From an optimization exercise on the open Yosys and OpenROAD flow, aimed at small area and a short achievable clock period; shortcuts taken in it are not production practice.
RTL that was checked went through simulation tests only; none was proved equivalent to the original.
The series may have gaps, and a smaller design here may also do less where the tests do not look.
The RTL of runs 9 and 10 was laid out without a check of its function.
Power is estimated from default activity; no workload was simulated.

`flow/standard.sh`:
```
#!/bin/bash
# synth_recipe.tcl (not shown) runs the flow's synth.tcl, then flattens the netlist and writes it again
# the make line also repeats each setting of config.mk as NAME=value (left out here)
make -C /OpenROAD-flow-scripts/flow DESIGN_CONFIG=/design/flow/config.mk WORK_HOME=/design/flow/orfs CLKGATE_MAP_FILE= SYNTH_SCRIPT=/design/flow/synth_recipe.tcl "${@:-finish}"
```
`flow/design.v`:
```
module comparer2 #(
    parameter DATA_WIDTH = 8
)(clk,arstn,dinA,dinB,max,min);
input clk;
input arstn;
input [DATA_WIDTH-1:0]dinA;
input [DATA_WIDTH-1:0]dinB;
output [DATA_WIDTH-1:0]max;
output [DATA_WIDTH-1:0]min;
reg [DATA_WIDTH-1:0]max_reg;
reg [DATA_WIDTH-1:0]min_reg;
assign max = max_reg;
assign min = min_reg;
always@(posedge clk or negedge arstn)
    begin
        if(~arstn)
            begin
                max_reg <= 0;
                min_reg <= 0;
            end
        else
            begin
                if(dinA > dinB)
                    begin
                        max_reg <= dinA;
                        min_reg <= dinB;
                    end
                else
                    begin
                        max_reg <= dinB;
                        min_reg <= dinA;
                    end
            end
    end
endmodule
module comparer3 #(
    parameter DATA_WIDTH = 8
)(clk,arstn,dinA,dinB,dinC,max,mid,min);
input clk;
input arstn;
input [DATA_WIDTH-1:0]dinA;
input [DATA_WIDTH-1:0]dinB;
input [DATA_WIDTH-1:0]dinC;
output [DATA_WIDTH-1:0]max;
output [DATA_WIDTH-1:0]mid;
output [DATA_WIDTH-1:0]min;
reg [DATA_WIDTH-1:0]dinc_delay;
always@(posedge clk or negedge arstn)
    begin
        if(~arstn)
            dinc_delay <= 0;
        else
            dinc_delay <= dinC;
    end
wire [DATA_WIDTH-1:0]first_max;
wire [DATA_WIDTH-1:0]first_min;
reg [DATA_WIDTH-1:0]first_min_delay;
always@(posedge clk or negedge arstn)
    begin
        if(~arstn)
            first_min_delay <= 0;
        else
            first_min_delay <= first_min;
    end
comparer2 #(
    .DATA_WIDTH(DATA_WIDTH)
)Inst_compare2_first(
    .clk(clk),
    .arstn(arstn),
    .dinA(dinA),
    .dinB(dinB),
    .max(first_max),
    .min(first_min)
);
wire [DATA_WIDTH-1:0]second_max;
wire [DATA_WIDTH-1:0]second_min;
reg [DATA_WIDTH-1:0]max_reg;
always@(posedge clk or negedge arstn)
    begin
        if(~arstn)
            max_reg <= 0;
        else
            max_reg <= second_max;
    end
assign max = max_reg;
comparer2 #(
    .DATA_WIDTH(DATA_WIDTH)
)Inst_compare2_second(
    .clk(clk),
    .arstn(arstn),
    .dinA(dinc_delay),
    .dinB(first_max),
    .max(second_max),
    .min(second_min)
);
comparer2 #(
    .DATA_WIDTH(DATA_WIDTH)
)Inst_compare2_third(
    .clk(clk),
    .arstn(arstn),
    .dinA(second_min),
    .dinB(first_min_delay),
    .max(mid),
    .min(min)
);
endmodule
module MidSort3x3 #(
    parameter DATA_WIDTH = 8
)(clk,arstn,din00,din01,din02,din10,din11,din12,
    din20,din21,din22,din_valid,dout_data,dout_valid,out0,out1,out2,
    out3,out4,out5,out6,out7,out8);
input clk;
input arstn;
input din_valid;
input [DATA_WIDTH-1:0]din00;
input [DATA_WIDTH-1:0]din01;
input [DATA_WIDTH-1:0]din02;
input [DATA_WIDTH-1:0]din10;
input [DATA_WIDTH-1:0]din11;
input [DATA_WIDTH-1:0]din12;
input [DATA_WIDTH-1:0]din20;
input [DATA_WIDTH-1:0]din21;
input [DATA_WIDTH-1:0]din22;
output [DATA_WIDTH-1:0]dout_data;
output dout_valid;
output [DATA_WIDTH-1:0]out0;
output [DATA_WIDTH-1:0]out1;
output [DATA_WIDTH-1:0]out2;
output [DATA_WIDTH-1:0]out3;
output [DATA_WIDTH-1:0]out4;
output [DATA_WIDTH-1:0]out5;
output [DATA_WIDTH-1:0]out6;
output [DATA_WIDTH-1:0]out7;
output [DATA_WIDTH-1:0]out8;
localparam W = DATA_WIDTH;
function [3*W-1:0] sort3;
    input [W-1:0] a;
    input [W-1:0] b;
    input [W-1:0] c;
    reg ab, ac, bc;
    reg [2:0] ra, rb, rc;   
    begin
        ab = a >= b;
        ac = a >= c;
        bc = b >= c;
        ra = {~ab & ~ac, ab ^ ac, ab & ac};
        rb = {ab & ~bc, ~(ab ^ bc), ~ab & bc};
        rc = {ac & bc, ac ^ bc, ~ac & ~bc};
        sort3 = {(a & {W{ra[0]}}) | (b & {W{rb[0]}}) | (c & {W{rc[0]}}),
                 (a & {W{ra[1]}}) | (b & {W{rb[1]}}) | (c & {W{rc[1]}}),
                 (a & {W{ra[2]}}) | (b & {W{rb[2]}}) | (c & {W{rc[2]}})};
    end
endfunction
wire [W-1:0] d [0:8];
assign d[0] = din00; assign d[1] = din01; assign d[2] = din02;
assign d[3] = din10; assign d[4] = din11; assign d[5] = din12;
assign d[6] = din20; assign d[7] = din21; assign d[8] = din22;
reg valid1, valid2, valid3;
always @(posedge clk or negedge arstn)
    if (~arstn) begin
        valid1 <= 1'b0;
        valid2 <= 1'b0;
        valid3 <= 1'b0;
    end else begin
        valid1 <= din_valid;
        valid2 <= valid1;
        valid3 <= valid2;
    end
assign dout_valid = valid3;
integer r, c, u, v, k;
reg [W-1:0] s1 [0:8];    
always @(posedge clk)
    for (r = 0; r < 3; r = r + 1)
        {s1[3*r], s1[3*r+1], s1[3*r+2]} <= sort3(d[3*r], d[3*r+1], d[3*r+2]);
reg [W-1:0] s2 [0:8];    
always @(posedge clk)
    for (c = 0; c < 3; c = c + 1)
        {s2[c], s2[3+c], s2[6+c]} <= sort3(s1[c], s1[3+c], s1[6+c]);
reg [8:0] pos [0:8];     
reg [W-1:0] res [0:8];
always @(*) begin
    for (u = 0; u < 9; u = u + 1) begin
        pos[u] = 9'b1 << ((u/3 + 1) * (u%3 + 1) - 1);
        for (v = 0; v < 9; v = v + 1)
            if ((u/3 < v/3 && u%3 > v%3) || (u/3 > v/3 && u%3 < v%3))
                if (v < u ? (s2[v] >= s2[u]) : (s2[v] > s2[u]))
                    pos[u] = {pos[u][7:0], 1'b0};
    end
    for (k = 0; k < 9; k = k + 1) begin
        res[k] = {W{1'b0}};
        for (u = 0; u < 9; u = u + 1)
            res[k] = res[k] | (s2[u] & {W{pos[u][k]}});
    end
end
reg [W-1:0] s3 [0:8];
always @(posedge clk)
    for (k = 0; k < 9; k = k + 1)
        s3[k] <= res[k];
assign out0 = s3[0];
assign out1 = s3[1];
assign out2 = s3[2];
assign out3 = s3[3];
assign out4 = s3[4];
assign out5 = s3[5];
assign out6 = s3[6];
assign out7 = s3[7];
assign out8 = s3[8];
assign dout_data = s3[4];
endmodule
```
`flow/constraint.sdc`:
```
create_clock -name core_clock -period 3.0 [get_ports {clk}]
set_input_delay 0.6000 -clock core_clock [delete_from_list [all_inputs] [get_ports {clk}]]
set_output_delay 0.6000 -clock core_clock [all_outputs]
set_load 0.01 [all_outputs]
```
`flow/flow/my_synth.tcl`:
```
# The standard synthesis (synth_recipe.tcl) with two changes to ORFS's synth.tcl:
# the combinational logic is mapped by Yosys's default ABC script (better area
# than ORFS's) and, if MY_NO_FA is 1, no half/full adder cells are extracted.
# Registers, their names and cell types are as in the standard synthesis.
proc synth {args} { yosys synth -nofsm -noshare {*}$args }
set here [file dirname [file normalize [info script]]]
set f [open $::env(SCRIPTS_DIR)/synth.tcl r]; set src [read $f]; close $f
if {[info exists ::env(MY_NO_FA)] && $::env(MY_NO_FA)} {
  set src [string map {"extract_fa \{*\}\[dont_use_extract_fa_args\]" "# no extract_fa"} $src]
}
set src [string map [list {log_cmd abc {*}$abc_args} $::env(MY_ABC)] $src]
set f [open $here/synth_patched.tcl w]; puts $f $src; close $f
source $here/synth_patched.tcl
# left out here: clear keep_hierarchy, flatten, clean up, hide names made inside functions, write 1_2_yosys.v
```
`flow/config.mk`:
```
export PLATFORM = sky130hd
export DESIGN_NAME = MidSort3x3
export DESIGN_NICKNAME = MidSort3x3
export VERILOG_FILES = /design/flow/design.v
export SDC_FILE = /design/flow/constraint.sdc
export NUM_CORES = 4
export LEC_CHECK = 0
export CAP_MARGIN = 20
export CORE_MARGIN = 2
export CORE_UTILIZATION = 40
export SETUP_SLACK_MARGIN = 1.0
export SLEW_MARGIN = 20
```
`flow/flow/run.sh`:
```
#!/bin/bash
# Layout: the standard flow (standard.sh) with our own synthesis script
# (flow/my_synth.tcl) and buf_2 cells as the port buffers.
set -euo pipefail
HERE=$(pwd)
export MY_NO_FA=1
export MY_ABC='log_cmd abc {*}$lib_args {*}$lib_dont_use_args'
export BUFFER_PORTS_ARGS="-buffer_cell sky130_fd_sc_hd__buf_2"
bash standard.sh SYNTH_SCRIPT=$HERE/flow/my_synth.tcl finish > standard.log 2>&1
```
Fig. 1: run 1, met2 routing
Drawn at 3 px/um.
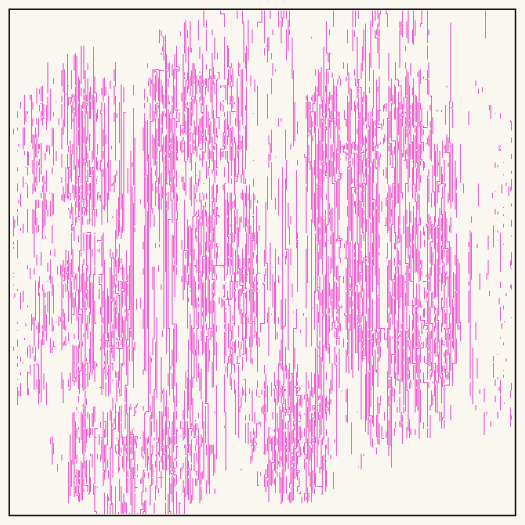
The layer holds 47% of the routed length. The longest straight run is 83.6 um. The wires run mostly vertical.

Fig. 2: run 1, cell sizes after repair
Drawn at 3 px/um.
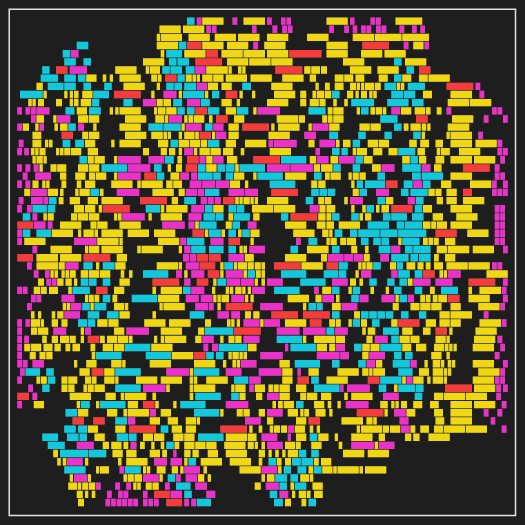
Key: drive 1 or less = yellow [cells 921, most used clkinv_1]; drive 3 to 4 = cyan [cells 293, most used buf_4]; drive 2 = magenta [cells 327, most used buf_2]; drive 6 and up = red [cells 72, most used buf_6]
fin area: 0.0160 mm^2
bufs w/o clock: 336
Area Growth Syn to Fin: 48.2%
PnR worst setup slack: 0.308 ns

Fig. 3: run 1, M3 wires
Drawn at 2 px/um. Cells faint in the background.
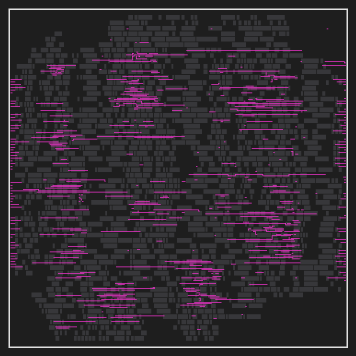
The layer carries 3,270 um of wire. 338 nets have wire on it. The wires run mostly horizontal. The layer holds 7.9% of the routed length.

==> notes.md, run 1 <==
LEAKAGE = 0.00636 uW
drt drc = 0
standard-cell rows = 60
CTS tree = built
grt met3 use = 3.29%
CTS Hold Bufs = 1
share of the synthesized area in the top cell type = 40.1%
CP max stage cell = a222oi_1
WL/cell = 21.1 um
Signal buf overhead = 14.8%
# placed instances = 1,771
ANT cells = 0
final design utilization = 59.9%
Seq area share = 28.3%
min Tclk post-route = 2.69 ns
WP data arrival = 3.10 ns
number of multi-input logic gates = 823
register area share after synthesis = 40.8%
Worst Path Class, Setup = reg -> reg
Worst VDD drop = 0.000542 V
met2 WL = 19,300 um
global-route wire length before repair = 62,800 um
M1 GR Usage = 34.8%
Reg area = 0.00452 mm^2
CP Launch Type = register
flops & latches, synth = 219
synth cell count leaders = dfxtp_1 (216), clkinv_1 (195), nand2_1 (107)
number of global-route vias before repair = 11,305
Worst Hold Class = in -> reg
Initial Utilization = 40.4%
post-synth net total = 1,310
post-synth cell types = 45
Power Internal = 11,200 uW
combinational share of power = 59.2%
clk slew on worst S/H paths = 0.06 ns
Synth area leaders = dfxtp_1 (40%), a222oi_1 (9.4%), clkinv_1 (6.8%), a221o_1 (5.6%), o22ai_1 (4.3%)
Worst Path Required = 3.41 ns
most frequent cells in the layout = clkinv_1 (171), dfxtp_1 (167), buf_2 (146)
# clk buffers = 30
antenna violations before repair = 0
vias per inst = 6.17
Top Usage Layer GRT = met2
Cell Pwr Density = 1250 mW/mm^2
pre-CTS setup slack = 0.0276 ns
Synth area leader = dfxtp_1
met1 wire length = 16,300 um
H-Tree Level Count = 1
Clock power frac = 13.6%
Slew HR = 58.0%
post-CTS sizing = 158
CP Cell Sequence = nand2b_4 -> maj3_2 -> maj3_2 -> a221oi_2 -> o221ai_2 -> a22oi_2 -> nor2_4 -> a222oi_1 -> buf_4 -> clkinv_2
layout cells sized above 1 = 42.9%
tap cells = 341
Synth Cell Area = 0.0108 mm^2
clk buf depth = 3
switching fraction of total power = 44.0%
Worst path max stage delay = 0.54 ns
RSZ-0062 raised after global routing = yes
Fin Hold WS = 0.203 ns
Post-DRT Antenna Nets = 0
Top delay family on crit path = compound AO/OA/AOI/OAI gates
Worst Path Max Fanout = 6
routed via count = 12,054
max cap viols = 0
Root Driver = clkbuf_16
Layout Skew = 0.0196 ns
most common cell after layout, fill and taps aside = clkinv_1
total gr overflow = 0
total power draw = 20,000 uW
clock latency (worst-skew pair) = 0.52 ns
footprint of the multi-input gates = 0.00716 mm^2
GR met2 Demand/Resource = 46.8%
Worst-Margin Slew = 0.628 ns
switching power = 8790 uW
IO Port Bufs = 155
num sequential = 219
Post-DP HPWL = 29,200 um
Ports = 156
Die ar. = 0.0283 mm^2
Fin Setup TNS = 0 ns
crit share post-route = 89.7%
Setup-failing EPs final = 0
fin cells = 1,954
cts bufs inserted = 23
postcts setup bufs = 79
All-Layer GR Usage = 27.8%
EDFF count, synth = 0
largest net degree at the start of global routing = 16
inverter count = 195
RD Place Congestion = 0.974
worst path bufs/invs = 2
uppermost routed layer = met4
DRT iter0 DRCs = 1,464
FILL cells = 2,296
final hold vios = 0
fin. max-slew vios = 0
Crit path top cell by count = maj3_2
Most used DFF post-synth = dfxtp_1
Leading cell kind = multi-input combinational cells
fraction of registers with async set/reset = 1.37%
DRT Wirelength = 41,200 um
Syn Inst Count = 1,235
multi-input combinational area share = 44.8%
top-count cell post-synth = dfxtp_1
Met3 Wirelength = 3270 um
sequential power share = 27.1%
Crit. End Element = register
drt first pass iters = 10
height of the die = 168 um
Core ar. = 0.0267 mm^2
status = no timing/DRC/antenna violations
Max Clock Freq = 371 MHz
Syn. warnings = 6
clk cell area share = 4.57%
final net count = 1,673
CTS sink cnt = 219
run 1: power groups by stage:
stage / combinational, uW / clock [uW] / sequential (uW)
after CTS: 10400 / 2770 / 5370
after global placement: 8970 / 0 / 5420
after global routing: 12600 / 2910 / 5510
final: 11800 / 2720 / 5420
after detailed placement: 8960 / 0 / 5450
after floorplan: 6140 / 0 / 5190
run 1: state kept, by name, summed over array words and instances, names as in the netlist:
name,count
s3,72
valid2,1
valid3,1
s1,72
valid1,1
s2,72
run 1: worst paths after layout:
| path | depth (start not counted) | end | startpoint | slack, ns |
|---|---|---|---|---|
| min in group asynchronous | 2 | valid3 | arstn | 0.42 |
| max | 10 | s2[7][2] | s1[1][0] | 0.31 |
| min reg2reg | 0 | s3[0][6] | s2[0][6] | 0.33 |
| max reg2reg | 10 | s2[7][2] | s1[1][0] | 0.31 |
| min | 1 | valid1 | din_valid | 0.20 |
| max in group asynchronous | 2 | valid1 | arstn | 2.48 |
run 1: cell families after synthesis:
kind of cell,after synthesis,share of synthesized area (%)
xor+xnor,7,0.568
flops,219,40.8
buf+inv,203,7.34
simple gates,341,15.5
fa+ha+maj,21,1.95
compound gates,444,33.9
Fig. 4: run 1, routed clock nets over the placement
Drawn at 4 px/um.
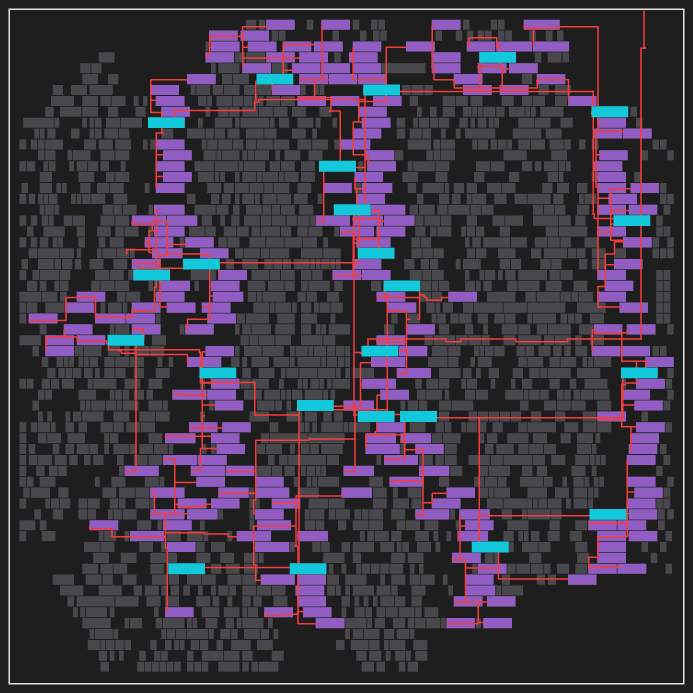

## Run 2: what changed since run 1
--- a/flow/design.v
+++ b/flow/design.v
@@ -171,11 +171,11 @@
 reg [W-1:0] s1 [0:8];    
 always @(posedge clk)
     for (r = 0; r < 3; r = r + 1)
-        {s1[3*r], s1[3*r+1], s1[3*r+2]} <= sort3(d[3*r], d[3*r+1], d[3*r+2]);
+        {s1[3*r], s1[3*r+1], s1[3*r+2]} <= ~sort3(d[3*r], d[3*r+1], d[3*r+2]);
 reg [W-1:0] s2 [0:8];    
 always @(posedge clk)
     for (c = 0; c < 3; c = c + 1)
-        {s2[c], s2[3+c], s2[6+c]} <= sort3(s1[c], s1[3+c], s1[6+c]);
+        {s2[c], s2[3+c], s2[6+c]} <= sort3(~s1[c], ~s1[3+c], ~s1[6+c]);
 reg [8:0] pos [0:8];     
 reg [W-1:0] res [0:8];
 always @(*) begin
==> flow/flow/run.sh (replaced) <==
#!/bin/bash
# Layout: the standard flow (standard.sh) with our own synthesis script
# (flow/my_synth.tcl: Yosys's default ABC mapping, no adder extraction) and
# buf_1 cells as the port buffers. Each ORFS step logs to orfs/logs/; the
# make output goes to standard.log.
set -euo pipefail
HERE=$(pwd)
export MY_NO_FA=1
export MY_ABC='log_cmd abc {*}$lib_args {*}$lib_dont_use_args'
export BUFFER_PORTS_ARGS="-buffer_cell sky130_fd_sc_hd__buf_1"
bash standard.sh SYNTH_SCRIPT=$HERE/flow/my_synth.tcl finish > standard.log 2>&1
--- a/flow/config.mk
+++ b/flow/config.mk
@@ -7,6 +7,7 @@
 export LEC_CHECK = 0
 export CAP_MARGIN = 20
 export CORE_MARGIN = 2
-export CORE_UTILIZATION = 40
-export SETUP_SLACK_MARGIN = 1.0
+export CORE_UTILIZATION = 60
+export GPL_TIMING_DRIVEN = 0
+export SETUP_SLACK_MARGIN = 0.1
 export SLEW_MARGIN = 20
Fig. 5: run 2, routed clock nets over the placement
Drawn at 6 px/um.
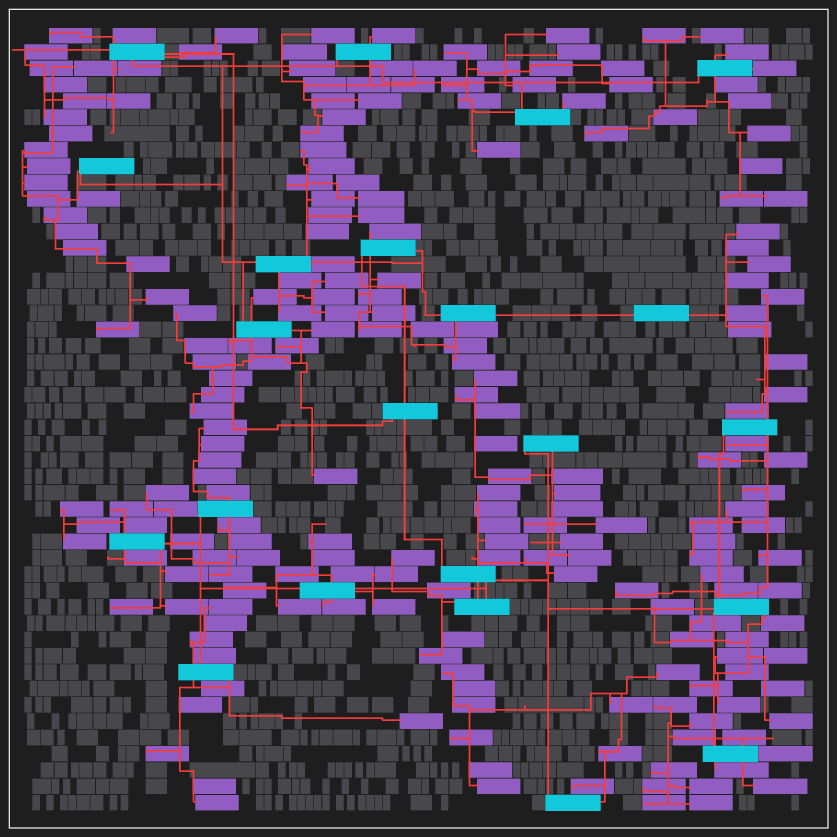
Key: clock wires = red [length 2,260 um]; flip-flops = purple [count 219]; cells driving clock nets = cyan [count 22]
There are 23 routed clock nets.
Layout Skew: 0.0121 ns
Clock power frac: 17.3%
Clk. pwr: 2870 uW
clock latency (worst-skew pair): 0.51 ns

Fig. 6: run 2, full-chip view from the flow's report step
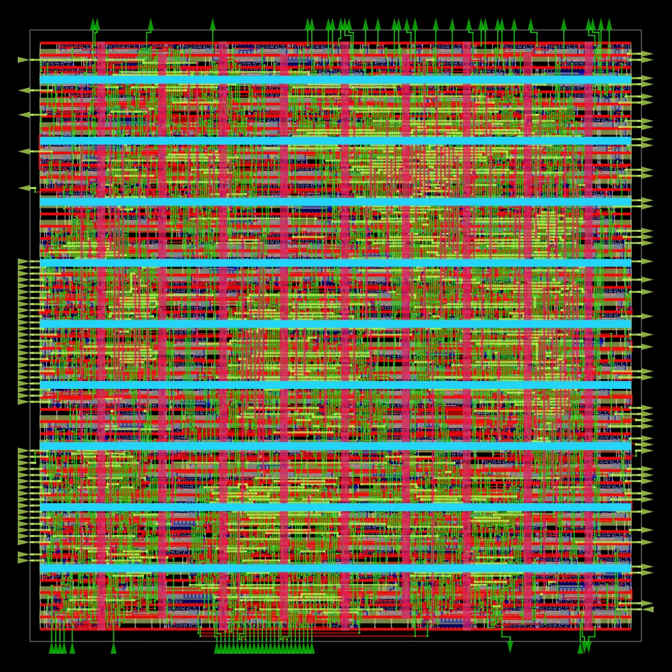
fin area: 0.0127 mm^2
die width: 136 um
fin cells: 1,595

==> run 2 against run 1 <==
  * Non-clock buffer count down 155
  * Sequential power grew 4.1%
  * Clock skew is 0.0075 ns lower
  * Die area down 34%
  * Critical path depth down 1
  * Clock power up 6%
  * Via count fell by 6.8%
  * Final cell count is 18% lower
  * Largest power group unchanged
  * Highest routed layer unchanged
  * Worst hold slack worse by 0.0061 ns
  * Combinational power decreased by 31%
==> notes.md, run 2 <==
WP data arrival = 3.19 ns (+0.09 ns)
min Tclk post-route = 2.81 ns (+0.122 ns)
H-Tree Level Count = 1 (unchanged)
Power Internal = 9190 uW (-18%)
Synth Area in Adders = 1.72% (-0.23 points)
Most used DFF post-synth = dfxtp_1
largest net degree at the start of global routing = 16 (unchanged)
flops & latches, synth = 219 (unchanged)
CTS sink cnt = 219 (unchanged)
Cell Pwr Density = 1310 mW/mm^2 (+5.2%)
final net count = 1,429 (-15%)
switching power = 7460 uW (-15%)
Fin Hold WS = 0.197 ns (-0.00608 ns)
Initial Utilization = 61.0% (+21 points)
crit share post-route = 93.8% (+4.1 points)
Ports = 156 (unchanged)
Top pwr grp = combinational cells
CP Launch Type = register
Area Growth Syn to Fin = 20.9%
vias per inst = 7.04 (+14%)
Fin Setup TNS = 0 ns (unchanged)
PnR worst setup slack = 0.186 ns (-0.122 ns)
Post-DP HPWL = 24,200 um (-17%)
Worst Hold Class = in -> reg
postcts setup bufs = 7 (-91%)
Worst path max stage delay = 0.50 ns (-0.04 ns)
Worst Hold Launch = din_valid
Worst-Margin Slew = 0.721 ns (+0.0923 ns)
post-synthesis compound-gate area fraction = 36.1% (+2.2 points)
CP Cell Sequence = clkinv_1 -> o221ai_1 -> a21oi_1 -> o22ai_1 -> a21oi_2 -> nor4_4 -> and3_2 -> nor4_1 -> or3b_1
status = no timing/DRC/antenna violations
FILL cells = 1,315 (-43%)
Reg area = 0.00443 mm^2 (-2.0%)
fin. max-slew vios = 0 (unchanged)
Worst VDD drop = 0.000879 V (+62%)
fraction of registers with async set/reset = 1.37% (unchanged)
simple logic cell fraction of the synthesized area = 15.1% (-0.39 points)
DRT Wirelength = 34,800 um (-15%)
synth cell count leaders = dfxtp_1 (216), clkinv_1 (118), a222oi_1 (96)
Syn Inst Count = 1,157 (-6.3%)
max cap viols = 0 (unchanged)
switching fraction of total power = 44.8% (+0.82 points)
RSZ-0062 raised after global routing = yes
beginning of the critical path = s2[2][2]
# placed instances = 1,537 (-13%)
Slew HR = 52.0% (-6.1 points)
routed via count = 11,234 (-6.8%)
Die ar. = 0.0185 mm^2 (-34%)
Worst Path Required = 3.38 ns (-0.03 ns)
share of the synthesized area in the top cell type = 41.2% (+1.2 points)
R2R Path End = s3[3][4]
top-count cell post-synth = dfxtp_1
crit path capture = s3[3][4]
drt drc = 0 (unchanged)
Top delay family on crit path = simple AND/OR/NAND/NOR gates
r2r startpoint = s2[2][2]
post-synth cell types = 48 (+6.7%)
Max Clock Freq = 355 MHz (-4.3%)
number of global-route vias before repair = 9,868 (-13%)
cts bufs inserted = 22 (-4.3%)
All-Layer GR Usage = 36.0% (+8.3 points)
EDFF count, synth = 0 (unchanged)
drt first pass iters = 17 (+7)
Crit. End Element = register
IO Port Bufs = 155 (unchanged)
worst reg-to-reg setup slack = 0.19 ns (-0.12 ns)
final hold vios = 0 (unchanged)
Synth area leaders = dfxtp_1 (41%), a222oi_1 (9.2%), o221ai_1 (5.9%), o22ai_1 (4.7%), clkinv_1 (4.2%)
Synth Cell Area = 0.0105 mm^2 (-2.8%)
layout cells sized above 1 = 11.0% (-32 points)
sequential cell power = 5640 uW (+4.1%)
final design utilization = 73.8% (+14 points)
post-synthesis xor/xnor area fraction = 0.334% (-0.23 points)
Core ar. = 0.0172 mm^2 (-36%)
most common cell after layout, fill and taps aside = dfxtp_1
clk buf depth = 3 (unchanged)
worst path bufs/invs = 1 (-1)
ANT cells = 0 (unchanged)
Worst Path Max Fanout = 10 (+4)
most frequent cells in the layout = dfxtp_1 (200), buf_1 (155), clkinv_1 (111)
Synth area leader = dfxtp_1
Worst Path Class, Setup = reg -> reg
Root Driver = clkbuf_16
DRT iter0 DRCs = 2,102 (+44%)
largest family of logic cells by synthesized area = compound AO/OA/AOI/OAI gates
LEAKAGE = 0.00453 uW (-29%)
standard-cell rows = 48 (-20%)
Post-DRT Antenna Nets = 0 (unchanged)
Setup-failing EPs final = 0 (unchanged)
hold endpoint = valid1
hold-critical path depth = 1 (unchanged)
[run 2: cell types whose count changed after synthesis, moves of 13 or more]
cell / before / now
clkinv_1: 195 / 118
and2_0: 27 / 7
o221ai_1: 22 / 71
nand2b_1: 35 / 60
a221o_1: 60 / 20
o21ai_0: 16 / 38
nor3_1: 51 / 18
nand2_1: 107 / 90
nand3_1: 2 / 22
o22a_1: 1 / 14
a2bb2oi_1: 6 / 19
[run 2: metal layers]
layer / up-vias / GRT usage (%) / wire length, um
met5: - / 0 / 0
met4: 0 / 18.9 / 2140
met3: 189 / 6.56 / 4090
met2: 836 / 56.1 / 15200
met1: 5130 / 47.7 / 13400
li1: 5079 / - / -
[run 2: final cells by class]
| cell class | count | share of cell area, % |
|---|---|---|
| Multi-Input combinational cell | 812 | 46.9 |
| Sequential cell | 219 | 35.0 |
| Inverter | 118 | 3.65 |
| Timing Repair Buffer | 173 | 5.68 |
| Buffer | 8 | 0.474 |
| Clock buffer | 29 | 5.03 |
| Tap cell | 225 | 2.22 |
| Clock inverter | 11 | 1.13 |
Fig. 7: run 2, M3 wires
Drawn at 3 px/um. Cells faint in the background.
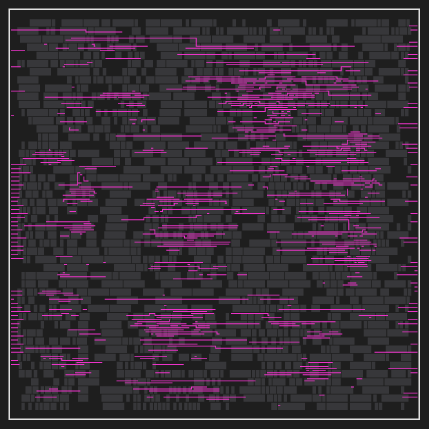

## Run 3: what changed since run 2
==> flow/flow/run.sh (replaced) <==
#!/bin/bash
# Layout: the standard flow (standard.sh) with our own synthesis script
# (flow/my_synth.tcl: ABC maps with flow/abc_fast.script, a delay-oriented
# mapping with gate sizing (the {D} in it is left empty: no delay target),
# and no adder extraction) and buf_1 cells as the
# port buffers. Each ORFS step logs to orfs/logs/; make's output goes to
# standard.log.
set -euo pipefail
HERE=$(pwd)
export MY_NO_FA=1
export MY_ABC="log_cmd abc -script $HERE/flow/abc_fast.script {*}\$lib_args {*}\$lib_dont_use_args"
export BUFFER_PORTS_ARGS="-buffer_cell sky130_fd_sc_hd__buf_1"
bash standard.sh SYNTH_SCRIPT=$HERE/flow/my_synth.tcl finish > standard.log 2>&1
==> flow/flow/abc_fast.script (new file) <==
strash; dch -f; map {D}; topo; buffer -p; upsize {D}; dnsize {D}; stime -p
--- a/flow/flow/my_synth.tcl
+++ b/flow/flow/my_synth.tcl
@@ -1,6 +1,6 @@
 # The standard synthesis (synth_recipe.tcl) with two changes to ORFS's synth.tcl:
-# the combinational logic is mapped by Yosys's default ABC script (better area
-# than ORFS's) and, if MY_NO_FA is 1, no half/full adder cells are extracted.
+# the combinational logic is mapped by the ABC command in MY_ABC (see run.sh)
+# and, if MY_NO_FA is 1, no half/full adder cells are extracted.
 # Registers, their names and cell types are as in the standard synthesis.
 proc synth {args} { yosys synth -nofsm -noshare {*}$args }
 set here [file dirname [file normalize [info script]]]
--- a/flow/config.mk
+++ b/flow/config.mk
@@ -8,6 +8,7 @@
 export CAP_MARGIN = 20
 export CORE_MARGIN = 2
 export CORE_UTILIZATION = 60
+export CTS_BUF_LIST = sky130_fd_sc_hd__clkbuf_8
 export GPL_TIMING_DRIVEN = 0
-export SETUP_SLACK_MARGIN = 0.1
+export SETUP_SLACK_MARGIN = 0.8
 export SLEW_MARGIN = 20
Fig. 8: run 3, M3 wires
Drawn at 2 px/um. Cells faint in the background.
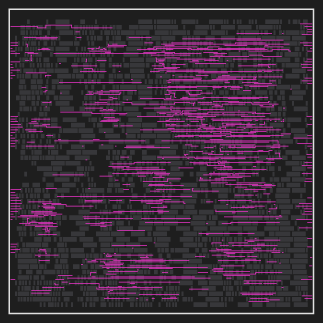
The layer carries 5,430 um of wire. The layer holds 12% of the routed length. The wires run mostly horizontal.

==> run 3 against run 2 <==
  * Sequential power up 3.7%
  * Register-to-register slack gained 0.61 ns
  * Area after synthesis grew 24%
  * First-iteration DRC count about the same
  * Clock skew increased by 0.010 ns
  * Setup slack improved by 0.61 ns
  * Sequential share of layout area is 5.7 points lower
  * Final cell count increased by 43%
  * Sequential cell count is the same
  * Clock power shrank 4%
  * Core utilization decreased by 1.2 points
==> notes.md, run 3 <==
CTS Hold Bufs = 1
Fin Setup TNS = 0 ns (unchanged)
DRT iter0 DRCs = 2,103 (+0.048%)
uppermost routed layer = met5
LEAKAGE = 0.00669 uW (+48%)
Fin Hold WS = 0.191 ns (-0.00568 ns)
status = no timing/DRC/antenna violations
r2r startpoint = s1[7][7]
Worst Path Class, Setup = reg -> reg
crit path capture = s2[7][4]
Power Internal = 10,100 uW (+9.9%)
switching power = 10,300 uW (+38%)
H-Tree Level Count = 2 (+1)
CTS sink cnt = 219 (unchanged)
IO Port Bufs = 155 (unchanged)
GR met2 Demand/Resource = 62.6% (+6.5 points)
clk buf depth = 3 (unchanged)
met1 wire length = 17,000 um (+27%)
drt drc = 0 (unchanged)
die width = 151 um (+11%)
clock latency (worst-skew pair) = 0.53 ns (+0.02 ns)
Slew HR = 52.1% (+0.11 points)
fin cells = 2,282 (+43%)
EDFF count, synth = 0 (unchanged)
flops & latches, synth = 219 (unchanged)
worst reg-to-reg setup slack = 0.79 ns (+0.61 ns)
beginning of the critical path = s1[7][7]
Cell Pwr Density = 1330 mW/mm^2 (+1.3%)
# placed instances = 2,194 (+43%)
fin area = 0.0154 mm^2 (+21%)
standard-cell rows = 53 (+10%)
Setup-failing EPs final = 0 (unchanged)
WP data arrival = 2.61 ns (-0.58 ns)
number of global-route vias before repair = 13,153 (+33%)
Syn Inst Count = 1,764 (+52%)
Worst-Margin Slew = 0.714 ns (-0.00642 ns)
layout cells sized above 1 = 19.0% (+8.0 points)
max cap viols = 0 (unchanged)
sequential cell power = 5850 uW (+3.7%)
Most used DFF post-synth = dfxtp_1
CP Launch Type = register
hold endpoint = valid1
met2 WL = 20,400 um (+34%)
top-count cell post-synth = nand2_1
drt first pass iters = 7 (-10)
grt met3 use = 8.70% (+2.1 points)
Worst Hold Class = in -> reg
synth cell count leaders = nand2_1 (307), nand3_1 (223), dfxtp_1 (216)
Core ar. = 0.0212 mm^2 (+23%)
most common cell after layout, fill and taps aside = nand2_1
Clock power frac = 13.5% (-3.8 points)
routed via count = 14,764 (+31%)
M1 GR Usage = 48.4% (+0.66 points)
Worst Path Max Fanout = 10 (unchanged)
Synth area leader = dfxtp_1
fraction of registers with async set/reset = 1.37% (unchanged)
Post-DRT Antenna Nets = 0 (unchanged)
WL/cell = 19.8 um
share of the synthesized area in the top cell type = 33.2% (-8.1 points)
switching fraction of total power = 50.6% (+5.7 points)
final net count = 2,059 (+44%)
hold-critical path depth = 1 (unchanged)
R2R Path End = s2[7][4]
Met3 Wirelength = 5430 um (+33%)
Post-DP HPWL = 34,100 um (+41%)
Ports = 156 (unchanged)
Initial Utilization = 61.6% (+0.59 points)
Crit. End Element = register
Top pwr grp = combinational cells
postcts setup bufs = 0 (-7)
Worst Path Required = 3.41 ns (+0.03 ns)
Top Usage Layer GRT = met2
most frequent cells in the layout = nand2_1 (289), nand3_1 (220), nor2_1 (174)
total gr overflow = 0
Area Growth Syn to Fin = 17.8%
crit share post-route = 73.5% (-20 points)
PnR worst setup slack = 0.794 ns (+0.607 ns)
Die ar. = 0.0229 mm^2 (+24%)
Max Clock Freq = 453 MHz (+28%)
Root Driver = clkbuf_8
vias per inst = 6.47 (-8.1%)
Worst Hold Launch = din_valid
final design utilization = 72.6% (-1.2 points)
cts bufs inserted = 36 (+64%)
largest net degree at the start of global routing = 14 (-2)
fin. max-slew vios = 0 (unchanged)
RSZ-0062 raised after global routing = yes
min Tclk post-route = 2.21 ns (-0.607 ns)
DRT Wirelength = 45,300 um (+30%)
Synth Cell Area = 0.0130 mm^2 (+24%)
All-Layer GR Usage = 38.6% (+2.6 points)
final hold vios = 0 (unchanged)
Layout Skew = 0.0222 ns (+0.0100 ns)
post-synth cell types = 84 (+75%)
Clk. pwr = 2760 uW (-4%)
Worst VDD drop = 0.000691 V (-21%)
Synth area leaders = dfxtp_1 (33%), nand2_1 (8.8%), nand3_1 (8.6%), nor2_1 (5.2%), inv_1 (4.3%)
Fig. 9: run 3, cell sizes after repair
Drawn at 3 px/um.
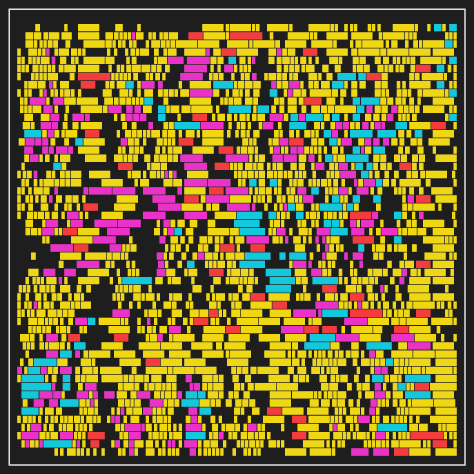
Key: drive 6 and up = red [cells 54, most used clkbuf_8]; drive 1 or less = yellow [cells 1,624, most used nand2_1]; drive 2 = magenta [cells 223, most used inv_2]; drive 3 to 4 = cyan [cells 105, most used buf_4]

## run 3: changes by cell type after synthesis, sizes merged, moves of 20 or more
cell / delta
nand2b: -53
nor2: +136
a22o: -22
a221o: -20
nand4: +80
inv: +197
clkinv: -112
a222oi: -96
nor2b: -48
a21oi: +27
nand3: +208
o211a: +24
buf: +29
nand2: +242
## run 3: logic make-up (layout without fill, tap and decap cells)
kind of cell,Yosys count,in the layout,share of synthesized area (%)
XOR/XNOR,25,25,1.79
buffers and inverters,240,482,7.94
AO/OA/AOI/OAI,407,407,24.5
AND/OR/NAND/NOR,867,867,31.5
adder cells (fa/ha/maj),6,6,0.489
flip-flops,219,219,33.7
other,0,1,0
## run 3: worst max-delay path, cell delays in order, from the launching register on
cell,delay [ns]
dfxtp_1,0.45
xor2_1,0.22
nor2_1,0.08
a221oi_1,0.32
and2_1,0.25
nand2_1,0.20
buf_2,0.26
o221ai_1,0.29
## run 3: final cells by class
cell class                 instances  area, um^2
tap                              275         344
clock buffer                      42         578
inverter                         203         800
multi-input combinational       1305        7860
sequential                       219        4500
timing repair buffer             182         818
antenna                            1        2.50
buffer                            37         258
clock inverter                    18         196
fill                            1738        5790
Fig. 10: run 3, met2 routing
Drawn at 4 px/um.
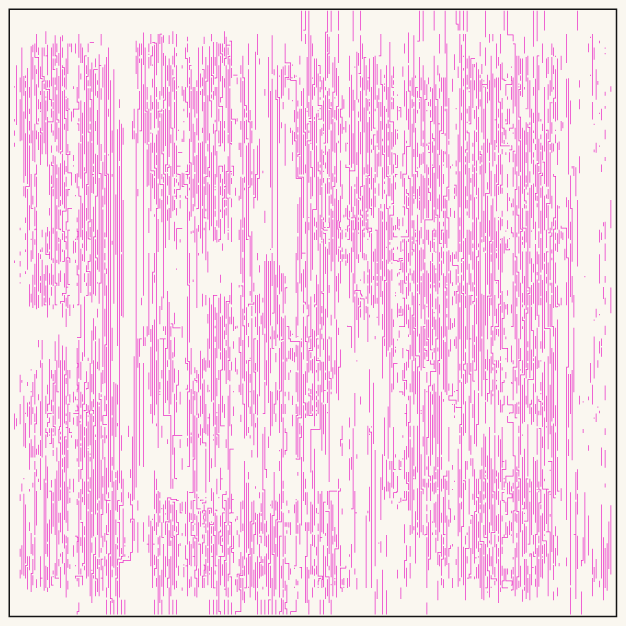

## Run 4: what changed since run 3
--- a/flow/design.v
+++ b/flow/design.v
@@ -133,6 +133,22 @@
 output [DATA_WIDTH-1:0]out7;
 output [DATA_WIDTH-1:0]out8;
 localparam W = DATA_WIDTH;
+function ge;
+    input [W-1:0] a;
+    input [W-1:0] b;
+    reg [W-1:0] gt, eq;
+    integer n, step;
+    begin
+        gt = a & ~b;
+        eq = ~(a ^ b);
+        for (step = 1; step < W; step = step * 2)
+            for (n = 0; n + step < W; n = n + 2 * step) begin
+                gt[n] = gt[n + step] | (eq[n + step] & gt[n]);
+                eq[n] = eq[n + step] & eq[n];
+            end
+        ge = gt[0] | eq[0];
+    end
+endfunction
 function [3*W-1:0] sort3;
     input [W-1:0] a;
     input [W-1:0] b;
@@ -140,9 +156,9 @@
     reg ab, ac, bc;
     reg [2:0] ra, rb, rc;   
     begin
-        ab = a >= b;
-        ac = a >= c;
-        bc = b >= c;
+        ab = ge(a, b);
+        ac = ge(a, c);
+        bc = ge(b, c);
         ra = {~ab & ~ac, ab ^ ac, ab & ac};
         rb = {ab & ~bc, ~(ab ^ bc), ~ab & bc};
         rc = {ac & bc, ac ^ bc, ~ac & ~bc};
@@ -183,7 +199,7 @@
         pos[u] = 9'b1 << ((u/3 + 1) * (u%3 + 1) - 1);
         for (v = 0; v < 9; v = v + 1)
             if ((u/3 < v/3 && u%3 > v%3) || (u/3 > v/3 && u%3 < v%3))
-                if (v < u ? (s2[v] >= s2[u]) : (s2[v] > s2[u]))
+                if (v < u ? ge(s2[v], s2[u]) : ~ge(s2[u], s2[v]))
                     pos[u] = {pos[u][7:0], 1'b0};
     end
     for (k = 0; k < 9; k = k + 1) begin
--- a/flow/flow/run.sh
+++ b/flow/flow/run.sh
@@ -1,8 +1,7 @@
 #!/bin/bash
 # Layout: the standard flow (standard.sh) with our own synthesis script
-# (flow/my_synth.tcl: ABC maps with flow/abc_fast.script, a delay-oriented
-# mapping with gate sizing (the {D} in it is left empty: no delay target),
-# and no adder extraction) and buf_1 cells as the
+# (flow/my_synth.tcl: ABC maps with flow/abc_fast.script, a mapping for a
+# 1.2 ns delay target with gate sizing, and no adder extraction) and buf_1 cells as the
 # port buffers. Each ORFS step logs to orfs/logs/; make's output goes to
 # standard.log.
 set -euo pipefail
==> flow/flow/abc_fast.script (replaced) <==
strash; dch -f; map -D 1200; topo; buffer -p; upsize -D 1200; dnsize -D 1200; stime -p
--- a/flow/config.mk
+++ b/flow/config.mk
@@ -10,5 +10,5 @@
 export CORE_UTILIZATION = 60
 export CTS_BUF_LIST = sky130_fd_sc_hd__clkbuf_8
 export GPL_TIMING_DRIVEN = 0
-export SETUP_SLACK_MARGIN = 0.8
+export SETUP_SLACK_MARGIN = 0.6
 export SLEW_MARGIN = 20
Fig. 11: run 4, met2 routing
Drawn at 4 px/um.
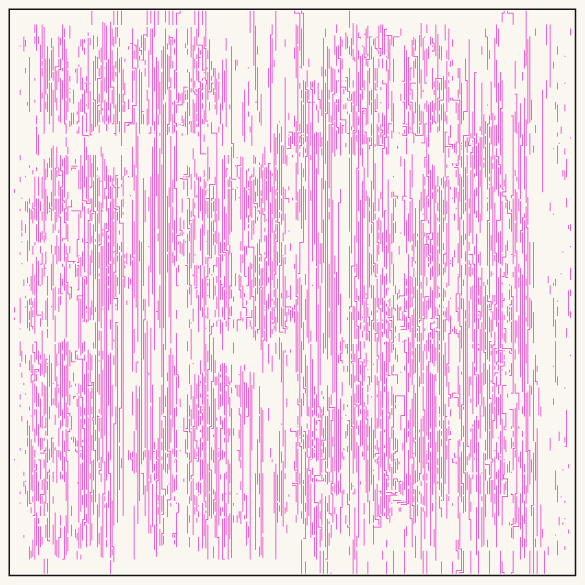
The wires run mostly vertical. The layer carries 17,900 um of wire. The longest straight run is 67.7 um. The layer holds 46% of the routed length. 1,514 nets have wire on it.

==> run 4 against run 3 <==
  * Still clean
  * Non-clock buffer count down 23
  * Setup slack got worse by 0.14 ns
  * Final cell count down 13%
  * Global-route usage is 1.2 points lower
  * Via count decreased by 12%
  * Clock skew rose by 0.0043 ns
  * Critical path type unchanged
  * Critical endpoint is now s3[2][6]
==> notes.md, run 4 <==
status = no timing/DRC/antenna violations
flops & latches, synth = 219 (unchanged)
synth cell count leaders = nand2_1 (245), dfxtp_1 (216), inv_1 (173)
Worst Path Class, Setup = reg -> reg
postcts setup bufs = 2 (+2)
LEAKAGE = 0.00587 uW (-12%)
hold endpoint = valid1
final net count = 1,797 (-13%)
Setup-failing EPs final = 0 (unchanged)
Worst Hold Launch = din_valid
share of the synthesized area in the top cell type = 38.3% (+5.1 points)
RD Place Congestion = 1.03
routed via count = 12,941 (-12%)
EDFF count, synth = 0 (unchanged)
CTS Hold Bufs = 1 (unchanged)
Synth area leader = dfxtp_1
Worst Hold Class = in -> reg
Ports = 156 (unchanged)
Syn. warnings = 6
Fin Hold WS = 0.169 ns (-0.0220 ns)
DRT Wirelength = 39,100 um (-14%)
Worst VDD drop = 0.000655 V (-5.3%)
fraction of registers with async set/reset = 1.37% (unchanged)
clock latency (worst-skew pair) = 0.53 ns (about the same)
switching fraction of total power = 48.5% (-2.0 points)
clk buf depth = 3 (unchanged)
fin. max-slew vios = 0 (unchanged)
height of the die = 141 um
WL/cell = 19.8 um (-0.41%)
max cap viols = 0 (unchanged)
CP Launch Type = register
pre-CTS setup slack = -0.168 ns
clk cell area share = 5.69% (+0.64 points)
FILL cells = 1,544 (-11%)
Post-DRT Antenna Nets = 0 (unchanged)
met2 WL = 17,900 um (-12%)
Syn Inst Count = 1,511 (-14%)
DRT iter0 DRCs = 1,802 (-14%)
total power draw = 17,900 uW
Slew HR = 61.6% (+9.6 points)
Leading cell kind = multi-input combinational cells
Reg area = 0.00448 mm^2 (-0.42%)
register area share after synthesis = 39.0%
vias per inst = 6.53 (+0.97%)
Syn Area/Cell = 7.47 um^2
combinational share of power = 53.7%
inverter count = 212 (+4.4%)
Core ar. = 0.0186 mm^2 (-12%)
post-CTS sizing = 45
M1 GR Usage = 48.4% (about the same)
r2r startpoint = s2[2][6]
Initial Utilization = 60.8% (-0.85 points)
GR met2 Demand/Resource = 60.3% (-2.3 points)
ANT cells = 0 (-1)
Layout Skew = 0.0265 ns (+0.00430 ns)
# clk buffers = 45 (+7.1%)
num sequential = 219 (unchanged)
Synth Cell Area = 0.0113 mm^2 (-13%)
number of global-route vias before repair = 11,138 (-15%)
Die ar. = 0.0199 mm^2 (-13%)
clk slew on worst S/H paths = 0.07 ns
met1 wire length = 15,000 um (-11%)
Post-DP HPWL = 29,000 um (-15%)
global-route wire length before repair = 59,200 um
cts bufs inserted = 36 (unchanged)
number of multi-input logic gates = 1,057 (-19%)
Worst Path Required = 3.42 ns (about the same)
uppermost routed layer = met4
CTS sink cnt = 219 (unchanged)
worst reg-to-reg path cell count = 11
WP data arrival = 2.77 ns (+0.16 ns)
Fin Setup TNS = 0 ns (unchanged)
top-count cell post-synth = nand2_1
Seq area share = 33.0% (+3.7 points)
final hold vios = 0 (unchanged)
RSZ-0062 raised after global routing = yes
layout cells sized above 1 = 16.5% (-2.5 points)
Clock power frac = 15.3% (+1.8 points)
crit path capture = s3[2][6]
die width = 141 um (-6.7%)
antenna violations before repair = 0
post-synth net total = 1,586
# placed instances = 1,900 (-13%)
fin cells = 1,981 (-13%)
hold-critical path depth = 1 (unchanged)
worst reg-to-reg setup slack = 0.65 ns (-0.14 ns)
post-synth cell types = 59 (-30%)
Root Driver = clkbuf_8
Signal buf overhead = 6.61% (-0.40 points)
drt drc = 0 (unchanged)
Top Usage Layer GRT = met2
CTS tree = built
Cell Pwr Density = 1320 mW/mm^2 (-0.98%)
most common cell after layout, fill and taps aside = nand2_1
H-Tree Level Count = 2 (unchanged)
Power Internal = 9220 uW (-8.7%)
final design utilization = 73.2% (+0.57 points)
footprint of the multi-input gates = 0.00634 mm^2 (-19%)
Synth area leaders = dfxtp_1 (38%), nand2_1 (8.1%), nand3_1 (6.1%), o221ai_1 (6.0%), inv_1 (5.8%)
Most used DFF post-synth = dfxtp_1
Worst Path Max Fanout = 10 (unchanged)
Worst-Margin Slew = 0.574 ns (-0.141 ns)
Max Clock Freq = 426 MHz (-6.0%)
crit share post-route = 78.2% (+4.7 points)
Post-DP Area = 0.0122 mm^2
switching power = 8690 uW (-16%)
min Tclk post-route = 2.35 ns (+0.140 ns)
sequential power share = 31.0%
Met3 Wirelength = 4200 um (-23%)
IO Port Bufs = 155 (unchanged)
total gr overflow = 0 (unchanged)
grt met3 use = 8.12% (-0.59 points)
drt first pass iters = 8 (+1)
standard-cell rows = 50 (-5.7%)
largest net degree at the start of global routing = 12 (-2)
Crit. End Element = register
All-Layer GR Usage = 37.4% (-1.2 points)
beginning of the critical path = s2[2][6]
most frequent cells in the layout = nand2_1 (222), dfxtp_1 (181), inv_1 (176)
multi-input combinational area share = 46.6% (-4.6 points)
tap cells = 234 (-15%)
R2R Path End = s3[2][6]
Fig. 12: run 4, cell sizes after repair
Drawn at 3 px/um.
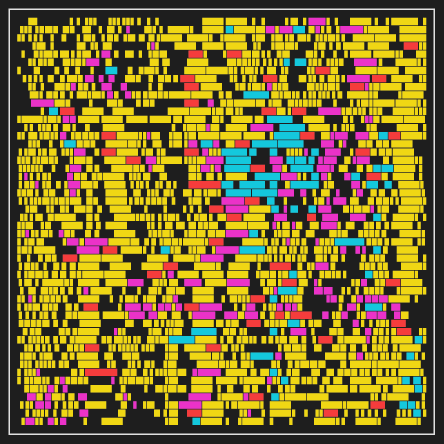
Key: drive 1 or less = yellow [cells 1,458, most used nand2_1]; drive 6 and up = red [cells 52, most used clkbuf_8]; drive 3 to 4 = cyan [cells 70, most used buf_4]; drive 2 = magenta [cells 167, most used inv_2]
Area Growth Syn to Fin: 20.4%
PnR worst setup slack: 0.653 ns
bufs w/o clock: 196
fin area: 0.0136 mm^2

-- run 4: cell count changes after synthesis, sizes merged, moves of 19 or more --
cell	before	now
o221ai	59	79
nor2	188	132
a22oi	14	85
o22ai	75	102
nand3	230	137
nand2	332	246
o21ai	38	64
a31oi	23	4
nand4	80	21
a21oi	53	78
-- run 4: power by group through the flow --
stage                     sequential (uW)  combinational (uW)  clock [uW]
final                                5560                9610        2740
after detailed placement             5460                8220           0
after global placement               5450                8150           0
after CTS                            5470                8400        2740
after global routing                 5590               10400        2880
after floorplan                      5130                5840           0
-- run 4: logic make-up (layout without fill, tap and decap cells) --
kind of cell | Yosys count | count (layout) | share of synthesized area (%)
xor+xnor | 9 | 9 | 0.698
compound gates | 492 | 492 | 30.9
buf+inv | 235 | 471 | 8.36
simple gates | 556 | 556 | 21.1
flops | 219 | 219 | 39.0
-- run 4: worst max-delay path: stages, from the launching register on --
cell,delay [ns]
dfxtp_4,0.41
inv_2,0.14
nor2_1,0.07
nor3_1,0.24
nand4_1,0.18
a21oi_2,0.18
or2_4,0.17
nand3_1,0.12
nor2_2,0.17
inv_2,0.09
buf_2,0.21
o221ai_1,0.24
Fig. 13: run 4, M3 wires
Drawn at 3 px/um. Cells faint in the background.
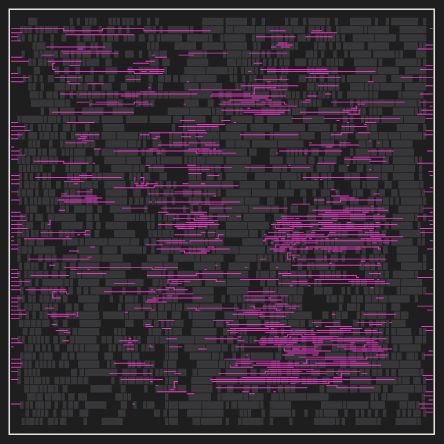

## Run 5: what changed since run 4
--- a/flow/flow/run.sh
+++ b/flow/flow/run.sh
@@ -1,7 +1,7 @@
 #!/bin/bash
 # Layout: the standard flow (standard.sh) with our own synthesis script
 # (flow/my_synth.tcl: ABC maps with flow/abc_fast.script, a mapping for a
-# 1.2 ns delay target with gate sizing, and no adder extraction) and buf_1 cells as the
+# 1.3 ns delay target with gate sizing, and no adder extraction) and buf_1 cells as the
 # port buffers. Each ORFS step logs to orfs/logs/; make's output goes to
 # standard.log.
 set -euo pipefail
==> flow/flow/abc_fast.script (replaced) <==
strash; dch -f; map -D 1300; topo; buffer -p; upsize -D 1300; dnsize -D 1300; stime -p
Fig. 14: run 5, M3 wires
Drawn at 3 px/um. Cells faint in the background.
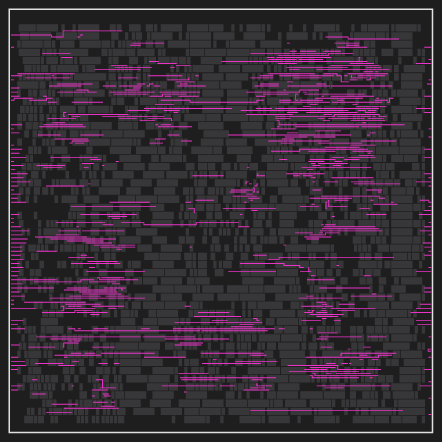
The longest straight run is 50.6 um. The layer holds 11% of the routed length.
grt met3 use: 6.25%
routed via count: 12,270

Fig. 15: run 5, cell sizes after repair
Drawn at 3 px/um.
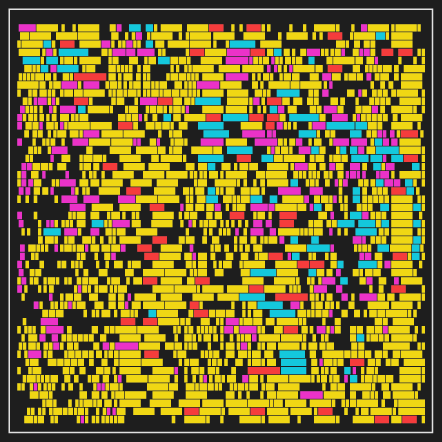
Key: drive 6 and up = red [cells 53, most used clkbuf_8]; drive 3 to 4 = cyan [cells 85, most used buf_4]; drive 1 or less = yellow [cells 1,323, most used nand2_1]; drive 2 = magenta [cells 199, most used inv_2]
fin area: 0.0135 mm^2
bufs w/o clock: 202
PnR worst setup slack: 0.638 ns
Area Growth Syn to Fin: 20.3%

==> run 5 against run 4 <==
  * Non-clock buffer count up 6
  * Final cell count down 4.6%
  * Synthesized cell count down 6.0%
  * Worst hold slack better by 0.012 ns
  * Die area down 0.86%
  * Largest power group unchanged
==> notes.md, run 5 <==
Syn. warnings = 6 (unchanged)
Setup-failing EPs final = 0 (unchanged)
die width = 141 um (-0.43%)
Core ar. = 0.0181 mm^2 (-2.3%)
most frequent cells in the layout = nand2_1 (194), dfxtp_1 (192), buf_1 (136)
CP Launch Type = register
post-synth net total = 1,496 (-5.7%)
IO Port Bufs = 155 (unchanged)
crit path capture = s3[2][7]
EDFF count, synth = 0 (unchanged)
Initial Utilization = 61.7% (+0.91 points)
Synth Cell Area = 0.0112 mm^2 (-0.88%)
DRT iter0 DRCs = 1,525 (-15%)
Die ar. = 0.0198 mm^2 (-0.86%)
instance count on the critical path = 11 (unchanged)
worst path bufs/invs = 2 (-1)
uppermost routed layer = met4
# placed instances = 1,805 (-5.0%)
largest net degree at the start of global routing = 14 (+2)
layout cells sized above 1 = 20.3% (+3.8 points)
share of the synthesized area in the top cell type = 38.6% (+0.34 points)
clock latency (worst-skew pair) = 0.55 ns (+0.02 ns)
met2 WL = 16,800 um (-6.3%)
Worst Path Class, Setup = reg -> reg
worst reg-to-reg setup slack = 0.64 ns (-0.02 ns)
Fin Setup TNS = 0 ns (unchanged)
final design utilization = 74.2% (+1.0 points)
Crit path top cell by count = o221ai_1
Most used DFF post-synth = dfxtp_1
top-count cell post-synth = dfxtp_1
post-synth cell types = 64 (+8.5%)
Max Clock Freq = 423 MHz (-0.64%)
Worst-Margin Slew = 0.706 ns (+0.132 ns)
Post-DP HPWL = 27,500 um (-5.3%)
Syn Area/Cell = 7.88 um^2 (+5.4%)
R2R Path End = s3[2][7]
final net count = 1,712 (-4.7%)
WP data arrival = 2.79 ns (+0.02 ns)
DRT Wirelength = 36,800 um (-5.9%)
drt drc = 0 (unchanged)
Top Usage Layer GRT = met2
Worst Hold Class = in -> reg
GR met2 Demand/Resource = 57.5% (-2.8 points)
Layout Skew = 0.0472 ns (+0.0207 ns)
Post-DRT Antenna Nets = 0 (unchanged)
clk slew on worst S/H paths = 0.06 ns (about the same)
CP Cell Sequence = inv_4 -> a22oi_1 -> nand2_1 -> o221ai_1 -> o21ai_1 -> a21boi_2 -> nand3_2 -> nor2_4 -> nand2_2 -> buf_2 -> o221ai_1
synth cell count leaders = dfxtp_1 (216), nand2_1 (204), nor2_1 (136)
total gr overflow = 0 (unchanged)
M1 GR Usage = 47.8% (-0.54 points)
fin. max-slew vios = 0 (unchanged)
fin cells = 1,889 (-4.6%)
Fin Hold WS = 0.182 ns (+0.0123 ns)
Post-DP Area = 0.0121 mm^2 (-0.86%)
Ports = 156 (unchanged)
vias per inst = 6.50 (-0.57%)
CP max stage cell = dfxtp_4
drt first pass iters = 9 (+1)
worst reg-to-reg path cell count = 11 (unchanged)
CTS sink cnt = 219 (unchanged)
total power draw = 17,800 uW (-0.37%)
Synth area leaders = dfxtp_1 (39%), nand2_1 (6.8%), o221ai_1 (6.4%), a22oi_1 (5.7%), o22ai_1 (5.1%)
Slew HR = 52.9% (-8.7 points)
WL/cell = 19.5 um (-1.3%)
height of the die = 141 um (-0.43%)
register area share after synthesis = 39.3% (+0.34 points)
RSZ-0062 raised after global routing = yes
Worst Path Max Fanout = 10 (unchanged)
max cap viols = 0 (unchanged)
LEAKAGE = 0.00570 uW (-2.9%)
pre-CTS setup slack = -0.116 ns (+0.0524 ns)
antenna violations before repair = 0 (unchanged)
cts bufs inserted = 36 (unchanged)
H-Tree Level Count = 2 (unchanged)
status = no timing/DRC/antenna violations
Crit. End Element = register
Worst path max stage delay = 0.44 ns (+0.03 ns)
min Tclk post-route = 2.36 ns (+0.0151 ns)
CTS tree = built
Top delay family on crit path = compound AO/OA/AOI/OAI gates
hold endpoint = valid1
met1 wire length = 14,300 um (-5.2%)
fraction of registers with async set/reset = 1.37% (unchanged)
Synth area leader = dfxtp_1
Worst VDD drop = 0.000750 V (+15%)
Met3 Wirelength = 4100 um (-2.5%)
crit share post-route = 78.7% (+0.50 points)
All-Layer GR Usage = 35.6% (-1.8 points)
flops & latches, synth = 219 (unchanged)
most common cell after layout, fill and taps aside = nand2_1
## run 5: cell types whose count changed after synthesis, moves of 31 or more
cell,delta
o21ai_0,-31
inv_2,+36
a221oi_1,+39
inv_1,-44
nand3_1,-67
nand2_1,-41
## run 5: cells by family (layout without fill, tap and decap cells)
logic type / after synthesis / in the layout / synth area share [%]
and+or+nand+nor: 470 / 470 / 18.3
xor gates and xnor gates: 14 / 14 / 1.16
AOI/OAI and AO/OA: 484 / 484 / 32.5
buffers and inverters: 234 / 473 / 8.80
DFF: 219 / 219 / 39.3
## run 5: layout make-up
cell class / instances / area (um^2)
Timing Repair Buffer: 178 / 782
Clock buffer: 43 / 592
Fill cell: 1444 / 4680
Sequential cell: 219 / 4460
Buffer: 24 / 155
Tap cell: 229 / 287
Clock inverter: 18 / 179
Multi-Input combinational cell: 968 / 6170
Inverter: 210 / 838
## run 5: power breakdown
group	leakage (uW)	internal (uW)	total (uW)	switching, uW
logic	0.00343	3520	9620	6100
registers	0.00185	4200	5480	1280
clock network	0.000410	1570	2740	1170
## run 5: repair_timing
action,4_1_cts,5_1_grt
endpoints found under the hold margin,3,0
setup endpoints to repair,42,103
setup buffers,0,22
hold buffers,1,0
pin swaps,0,7
gates resized for setup,23,108
Fig. 16: run 5, met2 routing
Drawn at 4 px/um.
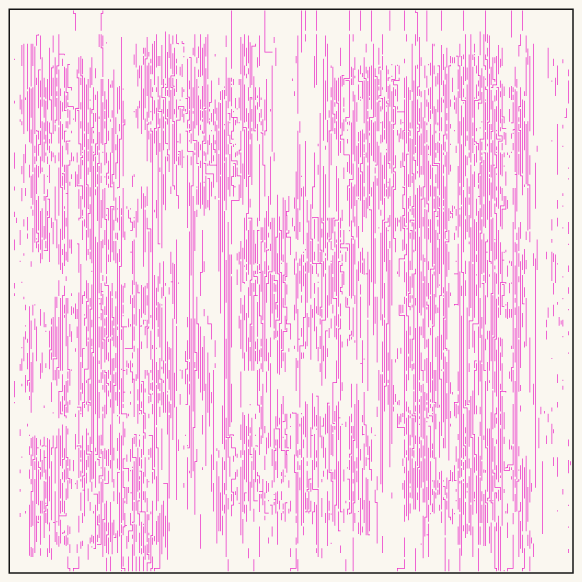

## Run 6: what changed since run 5
--- a/flow/design.v
+++ b/flow/design.v
@@ -136,17 +136,17 @@
 function ge;
     input [W-1:0] a;
     input [W-1:0] b;
-    reg [W-1:0] gt, eq;
+    reg [W-1:0] g, p;
     integer n, step;
     begin
-        gt = a & ~b;
-        eq = ~(a ^ b);
+        g = a & ~b;
+        p = a | ~b;
         for (step = 1; step < W; step = step * 2)
             for (n = 0; n + step < W; n = n + 2 * step) begin
-                gt[n] = gt[n + step] | (eq[n + step] & gt[n]);
-                eq[n] = eq[n + step] & eq[n];
+                g[n] = g[n + step] | (p[n + step] & g[n]);
+                p[n] = p[n + step] & p[n];
             end
-        ge = gt[0] | eq[0];
+        ge = g[0] | p[0];
     end
 endfunction
 function [3*W-1:0] sort3;
Fig. 17: run 6, met2 routing
Drawn at 4 px/um.
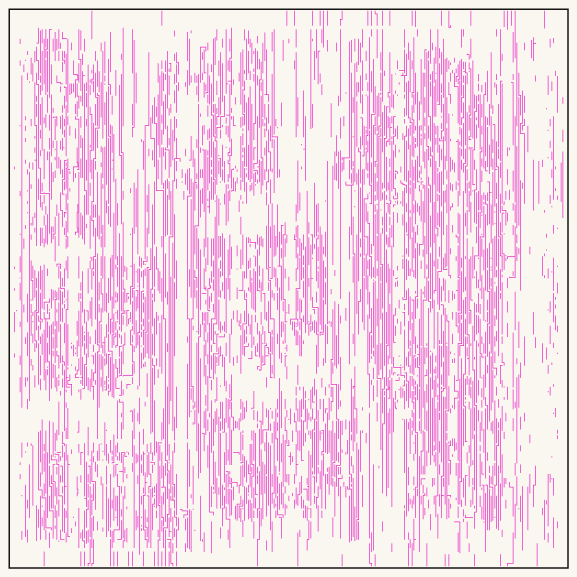
1,435 nets have wire on it. The longest straight run is 83.0 um. The layer carries 16,300 um of wire. The layer holds 46% of the routed length.

==> run 6 against run 5 <==
  * Critical path depth increased by 2
  * Setup slack got worse by 0.029 ns
  * Worst hold slack improved by 0.0022 ns
  * Register-to-register slack got worse by 0.03 ns
  * Largest cell class unchanged
  * Synthesized cell count decreased by 1.3%
  * Sequential cell count unchanged
  * Highest routed layer unchanged
  * First-iteration DRC count decreased by 14%
  * Core utilization decreased by 1.9 points
  * Critical path type unchanged
  * Clock skew decreased by 0.027 ns
==> notes.md, run 6 <==
drt drc = 0 (unchanged)
post-synthesis compound-gate area fraction = 34.3% (+1.8 points)
Core ar. = 0.0180 mm^2 (-1.0%)
Syn. warnings = 6 (unchanged)
fin area = 0.0130 mm^2 (-3.5%)
Power Internal = 9140 uW (-1.8%)
DRT Wirelength = 35,300 um (-4.2%)
# placed instances = 1,786 (-1.1%)
final design utilization = 72.3% (-1.9 points)
CP Cell Sequence = inv_8 -> nor2_2 -> a21oi_2 -> nand2_1 -> a21oi_1 -> nand3_1 -> o221ai_4 -> nor2_4 -> nand2_2 -> inv_2 -> nand2_2 -> clkbuf_4 -> o221ai_1
Worst-Margin Slew = 0.681 ns (-0.0247 ns)
R2R Path End = s3[2][0]
antenna violations before repair = 1 (+1)
Syn Area/Cell = 7.84 um^2 (-0.50%)
Post-DP Area = 0.0119 mm^2 (-1.7%)
instance count on the critical path = 13 (+2)
routed via count = 11,992 (-2.3%)
most common cell after layout, fill and taps aside = nand2_1
Worst Hold Class = in -> reg
uppermost routed layer = met4
Area Growth Syn to Fin = 18.2%
total power draw = 17,600 uW (-1.3%)
mux contribution to synthesized area = 0% (unchanged)
CP Launch Type = register
max cap viols = 0 (unchanged)
grt met3 use = 6.16% (-0.090 points)
Worst Path Class, Setup = reg -> reg
status = no timing/DRC/antenna violations
Post-DRT Antenna Nets = 0 (unchanged)
PnR worst setup slack = 0.609 ns (-0.0292 ns)
WL/cell = 19.0 um (-2.5%)
CTS sink cnt = 219 (unchanged)
EDFF count, synth = 0 (unchanged)
total gr overflow = 0 (unchanged)
die width = 139 um (-0.89%)
post-synth cell types = 58 (-9.4%)
simple logic cell fraction of the synthesized area = 15.8% (-2.4 points)
Top Usage Layer GRT = met2
final net count = 1,677 (-2.0%)
IO Port Bufs = 155 (unchanged)
DRT iter0 DRCs = 1,306 (-14%)
Setup-failing EPs final = 0 (unchanged)
RSZ-0062 raised after global routing = yes
FILL cells = 1,542 (+6.8%)
Initial Utilization = 61.2% (-0.51 points)
Max Clock Freq = 418 MHz (-1.2%)
Worst Path Max Fanout = 10 (unchanged)
Layout Skew = 0.0200 ns (-0.0271 ns)
GR met2 Demand/Resource = 56.8% (-0.70 points)
worst reg-to-reg path cell count = 13 (+2)
fraction of registers with async set/reset = 1.37% (unchanged)
min Tclk post-route = 2.39 ns (+0.0292 ns)
M1 GR Usage = 43.1% (-4.7 points)
Most used DFF post-synth = dfxtp_1
Worst VDD drop = 0.00125 V (+67%)
Clk. pwr = 2710 uW (about the same)
post-CTS sizing = 22 (-4.3%)
worst reg-to-reg setup slack = 0.61 ns (-0.03 ns)
register area share after synthesis = 40.0% (+0.73 points)
synth cell count leaders = nand2_1 (221), dfxtp_1 (216), inv_1 (167)
Synth Cell Area = 0.0110 mm^2 (-1.8%)
top-count cell post-synth = nand2_1
clock latency (worst-skew pair) = 0.52 ns (-0.03 ns)
CTS tree = built
postcts setup bufs = 0 (unchanged)
clk slew on worst S/H paths = 0.06 ns (about the same)
pre-CTS setup slack = 0.166 ns (+0.282 ns)
WP data arrival = 2.79 ns (about the same)
fin cells = 1,855 (-1.8%)
vias per inst = 6.46 (-0.47%)
Crit path top cell by count = nand2_2
largest family of logic cells by synthesized area = compound AO/OA/AOI/OAI gates
post-synth net total = 1,477 (-1.3%)
All-Layer GR Usage = 34.5% (-1.1 points)
Met3 Wirelength = 3400 um (-17%)
layout cells sized above 1 = 15.1% (-5.2 points)
combinational share of power = 52.8% (-1.1 points)
CTS Hold Bufs = 1 (unchanged)
H-Tree Level Count = 2 (unchanged)
largest net degree at the start of global routing = 12 (-2)
Post-DP HPWL = 26,400 um (-3.9%)
worst path bufs/invs = 3 (+1)
Fig. 18: run 6, routed clock nets over the placement
Drawn at 6 px/um.
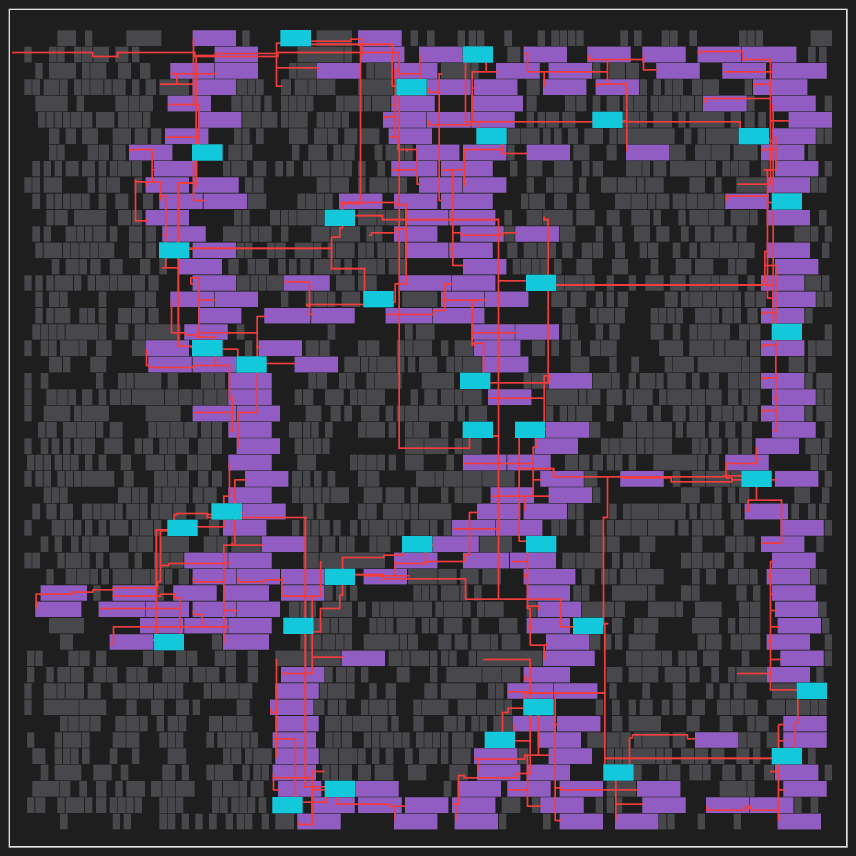
Key: flip-flops = purple [count 219]; cells driving clock nets = cyan [count 34]; clock wires = red [length 2,460 um]
Position of the flops: all over the die. There are 35 routed clock nets.

## run 6: cell types whose count changed after synthesis, moves of 20 or more
cell      delta
a22oi_1     -42
nor2_1      -45
a21oi_1     +46
o21ai_0     +20
inv_1       +38
o22ai_1     +46
a221oi_1    -33
inv_2       -35
## run 6: area by class of cell
| class | count | area, um^2 | share of cell area (%) |
|---|---|---|---|
| flip-flops and latches | 219 | 4450 | 34.3 |
| repair buffers | 164 | 652 | 5.02 |
| inverters | 208 | 808 | 6.22 |
| clock inverters | 15 | 141 | 1.09 |
| well taps | 229 | 287 | 2.21 |
| multi-input cells | 953 | 5880 | 45.3 |
| plain buffers | 22 | 153 | 1.18 |
| clock buffers | 45 | 619 | 4.77 |
## run 6: worst min-delay path by stage
| stage | start | to | slack [ns] | cells past startpoint |
|---|---|---|---|---|
| 6_report | din_valid | valid1 | 0.18 | 1 |
| 5_1_grt | din_valid | valid1 | 0.17 | 1 |
| 4_1_cts | din_valid | valid1 | 0.17 | 1 |
| 3_5_place_dp | s2[0][4] | s3[0][4] | 0.31 | 0 |
| 3_3_place_gp | s2[0][1] | s3[0][1] | 0.31 | 0 |
| 2_1_floorplan | arstn | valid1 | 0.30 | 0 |
Fig. 19: run 6, full-chip view from the flow's report step
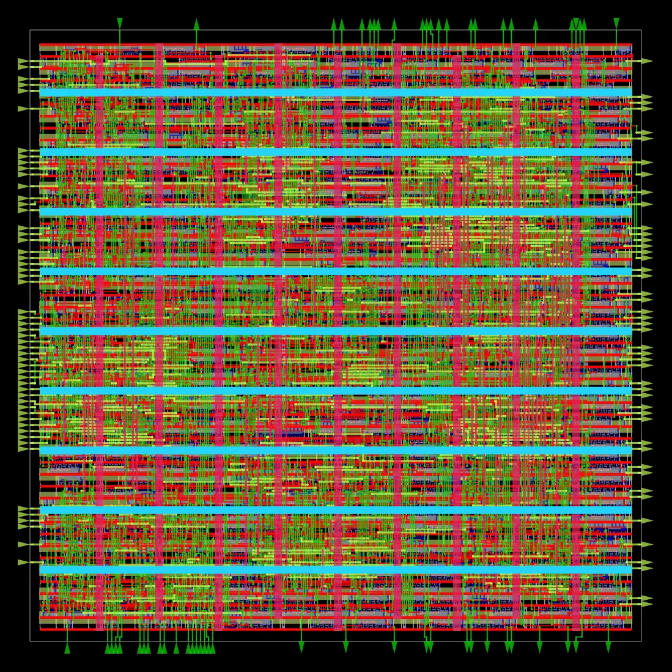

## Run 7: what changed since run 6
--- a/flow/config.mk
+++ b/flow/config.mk
@@ -9,6 +9,6 @@
 export CORE_MARGIN = 2
 export CORE_UTILIZATION = 60
 export CTS_BUF_LIST = sky130_fd_sc_hd__clkbuf_8
-export GPL_TIMING_DRIVEN = 0
+export GPL_TIMING_DRIVEN = 1
 export SETUP_SLACK_MARGIN = 0.6
 export SLEW_MARGIN = 20
Fig. 20: run 7, full-chip view from the flow's report step
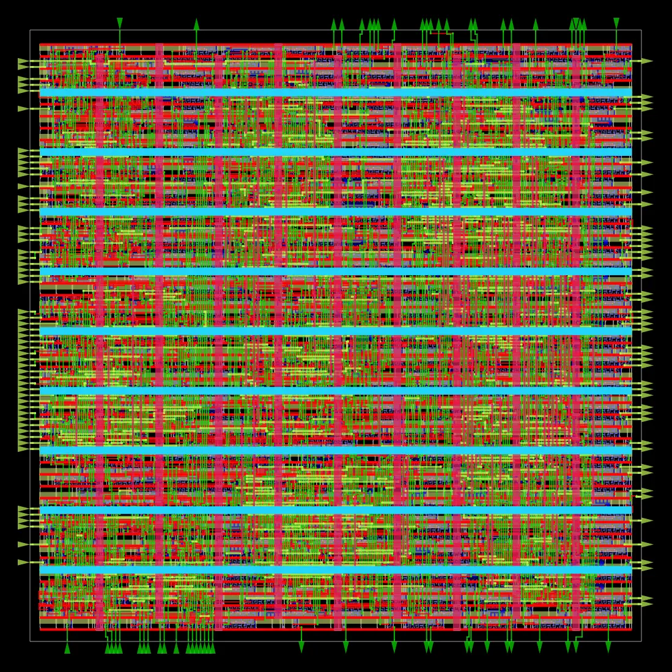
Ports: 156
fin area: 0.0128 mm^2
final design utilization: 71.2%
height of the die: 139 um

Fig. 21: run 7, M3 wires
Drawn at 3 px/um. Cells faint in the background.
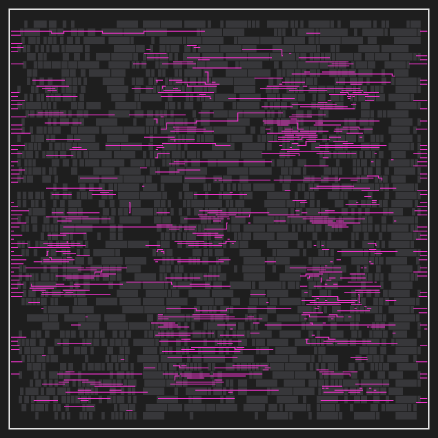
The wires run mostly horizontal. The layer holds 10% of the routed length.
grt met3 use: 6.02%
routed via count: 11,918

==> run 7 against run 6 <==
  * Routed wire length increased by 1.2%
  * Still clean on timing, DRC and antenna
  * Power shrank 2.7%
  * Sequential cell count did not move
  * Sequential share of layout area up 0.32 points
  * Clock skew grew 0.0072 ns
  * Synthesized cell count did not move
  * Largest cell class unchanged
  * First-iteration DRC count increased by 8.2%
  * Fmax is 1.6% higher
  * Sequential power shrank 3.6%
  * Design area down 1.6%
  * Count of clock-buffer cells in the layout decreased by 2
  * Critical path depth shrank 1
  * Highest routed layer unchanged
==> notes.md, run 7 <==
status = no timing/DRC/antenna violations
IO Port Bufs = 155 (unchanged)
final net count = 1,670 (-0.42%)
switching fraction of total power = 48.6%
RD Place Congestion = 1.01
Area Growth Syn to Fin = 16.3%
Worst Hold Class = in -> reg
Max Clock Freq = 425 MHz (+1.6%)
post-synth cell types = 58 (unchanged)
Post-DRT Antenna Nets = 0 (unchanged)
CP Cell Sequence = inv_8 -> nor2_2 -> a21oi_2 -> nand2_1 -> a21oi_1 -> nand3_1 -> o221ai_4 -> nor2_4 -> nand2_2 -> inv_2 -> nand2_2 -> o221ai_1
most common cell after layout, fill and taps aside = nand2_1
Power Internal = 8800 uW (-3.7%)
RSZ-0062 raised after global routing = yes
Syn. warnings = 6 (unchanged)
hold endpoint = valid1
PnR worst setup slack = 0.647 ns (+0.0376 ns)
Syn Area/Cell = 7.84 um^2 (unchanged)
synth cell count leaders = nand2_1 (221), dfxtp_1 (216), inv_1 (167)
hold-critical path depth = 1 (unchanged)
All-Layer GR Usage = 34.9% (+0.36 points)
Crit. End Element = register
crit share post-route = 78.4%
Syn Inst Count = 1,402
DRT iter0 DRCs = 1,413 (+8.2%)
die width = 139 um (unchanged)
max cap viols = 0 (unchanged)
H-Tree Level Count = 2 (unchanged)
clock latency (worst-skew pair) = 0.53 ns (about the same)
Post-DP Area = 0.0119 mm^2 (about the same)
layout cells sized above 1 = 13.2% (-1.9 points)
standard-cell rows = 49
Worst-Margin Slew = 0.703 ns (+0.0213 ns)
Die ar. = 0.0194 mm^2
Fin Setup TNS = 0 ns
sequential power share = 31.6%
combinational power = 9260 uW
register area share after synthesis = 40.0% (unchanged)
CTS Hold Bufs = 1 (unchanged)
Worst Path Required = 3.42 ns
LEAKAGE = 0.00541 uW
Core ar. = 0.0180 mm^2 (unchanged)
share of the synthesized area in the top cell type = 39.3%
Worst Path Max Fanout = 16 (+6)
vias per inst = 6.45 (-0.24%)
Most used DFF post-synth = dfxtp_1
fraction of registers with async set/reset = 1.37% (unchanged)
Initial Utilization = 61.2% (unchanged)
most frequent cells in the layout = nand2_1 (213), dfxtp_1 (201), inv_1 (178)
Synth area leaders = dfxtp_1 (39%), o22ai_1 (7.9%), o221ai_1 (7.8%), nand2_1 (7.5%), inv_1 (5.7%)
Post-DP HPWL = 26,700 um (+1.2%)
clk buf depth = 3
CP max stage cell = dfxtp_4
post-synth net total = 1,477 (unchanged)
antenna violations before repair = 0 (-1)
final hold vios = 0
Layout Skew = 0.0273 ns (+0.00724 ns)
post-CTS sizing = 5 (-77%)
WL/cell = 19.3 um (+1.6%)
total gr overflow = 0 (unchanged)
Worst path max stage delay = 0.44 ns
clk slew on worst S/H paths = 0.06 ns (about the same)
number of global-route vias before repair = 10,502
total power draw = 17,100 uW (-2.7%)
beginning of the critical path = s2[6][7]
postcts setup bufs = 0 (unchanged)
Synth Cell Area = 0.0110 mm^2 (unchanged)
fin. max-slew vios = 0
cts bufs inserted = 34
r2r startpoint = s2[6][7]
Slew HR = 53.1%
FILL cells = 1,543 (+0.065%)
Crit path top cell by count = nand2_2
WP data arrival = 2.77 ns (-0.02 ns)
global-route wire length before repair = 54,700 um
pre-CTS setup slack = 0.300 ns (+0.134 ns)
largest net degree at the start of global routing = 17 (+5)
ANT cells = 0
Clk. pwr = 2460 uW (-9.2%)
Fin Hold WS = 0.173 ns
Worst Path Class, Setup = reg -> reg
fin cells = 1,848 (-0.38%)
sequential cell power = 5410 uW
DRT Wirelength = 35,700 um (+1.2%)
Worst Hold Launch = din_valid
switching power = 8330 uW
Root Driver = clkbuf_8
CTS tree = built
combinational share of power = 54.1% (+1.3 points)
worst path bufs/invs = 2 (-1)
# placed instances = 1,784 (-0.11%)
Setup-failing EPs final = 0 (unchanged)
flops & latches, synth = 219
Worst VDD drop = 0.00116 V (-7.1%)
worst reg-to-reg path cell count = 12 (-1)
drt first pass iters = 6
Cell Pwr Density = 1340 mW/mm^2
drt drc = 0 (unchanged)
Top pwr grp = combinational cells
Clock power frac = 14.3%
min Tclk post-route = 2.35 ns (-0.0376 ns)
CP Launch Type = register
Synth area leader = dfxtp_1
Top delay family on crit path = simple AND/OR/NAND/NOR gates
R2R Path End = s3[2][1]
CTS sink cnt = 219 (unchanged)
EDFF count, synth = 0 (unchanged)
worst reg-to-reg setup slack = 0.65 ns (+0.04 ns)
top-count cell post-synth = nand2_1
run 7: metal layers:
layer / share of wire (%) / wire [um] / global-route usage [%]
met5: 0 / 0 / 0
met4: 5.4 / 1940 / 19.1
met3: 10 / 3570 / 6.02
met2: 46 / 16600 / 56.6
met1: 38 / 13600 / 44.3
run 7: cell families after synthesis:
kind of cell           synth area share, %
AND/OR/NAND/NOR                       15.8
buffers and inverters                 8.65
AO/OA/AOI/OAI                         34.3
flip-flops                            40.0
XOR/XNOR                              1.24
run 7: layout make-up:
cell class,instances,area [um^2],share of cell area [%]
multi-input cells,953,5820,45.5
flip-flops and latches,219,4420,34.6
inverters,208,808,6.32
repair buffers,179,764,5.98
clock buffers,43,592,4.63
well taps,229,287,2.24
clock inverters,17,95.1,0.744
run 7: how the worst max path moves through the flow:
stage	end	slack (ns)	cells after the start
6_report	s3[2][1]	0.65	12
3_3_place_gp	s1[4][6]	0.35	11
3_5_place_dp	s1[4][7]	0.30	11
5_1_grt	s3[3][5]	0.57	13
4_1_cts	s3[5][5]	0.60	11
2_1_floorplan	s1[1][5]	0.97	10
Fig. 22: run 7, met2 routing
Drawn at 4 px/um.
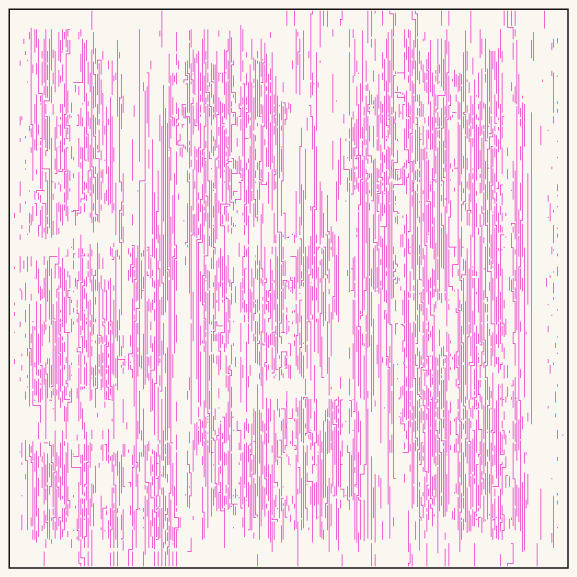

## Run 8: what changed since run 7
--- a/flow/config.mk
+++ b/flow/config.mk
@@ -10,5 +10,5 @@
 export CORE_UTILIZATION = 60
 export CTS_BUF_LIST = sky130_fd_sc_hd__clkbuf_8
 export GPL_TIMING_DRIVEN = 1
-export SETUP_SLACK_MARGIN = 0.6
+export SETUP_SLACK_MARGIN = 0.7
 export SLEW_MARGIN = 20
Fig. 23: run 8, met2 routing
Drawn at 4 px/um.
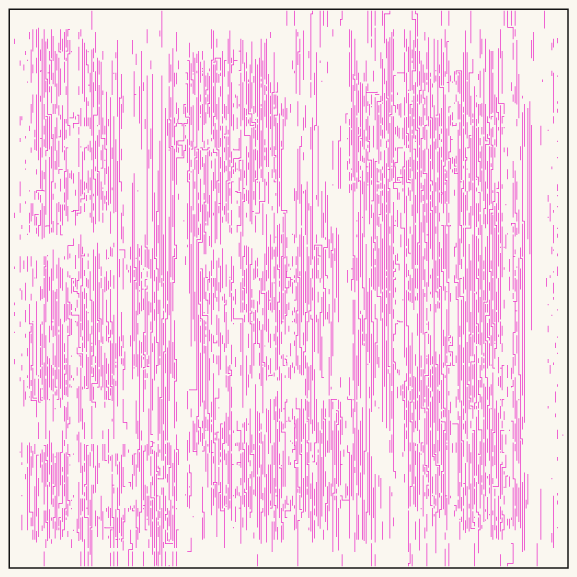
The layer carries 16,900 um of wire. The layer holds 47% of the routed length. The longest straight run is 70.2 um.
DRT Wirelength: 36,100 um
GR met2 Demand/Resource: 56.4%

Fig. 24: run 8, full-chip view from the flow's report step
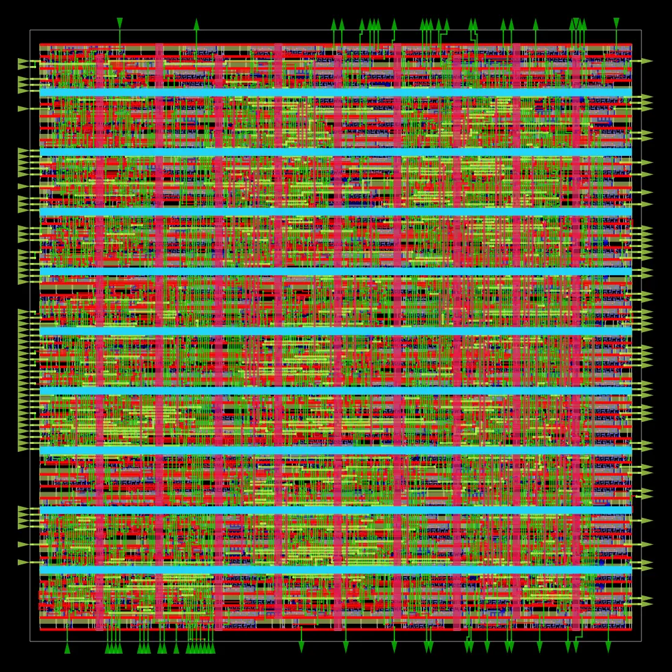
standard-cell rows: 49
fin cells: 1,855
die width: 139 um
fin area: 0.0130 mm^2
Die ar.: 0.0194 mm^2

==> run 8 against run 7 <==
  * Still clean on timing, DRC and antenna
  * Sequential power rose by 0.9%
  * Area after synthesis is the same
  * First-iteration DRC count decreased by 0.35%
  * Setup slack better by 0.096 ns
  * Die area stayed put
  * Clock skew up 0.0013 ns
  * Global-route usage barely moved
  * Synthesized cell count did not move
  * Core utilization is 1.3 points higher
  * Worst hold slack is essentially flat
==> notes.md, run 8 <==
synth cell count leaders = nand2_1 (221), dfxtp_1 (216), inv_1 (167)
simple logic cell fraction of the synthesized area = 15.8% (unchanged)
Syn. warnings = 6 (unchanged)
Synth area leaders = dfxtp_1 (39%), o22ai_1 (7.9%), o221ai_1 (7.8%), nand2_1 (7.5%), inv_1 (5.7%)
final hold vios = 0 (unchanged)
Syn Area/Cell = 7.84 um^2 (unchanged)
Max Clock Freq = 443 MHz (+4.2%)
largest net degree at the start of global routing = 17 (unchanged)
fin. max-slew vios = 0 (unchanged)
Worst Path Max Fanout = 9 (-7)
final net count = 1,677 (+0.42%)
Synth Cell Area = 0.0110 mm^2 (unchanged)
Setup-failing EPs final = 0 (unchanged)
Worst Path Required = 3.38 ns (-0.04 ns)
switching fraction of total power = 48.7% (+0.057 points)
clk slew on worst S/H paths = 0.06 ns (about the same)
Clock power frac = 14.1% (-0.2 points)
Core ar. = 0.0180 mm^2 (unchanged)
Post-DRT Antenna Nets = 0 (unchanged)
layout cells sized above 1 = 15.6% (+2.4 points)
status = no timing/DRC/antenna violations
Top delay family on crit path = compound AO/OA/AOI/OAI gates
CTS tree = built
crit share post-route = 75.3% (-3.2 points)
drt first pass iters = 6 (unchanged)
Ports = 156 (unchanged)
ANT cells = 0 (unchanged)
global-route wire length before repair = 54,600 um (-0.14%)
Synth Area in Adders = 0% (unchanged)
Top pwr grp = combinational cells
final design utilization = 72.4% (+1.3 points)
CTS sink cnt = 219 (unchanged)
min Tclk post-route = 2.26 ns (-0.0956 ns)
total power draw = 17,500 uW (+2.4%)
flops & latches, synth = 219 (unchanged)
routed via count = 11,974 (+0.47%)
post-synthesis compound-gate area fraction = 34.3% (unchanged)
sequential cell power = 5460 uW (+0.9%)
CP Cell Sequence = inv_2 -> o22ai_1 -> nand2_1 -> a311oi_2 -> o21ai_2 -> nor2_1 -> inv_2 -> and2_2 -> nand2_1 -> o211ai_1
PnR worst setup slack = 0.742 ns (+0.0956 ns)
post-CTS sizing = 14 (+9)
RSZ-0062 raised after global routing = yes
cts bufs inserted = 34 (unchanged)
Initial Utilization = 61.2% (unchanged)
Worst Hold Class = in -> reg
Fin Hold WS = 0.174 ns (+0.000362 ns)
share of the synthesized area in the top cell type = 39.3% (unchanged)
Post-DP HPWL = 26,700 um (unchanged)
Slew HR = 53.2% (+0.10 points)
IO Port Bufs = 155 (unchanged)
Most used DFF post-synth = dfxtp_1
Worst-Margin Slew = 0.701 ns (-0.00153 ns)
postcts setup bufs = 0 (unchanged)
number of global-route vias before repair = 10,527 (+0.24%)
register area share after synthesis = 40.0% (unchanged)
largest family of logic cells by synthesized area = compound AO/OA/AOI/OAI gates
max cap viols = 0 (unchanged)
mux contribution to synthesized area = 0% (unchanged)
Cell Pwr Density = 1350 mW/mm^2 (+0.63%)
sequential power share = 31.1% (-0.5 points)
Power Internal = 9000 uW (+2.3%)
vias per inst = 6.45 (about the same)
Area Growth Syn to Fin = 18.4%
CP max stage cell = dfxtp_2
antenna violations before repair = 0 (unchanged)
DRT iter0 DRCs = 1,408 (-0.35%)
RD Place Congestion = 1.01 (unchanged)
# placed instances = 1,784 (unchanged)
total gr overflow = 0 (unchanged)
post-synth net total = 1,477 (unchanged)
WP data arrival = 2.64 ns (-0.13 ns)
CTS Hold Bufs = 1 (unchanged)
EDFF count, synth = 0 (unchanged)
Worst path max stage delay = 0.49 ns (+0.05 ns)
clk buf depth = 3 (unchanged)
All-Layer GR Usage = 34.9% (about the same)
Worst Path Class, Setup = reg -> reg
worst path bufs/invs = 2 (unchanged)
Synth area leader = dfxtp_1
clock latency (worst-skew pair) = 0.53 ns (about the same)
LEAKAGE = 0.00548 uW (+1.3%)
top-count cell post-synth = nand2_1
combinational power = 9610 uW (+3.8%)
drt drc = 0 (unchanged)
most common cell after layout, fill and taps aside = nand2_1
Crit. End Element = register
Worst VDD drop = 0.00110 V (-5.0%)
combinational share of power = 54.8% (+0.7 points)
pre-CTS setup slack = 0.300 ns (unchanged)
Root Driver = clkbuf_8
switching power = 8540 uW (+2.5%)
post-synth cell types = 58 (unchanged)
Post-DP Area = 0.0119 mm^2 (unchanged)
H-Tree Level Count = 2 (unchanged)
Layout Skew = 0.0285 ns (+0.00128 ns)
WL/cell = 19.5 um (+0.74%)
CP Launch Type = register
most frequent cells in the layout = nand2_1 (210), dfxtp_1 (194), inv_1 (177)
Fin Setup TNS = 0 ns (unchanged)
Syn Inst Count = 1,402 (unchanged)
==> run 8: area by class of cell <==
cell class | count | area [um^2]
Multi-Input combinational cell | 953 | 5970
Clock buffer | 43 | 592
Inverter | 208 | 812
Tap cell | 229 | 287
Timing Repair Buffer | 186 | 817
Clock inverter | 17 | 95.1
Sequential cell | 219 | 4440
Fill cell | 1511 | 4950
==> run 8: routing by layer <==
| layer | GRT usage [%] | vias up | part of all wire [%] |
|---|---|---|---|
| met5 | 0 | - | 0 |
| met4 | 19.5 | 0 | 5.5 |
| met3 | 6.06 | 151 | 9.7 |
| met2 | 56.4 | 826 | 47 |
| met1 | 44.2 | 5421 | 38 |
| li1 | - | 5576 | - |
==> run 8: final timing paths <==
kind	slack, ns	depth (start not counted)	start	endpoint
hold / removal	0.17	1	din_valid	valid1
hold reg to reg	0.32	0	s2[0][0]	s3[0][0]
setup reg to reg	0.74	10	s2[6][3]	s3[6][1]
setup / recovery	0.74	10	s2[6][3]	s3[6][1]
min in group asynchronous	0.40	2	arstn	valid2
max in group asynchronous	2.45	2	arstn	valid3
Fig. 25: run 8, routed clock nets over the placement
Drawn at 6 px/um.
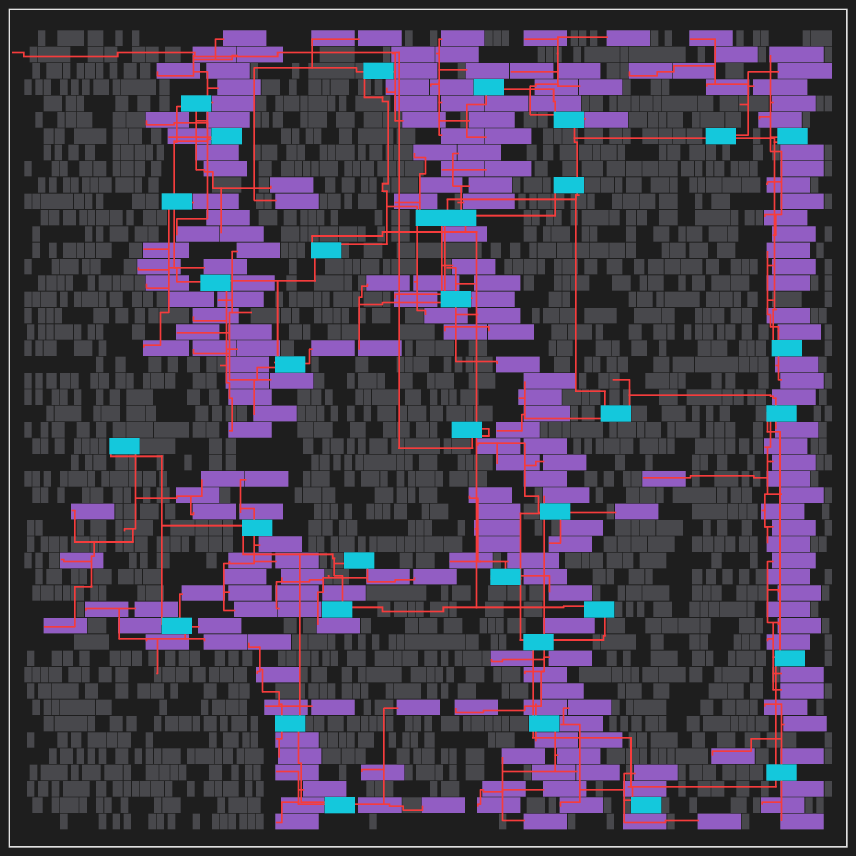

## Run 9: files that changed since run 8, shown whole
removed: flow/flow/run.sh
removed: flow/flow/abc_fast.script
removed: flow/flow/my_synth.tcl
removed: flow/standard.sh
==> flow/design.v <==
module comparer2 #(
    parameter DATA_WIDTH = 8
)(clk,arstn,dinA,dinB,max,min);
input clk;
input arstn;
input [DATA_WIDTH-1:0]dinA;
input [DATA_WIDTH-1:0]dinB;
output [DATA_WIDTH-1:0]max;
output [DATA_WIDTH-1:0]min;
reg [DATA_WIDTH-1:0]max_reg;
reg [DATA_WIDTH-1:0]min_reg;
assign max = max_reg;
assign min = min_reg;
always@(posedge clk or negedge arstn)
    begin
        if(~arstn)
            begin
                max_reg <= 0;
                min_reg <= 0;
            end
        else
            begin
                if(dinA > dinB)
                    begin
                        max_reg <= dinA;
                        min_reg <= dinB;
                    end
                else
                    begin
                        max_reg <= dinB;
                        min_reg <= dinA;
                    end
            end
    end
endmodule
module comparer3 #(
    parameter DATA_WIDTH = 8
)(clk,arstn,dinA,dinB,dinC,max,mid,min);
input clk;
input arstn;
input [DATA_WIDTH-1:0]dinA;
input [DATA_WIDTH-1:0]dinB;
input [DATA_WIDTH-1:0]dinC;
output [DATA_WIDTH-1:0]max;
output [DATA_WIDTH-1:0]mid;
output [DATA_WIDTH-1:0]min;
reg [DATA_WIDTH-1:0]dinc_delay;
always@(posedge clk or negedge arstn)
    begin
        if(~arstn)
            dinc_delay <= 0;
        else
            dinc_delay <= dinC;
    end
wire [DATA_WIDTH-1:0]first_max;
wire [DATA_WIDTH-1:0]first_min;
reg [DATA_WIDTH-1:0]first_min_delay;
always@(posedge clk or negedge arstn)
    begin
        if(~arstn)
            first_min_delay <= 0;
        else
            first_min_delay <= first_min;
    end
comparer2 #(
    .DATA_WIDTH(DATA_WIDTH)
)Inst_compare2_first(
    .clk(clk),
    .arstn(arstn),
    .dinA(dinA),
    .dinB(dinB),
    .max(first_max),
    .min(first_min)
);
wire [DATA_WIDTH-1:0]second_max;
wire [DATA_WIDTH-1:0]second_min;
reg [DATA_WIDTH-1:0]max_reg;
always@(posedge clk or negedge arstn)
    begin
        if(~arstn)
            max_reg <= 0;
        else
            max_reg <= second_max;
    end
assign max = max_reg;
comparer2 #(
    .DATA_WIDTH(DATA_WIDTH)
)Inst_compare2_second(
    .clk(clk),
    .arstn(arstn),
    .dinA(dinc_delay),
    .dinB(first_max),
    .max(second_max),
    .min(second_min)
);
comparer2 #(
    .DATA_WIDTH(DATA_WIDTH)
)Inst_compare2_third(
    .clk(clk),
    .arstn(arstn),
    .dinA(second_min),
    .dinB(first_min_delay),
    .max(mid),
    .min(min)
);
endmodule
module MidSort3x3 #(
    parameter DATA_WIDTH = 8
)(clk,arstn,din00,din01,din02,din10,din11,din12,
    din20,din21,din22,din_valid,dout_data,dout_valid,out0,out1,out2,
    out3,out4,out5,out6,out7,out8);
input clk;
input arstn;
input din_valid;
input [DATA_WIDTH-1:0]din00;
input [DATA_WIDTH-1:0]din01;
input [DATA_WIDTH-1:0]din02;
input [DATA_WIDTH-1:0]din10;
input [DATA_WIDTH-1:0]din11;
input [DATA_WIDTH-1:0]din12;
input [DATA_WIDTH-1:0]din20;
input [DATA_WIDTH-1:0]din21;
input [DATA_WIDTH-1:0]din22;
output [DATA_WIDTH-1:0]dout_data;
output dout_valid;
output [DATA_WIDTH-1:0]out0;
output [DATA_WIDTH-1:0]out1;
output [DATA_WIDTH-1:0]out2;
output [DATA_WIDTH-1:0]out3;
output [DATA_WIDTH-1:0]out4;
output [DATA_WIDTH-1:0]out5;
output [DATA_WIDTH-1:0]out6;
output [DATA_WIDTH-1:0]out7;
output [DATA_WIDTH-1:0]out8;
localparam W = DATA_WIDTH;
function ge;
    input [W-1:0] a;
    input [W-1:0] b;
    integer n;
    reg c;
    begin
        c = 1'b1;
        for (n = 0; n < W; n = n + 1)
            c = (a[n] & ~b[n]) | ((a[n] | ~b[n]) & c);
        ge = c;
    end
endfunction
function [7:0] bsort;
    input [7:0] v;
    reg [7:0] t;
    reg h;
    begin
        t = v;
        begin h = t[0] | t[1]; t[1] = t[0] & t[1]; t[0] = h; end begin h = t[2] | t[3]; t[3] = t[2] & t[3]; t[2] = h; end begin h = t[4] | t[5]; t[5] = t[4] & t[5]; t[4] = h; end begin h = t[6] | t[7]; t[7] = t[6] & t[7]; t[6] = h; end
        begin h = t[0] | t[2]; t[2] = t[0] & t[2]; t[0] = h; end begin h = t[1] | t[3]; t[3] = t[1] & t[3]; t[1] = h; end begin h = t[4] | t[6]; t[6] = t[4] & t[6]; t[4] = h; end begin h = t[5] | t[7]; t[7] = t[5] & t[7]; t[5] = h; end
        begin h = t[1] | t[2]; t[2] = t[1] & t[2]; t[1] = h; end begin h = t[5] | t[6]; t[6] = t[5] & t[6]; t[5] = h; end
        begin h = t[0] | t[4]; t[4] = t[0] & t[4]; t[0] = h; end begin h = t[1] | t[5]; t[5] = t[1] & t[5]; t[1] = h; end begin h = t[2] | t[6]; t[6] = t[2] & t[6]; t[2] = h; end begin h = t[3] | t[7]; t[7] = t[3] & t[7]; t[3] = h; end
        begin h = t[2] | t[4]; t[4] = t[2] & t[4]; t[2] = h; end begin h = t[3] | t[5]; t[5] = t[3] & t[5]; t[3] = h; end
        begin h = t[1] | t[2]; t[2] = t[1] & t[2]; t[1] = h; end begin h = t[3] | t[4]; t[4] = t[3] & t[4]; t[3] = h; end begin h = t[5] | t[6]; t[6] = t[5] & t[6]; t[5] = h; end
        bsort = t;
    end
endfunction
function [8:0] count1h;
    input [7:0] x;
    reg [7:0] t;
    begin
        t = bsort(x);
        count1h = {t[7], t[6:0] & ~t[7:1], ~t[0]};
    end
endfunction
wire [W-1:0] d [0:8];
assign d[0] = din00; assign d[1] = din01; assign d[2] = din02;
assign d[3] = din10; assign d[4] = din11; assign d[5] = din12;
assign d[6] = din20; assign d[7] = din21; assign d[8] = din22;
reg valid1, valid2;
always @(posedge clk or negedge arstn)
    if (~arstn) begin
        valid1 <= 1'b0;
        valid2 <= 1'b0;
    end else begin
        valid1 <= din_valid;
        valid2 <= valid1;
    end
assign dout_valid = valid2;
reg [W-1:0] s1_d [0:8];
reg [8:0] s1_ge [0:8];
integer i, j, k;
always @(posedge clk) begin
    for (i = 0; i < 9; i = i + 1) begin
        s1_d[i] <= d[i];
        for (j = 0; j < 9; j = j + 1)
            if (i < j) s1_ge[i][j] <= ge(d[i], d[j]);
    end
end
reg [7:0] beat [0:8];
reg [8:0] pos [0:8];
reg [W-1:0] res [0:8];
always @(*) begin
    for (i = 0; i < 9; i = i + 1) begin
        beat[i] = 8'd0;
        for (j = 0; j < 9; j = j + 1) begin
            if (j < i) beat[i][j] = s1_ge[j][i];
            if (j > i) beat[i][j-1] = ~s1_ge[i][j];
        end
        pos[i] = count1h(beat[i]);
    end
    for (k = 0; k < 9; k = k + 1) begin
        res[k] = {W{1'b0}};
        for (i = 0; i < 9; i = i + 1)
            res[k] = res[k] | (s1_d[i] & {W{pos[i][k]}});
    end
end
reg [W-1:0] s2_out [0:8];
always @(posedge clk) begin
    for (k = 0; k < 9; k = k + 1)
        s2_out[k] <= res[k];
end
assign out0 = s2_out[0];
assign out1 = s2_out[1];
assign out2 = s2_out[2];
assign out3 = s2_out[3];
assign out4 = s2_out[4];
assign out5 = s2_out[5];
assign out6 = s2_out[6];
assign out7 = s2_out[7];
assign out8 = s2_out[8];
assign dout_data = s2_out[4];
endmodule
==> flow/run.sh <==
#!/bin/bash
# synth_recipe.tcl (not shown) runs the flow's synth.tcl, then flattens the netlist and writes it again
# the make line also repeats each setting of config.mk as NAME=value (left out here)
make -C /OpenROAD-flow-scripts/flow DESIGN_CONFIG=/design/flow/config.mk WORK_HOME=/design/flow/orfs CLKGATE_MAP_FILE= SYNTH_SCRIPT=/design/flow/synth_recipe.tcl finish
==> flow/config.mk <==
export PLATFORM = sky130hd
export DESIGN_NAME = MidSort3x3
export DESIGN_NICKNAME = MidSort3x3
export VERILOG_FILES = /design/flow/design.v
export SDC_FILE = /design/flow/constraint.sdc
export NUM_CORES = 4
export LEC_CHECK = 0
export CAP_MARGIN = 20
export CORE_MARGIN = 2
export CORE_UTILIZATION = 40
export SETUP_SLACK_MARGIN = 1.2
export SLEW_MARGIN = 20
Fig. 26: run 9, routed clock nets over the placement
Drawn at 4 px/um.
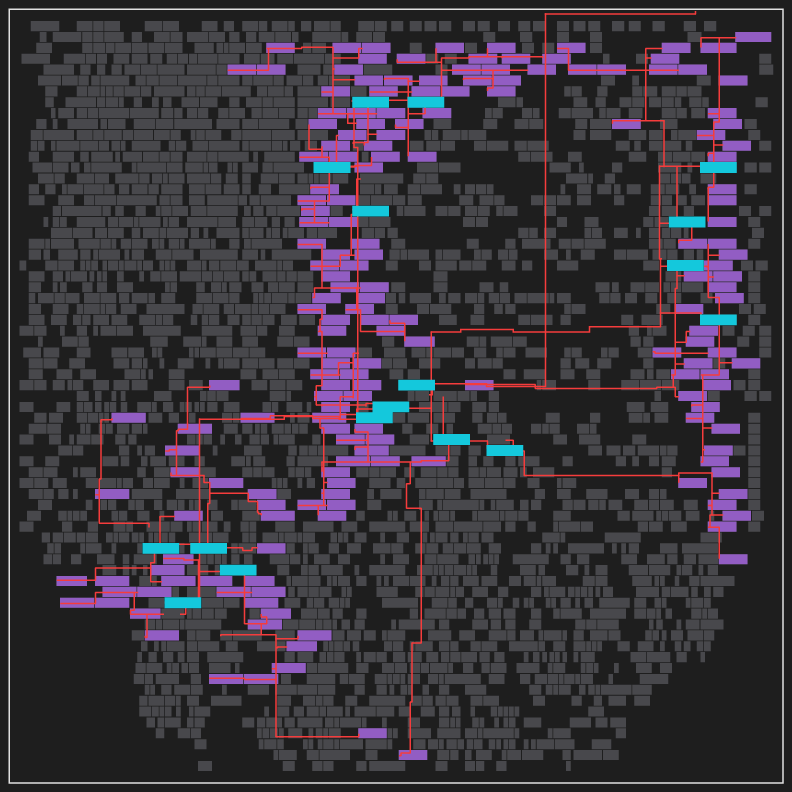
Key: cells driving clock nets = cyan [count 17]; flip-flops = purple [count 182]; clock wires = red [length 2,210 um]
Position of the flops: all over the die.
clock latency (worst-skew pair): 0.46 ns
Layout Skew: 0.0139 ns
Clk. pwr: 2340 uW
Clock power frac: 20.8%

Fig. 27: run 9, M3 wires
Drawn at 2 px/um. Cells faint in the background.
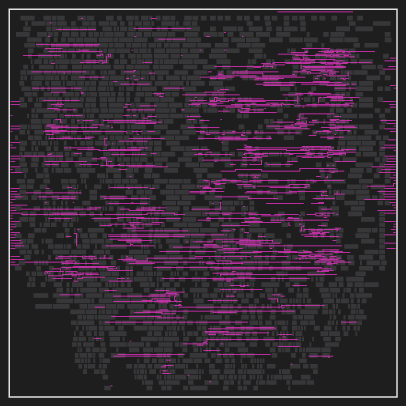
The wires run mostly horizontal. The layer holds 9.9% of the routed length. The layer carries 6,650 um of wire.

==> run 9 against run 8 <==
  * Combinational power is 42% lower
  * Area after synthesis is 30% higher
  * Non-clock buffer count is 252 higher
  * Largest cell class unchanged
  * Fmax is 18% lower
  * Power is 36% lower
  * Clock power is 5% lower
  * Synthesized cell count is 30% higher
  * Die area is 92% higher
  * Highest routed layer unchanged
  * Sequential share of layout area is 16 points lower
  * Routed wire length is 86% higher
  * Worst hold slack better by 0.14 ns
==> notes.md, run 9 <==
final design utilization = 59.6% (-13 points)
fin. max-slew vios = 0 (unchanged)
routed via count = 16,827 (+41%)
combinational power = 5620 uW (-42%)
Worst path max stage delay = 0.36 ns (-0.13 ns)
global-route wire length before repair = 98,700 um (+81%)
synth cell count leaders = dfxtp_1 (180), nand2_1 (149), clkbuf_1 (147)
worst reg-to-reg path cell count = 11 (+1)
clk slew on worst S/H paths = 0.07 ns (about the same)
WP data arrival = 3.08 ns (+0.44 ns)
Ports = 156 (unchanged)
Synth Area in Adders = 11.9% (+12 points)
Syn. warnings = 7 (+1)
vias per inst = 6.69 (+3.6%)
H-Tree Level Count = 4 (+2)
Post-DP HPWL = 49,800 um (+87%)
Slew HR = 53.5% (+0.29 points)
register area share after synthesis = 25.6% (-14 points)
standard-cell rows = 69 (+41%)
grt met3 use = 6.43% (+0.37 points)
Fin Setup TNS = 0 ns (unchanged)
Synth area leaders = dfxtp_1 (25%), maj3_1 (6.9%), a22oi_1 (5.3%), a222oi_1 (5.1%), ha_1 (4.7%)
post-synth net total = 1,954 (+32%)
Root Driver = clkbuf_16
number of global-route vias before repair = 15,884 (+51%)
GR met2 Demand/Resource = 54.2% (-2.2 points)
Power Internal = 6630 uW (-26%)
All-Layer GR Usage = 35.0% (+0.16 points)
simple logic cell fraction of the synthesized area = 16.0% (+0.21 points)
drt drc = 0 (unchanged)
Cell Pwr Density = 533 mW/mm^2 (-60%)
CTS Hold Bufs = 0 (-1)
instance count on the critical path = 11 (+1)
post-synthesis compound-gate area fraction = 35.3% (+1.0 points)
switching power = 4630 uW (-46%)
WL/cell = 26.7 um (+37%)
Worst Path Class, Setup = reg -> reg
status = no timing/DRC/antenna violations
CTS sink cnt = 182 (-17%)
Top pwr grp = combinational cells
worst path bufs/invs = 1 (-1)
RD Place Congestion = 0.956 (-5.3%)
EDFF count, synth = 0 (unchanged)
M1 GR Usage = 46.3% (+2.0 points)
layout cells sized above 1 = 44.4% (+29 points)
uppermost routed layer = met4
DRT Wirelength = 67,300 um (+86%)
max cap viols = 0 (unchanged)
Area Growth Syn to Fin = 47.6%
largest net degree at the start of global routing = 21 (+4)
final net count = 2,171 (+29%)
Core ar. = 0.0354 mm^2 (+97%)
Synth Cell Area = 0.0143 mm^2 (+30%)
die width = 193 um (+39%)
total gr overflow = 0 (unchanged)
Worst Hold Class = in -> async
crit share post-route = 91.4% (+16 points)
Worst Path Max Fanout = 8 (-1)
drt first pass iters = 12 (+6)
Die ar. = 0.0373 mm^2 (+92%)
sequential cell power = 3290 uW (-40%)
Worst Path Required = 3.33 ns (-0.05 ns)
Worst-Margin Slew = 0.695 ns (-0.00582 ns)
DRT iter0 DRCs = 2,678 (+90%)
pre-CTS setup slack = -0.0355 ns (-0.335 ns)
Worst VDD drop = 0.000472 V (-57%)
flops & latches, synth = 182 (-17%)
sequential power share = 29.2% (-1.9 points)
Post-DP Area = 0.0174 mm^2 (+47%)
Most used DFF post-synth = dfxtp_1
most common cell after layout, fill and taps aside = buf_4
Post-DRT Antenna Nets = 0 (unchanged)
Synth area leader = dfxtp_1
CP Cell Sequence = or2_4 -> nand2_2 -> nand2_4 -> o22ai_1 -> o21ai_0 -> ha_4 -> and2_4 -> buf_12 -> a222oi_1 -> nand3_1 -> a221o_1
mux contribution to synthesized area = 0% (unchanged)
post-synth cell types = 79 (+36%)
CP max stage cell = dfxtp_4
Top Usage Layer GRT = met2
Fin Hold WS = 0.311 ns (+0.137 ns)
min Tclk post-route = 2.74 ns (+0.486 ns)
Top delay family on crit path = compound AO/OA/AOI/OAI gates
met2 WL = 30,200 um (+79%)
Initial Utilization = 40.4% (-21 points)
RSZ-0062 raised after global routing = yes
total power draw = 11,300 uW (-36%)
largest family of logic cells by synthesized area = compound AO/OA/AOI/OAI gates
Syn Area/Cell = 7.83 um^2 (about the same)
clk buf depth = 2 (-1)
final hold vios = 0 (unchanged)
cts bufs inserted = 17 (-50%)
most frequent cells in the layout = buf_4 (204), dfxtp_1 (144), nand2_1 (124)
Crit. End Element = register
combinational share of power = 49.9% (-4.9 points)
share of the synthesized area in the top cell type = 25.2% (-14 points)
Syn Inst Count = 1,825 (+30%)
run 9: timing repair:
action	CTS	global route
resized for setup	662	164
endpoints found under the setup margin	189	107
pin swaps	210	161
buffers inserted	81	36
gates cloned	2	0
run 9: layout make-up:
cell class / count / area [um^2]
Fill cell: 3082 / 14300
Multi-Input combinational cell: 1284 / 11500
Timing Repair Buffer: 438 / 4070
Sequential cell: 182 / 3770
Tap cell: 461 / 577
Inverter: 119 / 542
Clock buffer: 17 / 425
Clock inverter: 15 / 204
Antenna cell: 1 / 2.50
run 9: worst reg2reg max path, stage by stage (launching register included):
cell and delay [ns]:
dfxtp_4 0.36, or2_4 0.26, nand2_2 0.08, nand2_4 0.07, o22ai_1 0.28, o21ai_0 0.29, ha_4 0.23, and2_4 0.15
buf_12 0.14, a222oi_1 0.37, nand3_1 0.12, a221o_1 0.28
run 9: final timing paths:
kind / from / end / slack (ns)
min in group core_clock: din01[1] / s1_d[1][1] / 0.31
setup / recovery: s1_ge[2][8] / s2_out[3][5] / 0.26
max in group asynchronous: arstn / valid2 / 2.56
hold reg to reg: valid1 / valid2 / 0.35
setup reg to reg: s1_ge[2][8] / s2_out[3][5] / 0.26
hold / removal: arstn / valid1 / 0.31
## Run 10: what changed since run 9
==> flow/flow/run.sh (new file) <==
#!/bin/bash
# Standard layout, with each tool's output in its own log.
bash standard.sh > standard.log 2>&1
==> flow/standard.sh (new file) <==
#!/bin/bash
# synth_recipe.tcl (not shown) runs the flow's synth.tcl, then flattens the netlist and writes it again
# the make line also repeats each setting of config.mk as NAME=value (left out here)
make -C /OpenROAD-flow-scripts/flow DESIGN_CONFIG=/design/flow/config.mk WORK_HOME=/design/flow/orfs CLKGATE_MAP_FILE= SYNTH_SCRIPT=/design/flow/synth_recipe.tcl "${@:-finish}"
removed: flow/run.sh
Fig. 28: run 10, cell sizes after repair
Drawn at 2 px/um.
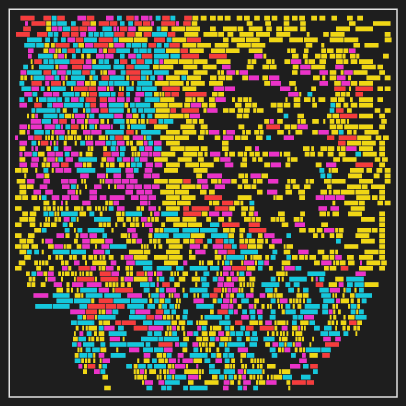
Key: drive 6 and up = red [cells 138, most used buf_6]; drive 3 to 4 = cyan [cells 415, most used buf_4]; drive 1 or less = yellow [cells 1,142, most used dfxtp_1]; drive 2 = magenta [cells 360, most used maj3_2]

Fig. 29: run 10, full-chip view from the flow's report step
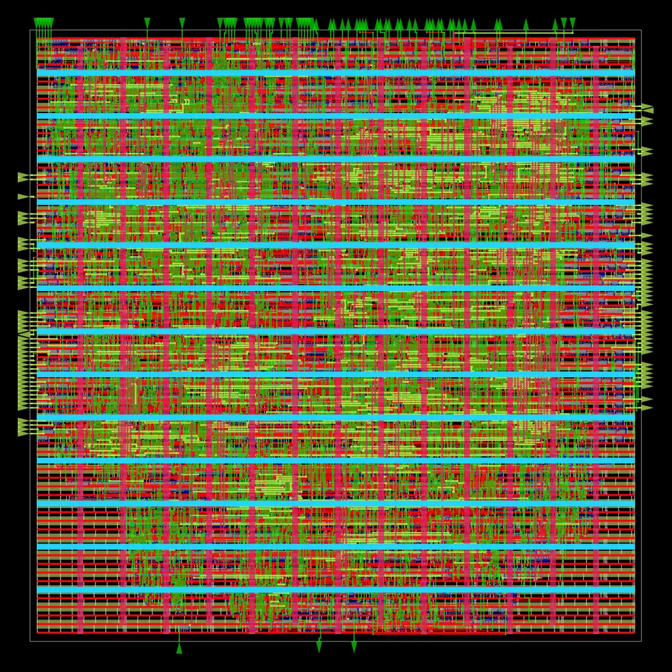
die width: 193 um
Die ar.: 0.0373 mm^2
standard-cell rows: 69
final design utilization: 59.6%

==> run 10 against run 9 <==
  * Combinational power is essentially flat
  * Core utilization unchanged
  * Fmax unchanged
  * Critical endpoint unchanged
  * Largest cell class unchanged
  * Largest power group unchanged
==> notes.md, run 10 <==
CTS tree = built
CP max stage cell = dfxtp_4
RD Place Congestion = 0.956 (unchanged)
Worst Path Max Fanout = 8 (unchanged)
cts bufs inserted = 17 (unchanged)
Worst Path Class, Setup = reg -> reg
vias per inst = 6.69 (unchanged)
beginning of the critical path = s1_ge[2][8]
Syn Area/Cell = 7.83 um^2 (unchanged)
sequential power share = 29.2% (about the same)
CP Launch Type = register
Worst Hold Class = in -> async
EDFF count, synth = 0 (unchanged)
R2R Path End = s2_out[3][5]
DRT iter0 DRCs = 2,678 (unchanged)
Setup-failing EPs final = 0
layout cells sized above 1 = 44.4% (unchanged)
post-synth cell types = 79 (unchanged)
antenna violations before repair = 2
Area Growth Syn to Fin = 47.6% (unchanged)
switching fraction of total power = 41.1%
fraction of registers with async set/reset = 1.10%
Worst-Margin Slew = 0.695 ns (unchanged)
Slew HR = 53.5% (unchanged)
Worst Path Required = 3.33 ns (about the same)
instance count on the critical path = 11 (unchanged)
sequential cell power = 3290 uW (about the same)
Fin Hold WS = 0.311 ns (unchanged)
crit path capture = s2_out[3][5]
Cell Pwr Density = 533 mW/mm^2 (unchanged)
combinational share of power = 49.9% (about the same)
final hold vios = 0 (unchanged)
Ports = 156 (unchanged)
fin cells = 2,517
Power Internal = 6630 uW (unchanged)
Clk. pwr = 2340 uW (about the same)
max cap viols = 0 (unchanged)
drt first pass iters = 12 (unchanged)
Clock power frac = 20.8% (about the same)
fin. max-slew vios = 0 (unchanged)
top-count cell post-synth = dfxtp_1
Syn. warnings = 7 (unchanged)
LEAKAGE = 0.00859 uW
Max Clock Freq = 365 MHz
Most used DFF post-synth = dfxtp_1
most common cell after layout, fill and taps aside = buf_4
H-Tree Level Count = 4 (unchanged)
# placed instances = 2,365
share of the synthesized area in the top cell type = 25.2% (unchanged)
fin area = 0.0211 mm^2
number of global-route vias before repair = 15,884 (unchanged)
Post-DP HPWL = 49,800 um (unchanged)
Syn Inst Count = 1,825 (unchanged)
Fin Setup TNS = 0 ns (unchanged)
Post-DP Area = 0.0174 mm^2 (unchanged)
IO Port Bufs = 155
crit share post-route = 91.4% (unchanged)
worst path bufs/invs = 1 (unchanged)
Root Driver = clkbuf_16
clk buf depth = 2 (unchanged)
combinational power = 5620 uW (about the same)
post-synth net total = 1,954 (unchanged)
Synth area leaders = dfxtp_1 (25%), maj3_1 (6.9%), a22oi_1 (5.3%), a222oi_1 (5.1%), ha_1 (4.7%)
Worst path max stage delay = 0.36 ns (about the same)
CTS sink cnt = 182 (unchanged)
largest net degree at the start of global routing = 21 (unchanged)
routed via count = 16,827 (unchanged)
pre-CTS setup slack = -0.0355 ns (unchanged)
flops & latches, synth = 182 (unchanged)
All-Layer GR Usage = 35.0% (unchanged)
clk slew on worst S/H paths = 0.07 ns (about the same)
Crit. End Element = register
most frequent cells in the layout = buf_4 (204), dfxtp_1 (144), nand2_1 (124)
Core ar. = 0.0354 mm^2 (unchanged)
clock latency (worst-skew pair) = 0.46 ns (about the same)
Top delay family on crit path = compound AO/OA/AOI/OAI gates
Initial Utilization = 40.4% (unchanged)
synth cell count leaders = dfxtp_1 (180), nand2_1 (149), clkbuf_1 (147)
WP data arrival = 3.08 ns (about the same)
Synth Cell Area = 0.0143 mm^2 (unchanged)
CP Cell Sequence = or2_4 -> nand2_2 -> nand2_4 -> o22ai_1 -> o21ai_0 -> ha_4 -> and2_4 -> buf_12 -> a222oi_1 -> nand3_1 -> a221o_1
worst reg-to-reg path cell count = 11 (unchanged)
total gr overflow = 0 (unchanged)
drt drc = 0 (unchanged)
status = no timing/DRC/antenna violations
final net count = 2,171 (unchanged)
WL/cell = 26.7 um (unchanged)
r2r startpoint = s1_ge[2][8]
Synth area leader = dfxtp_1
switching power = 4630 uW (unchanged)
PnR worst setup slack = 0.257 ns
Layout Skew = 0.0139 ns (unchanged)
min Tclk post-route = 2.74 ns (unchanged)
RSZ-0062 raised after global routing = yes
register area share after synthesis = 25.6% (unchanged)
Post-DRT Antenna Nets = 0 (unchanged)
DRT Wirelength = 67,300 um (unchanged)
total power draw = 11,300 uW (unchanged)
worst reg-to-reg setup slack = 0.26 ns (about the same)
Worst VDD drop = 0.000472 V (unchanged)
global-route wire length before repair = 98,700 um (unchanged)
Top pwr grp = combinational cells
## run 10: cells by family (layout without fill, tap and decap cells)
logic type	count (synthesis)	after routing	share of synthesized area [%]
compound gates	675	675	35.3
simple gates	453	453	16.0
buf+inv	359	589	11.2
flops	182	182	25.6
fa+ha+maj	156	156	11.9
other cells	0	1	0
## run 10: repair_timing
action                                  4_1_cts  5_1_grt
buffers inserted                             81       36
gates cloned                                  2        0
hold buffers                                  0        0
pin swaps                                   210      161
endpoints found under the setup margin      189      107
resized for setup                           662      164
## run 10: cell type report
type	instances	area [um^2]
Antenna cell	1	2.50
Sequential cell	182	3770
Clock inverter	15	204
Tap cell	461	577
Clock buffer	17	425
Fill cell	3082	14300
Timing Repair Buffer	438	4070
Multi-Input combinational cell	1284	11500
Inverter	119	542
## run 10: per-layer routing
metal / wire length [um] / share of wire [%] / vias to the layer above / GRT usage (%)
met1: 26700 / 40 / 8011 / 46.3
met4: 3780 / 5.6 / 0 / 18.6
met5: 0 / 0 / - / 0
met3: 6650 / 9.9 / 268 / 6.43
met2: 30200 / 45 / 1228 / 54.2
li1: - / - / 7320 / -

==> notes/layouts.md <==
Pictures saved along the way, in no particular order.

Met2 routing.
Plate I
Drawn at 3 px/um.
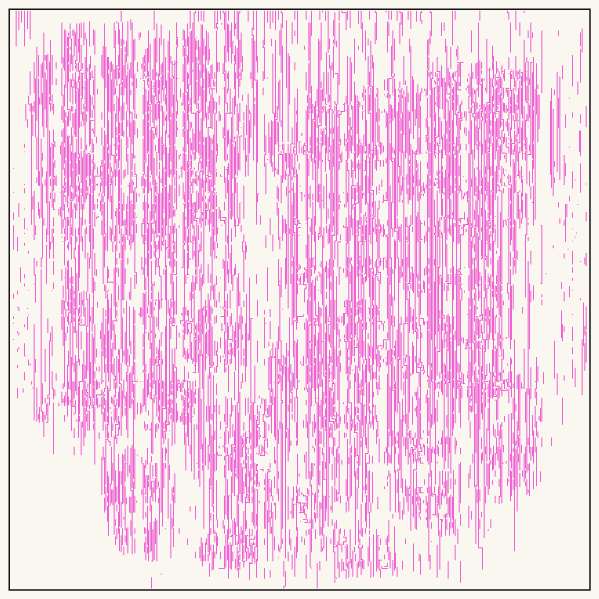
Plate II
Drawn at 4 px/um.
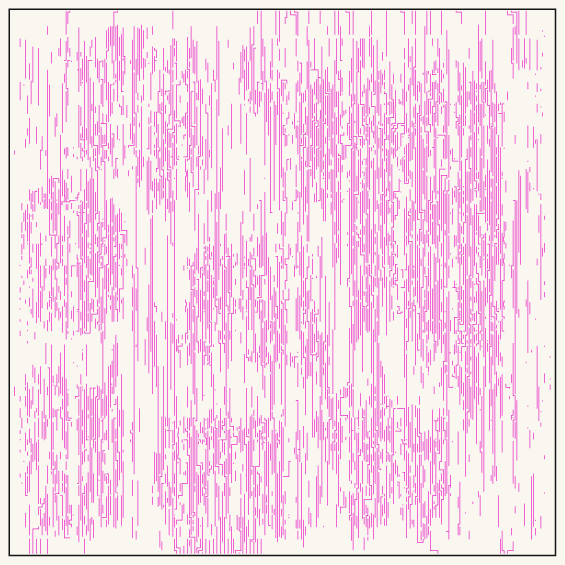
The one with the largest die is Plate I.
Run 9 is Plate I.
Run 2 is Plate II.

Key to Plate II:
The layer carries 15,200 um of wire. 1,228 nets have wire on it. The longest straight run is 53.7 um. The layer holds 44% of the routed length. The wires run mostly vertical.


==> notes/layouts.md <==
Pictures saved along the way, in no particular order.

Routed clock nets over the placement.
image #1
Drawn at 6 px/um.
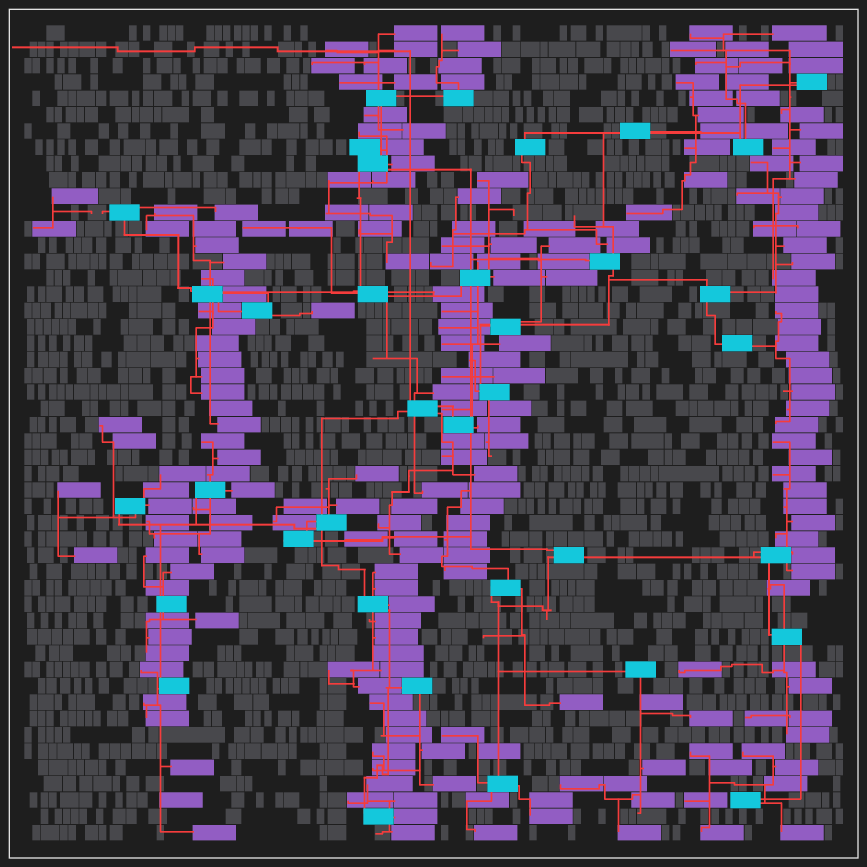
image #2
Drawn at 6 px/um.
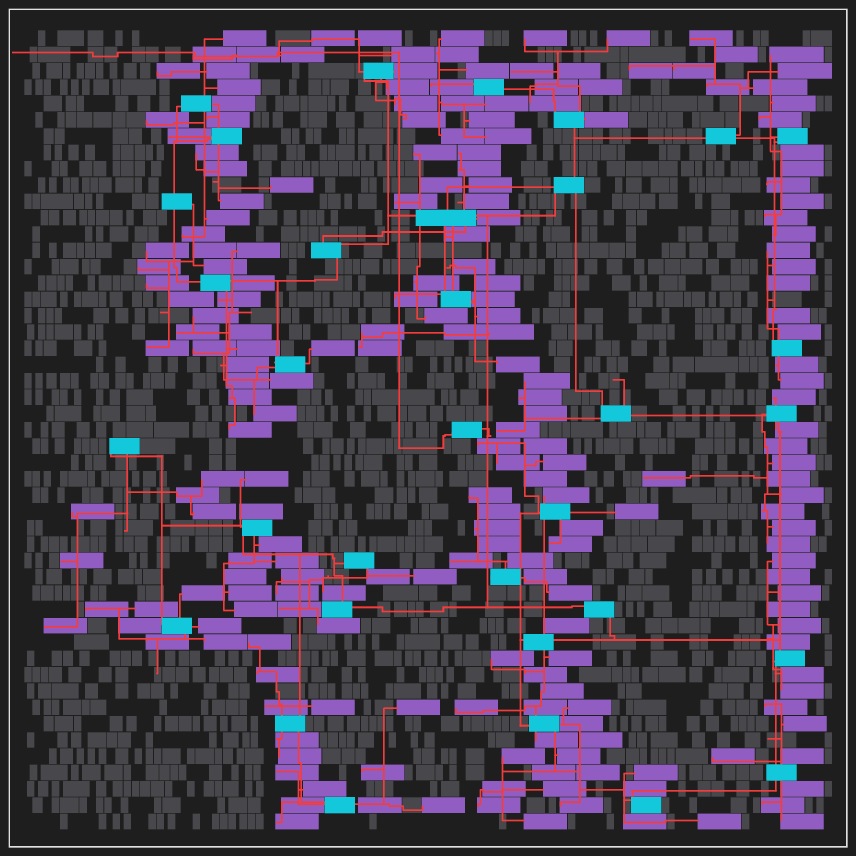
image #3
Drawn at 4 px/um.
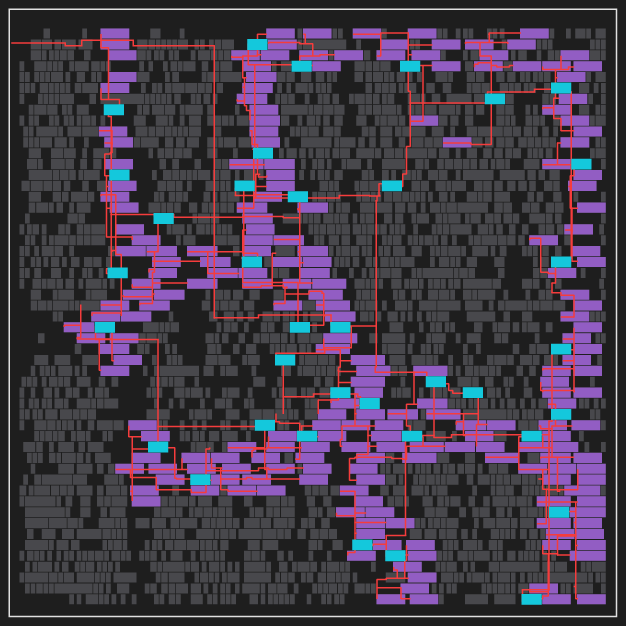
image #4
Drawn at 6 px/um.
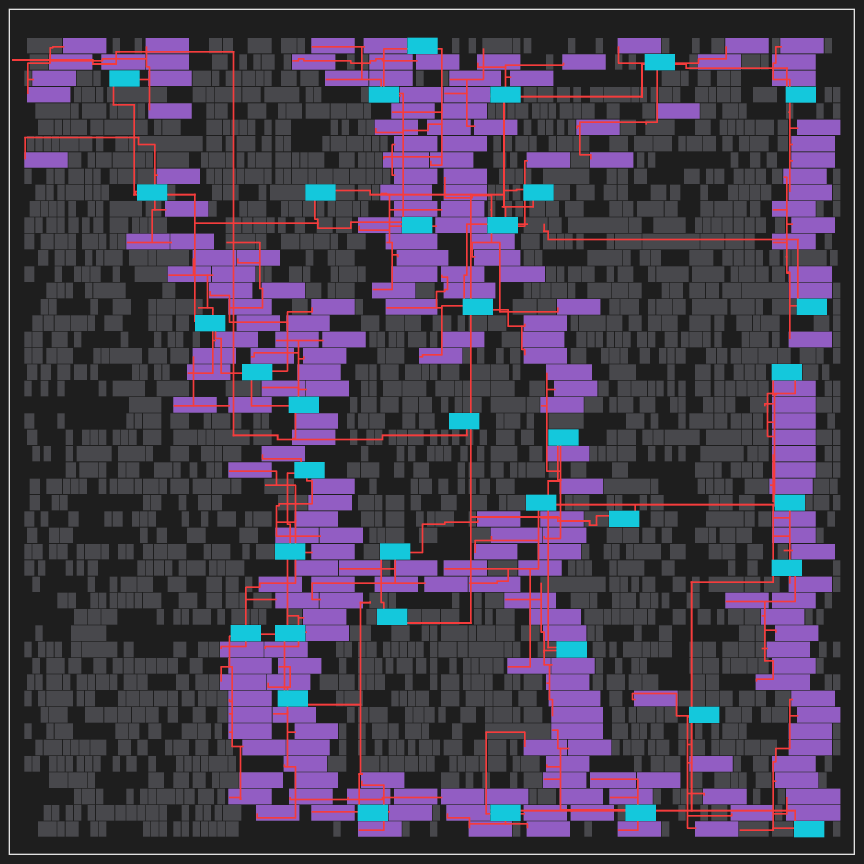
For run 3, see image #3.
For run 5, see image #4.
For run 4, see image #1.
For run 7, see image #2.

-- port drivers added, routing unchanged --
No port has a modelled driver above. Below, the same layouts with a new extraction and two added sets of constraints. Step 1 assumes that a clkbuf_16 drives the clock port and a buf_2 every other input. Step 2 moves the port delays by t, midway between the first and last clock arrival at a register: inputs arrive t later, outputs are due t later. That takes back most of the time a late clock gives input paths. Three values: ideal, step 1, step 2; two values: the first two.
run	shift t [ns]	setup slack, ns	hold WS [ns]	worst slew at a driven data input, ns	pins driven straight from the clock port
run 1	0.556	0.308 / 0.308 / 0.110	0.203 / 0.174 / 0.326	0.05	1
run 2	0.549	0.186 / 0.186 / -0.252	0.197 / 0.172 / 0.326	0.03	1
run 3	0.566	0.794 / 0.794 / 0.304	0.191 / 0.164 / 0.323	0.03	1
run 4	0.561	0.653 / 0.653 / 0.191	0.169 / 0.148 / 0.325	0.03	1
run 5	0.571	0.638 / 0.638 / 0.146	0.182 / 0.158 / 0.288	0.04	1
run 6	0.555	0.609 / 0.609 / 0.153	0.184 / 0.159 / 0.312	0.03	1
run 7	0.559	0.647 / 0.647 / 0.257	0.173 / 0.153 / 0.313	0.04	1
run 8	0.561	0.742 / 0.742 / 0.272	0.174 / 0.152 / 0.323	0.04	1
run 9	0.501	0.257 / 0.257 / 0.257	0.311 / 0.290 / 0.351	0.07	1
run 10	0.501	0.257 / 0.257 / 0.257	0.311 / 0.290 / 0.351	0.07	1
With both steps, setup timing fails in run 2, where it was met with ideal ports. The setup slack of run 5, which loses most, moves by 0.000 ns with the drivers and by -0.492 ns with both steps.
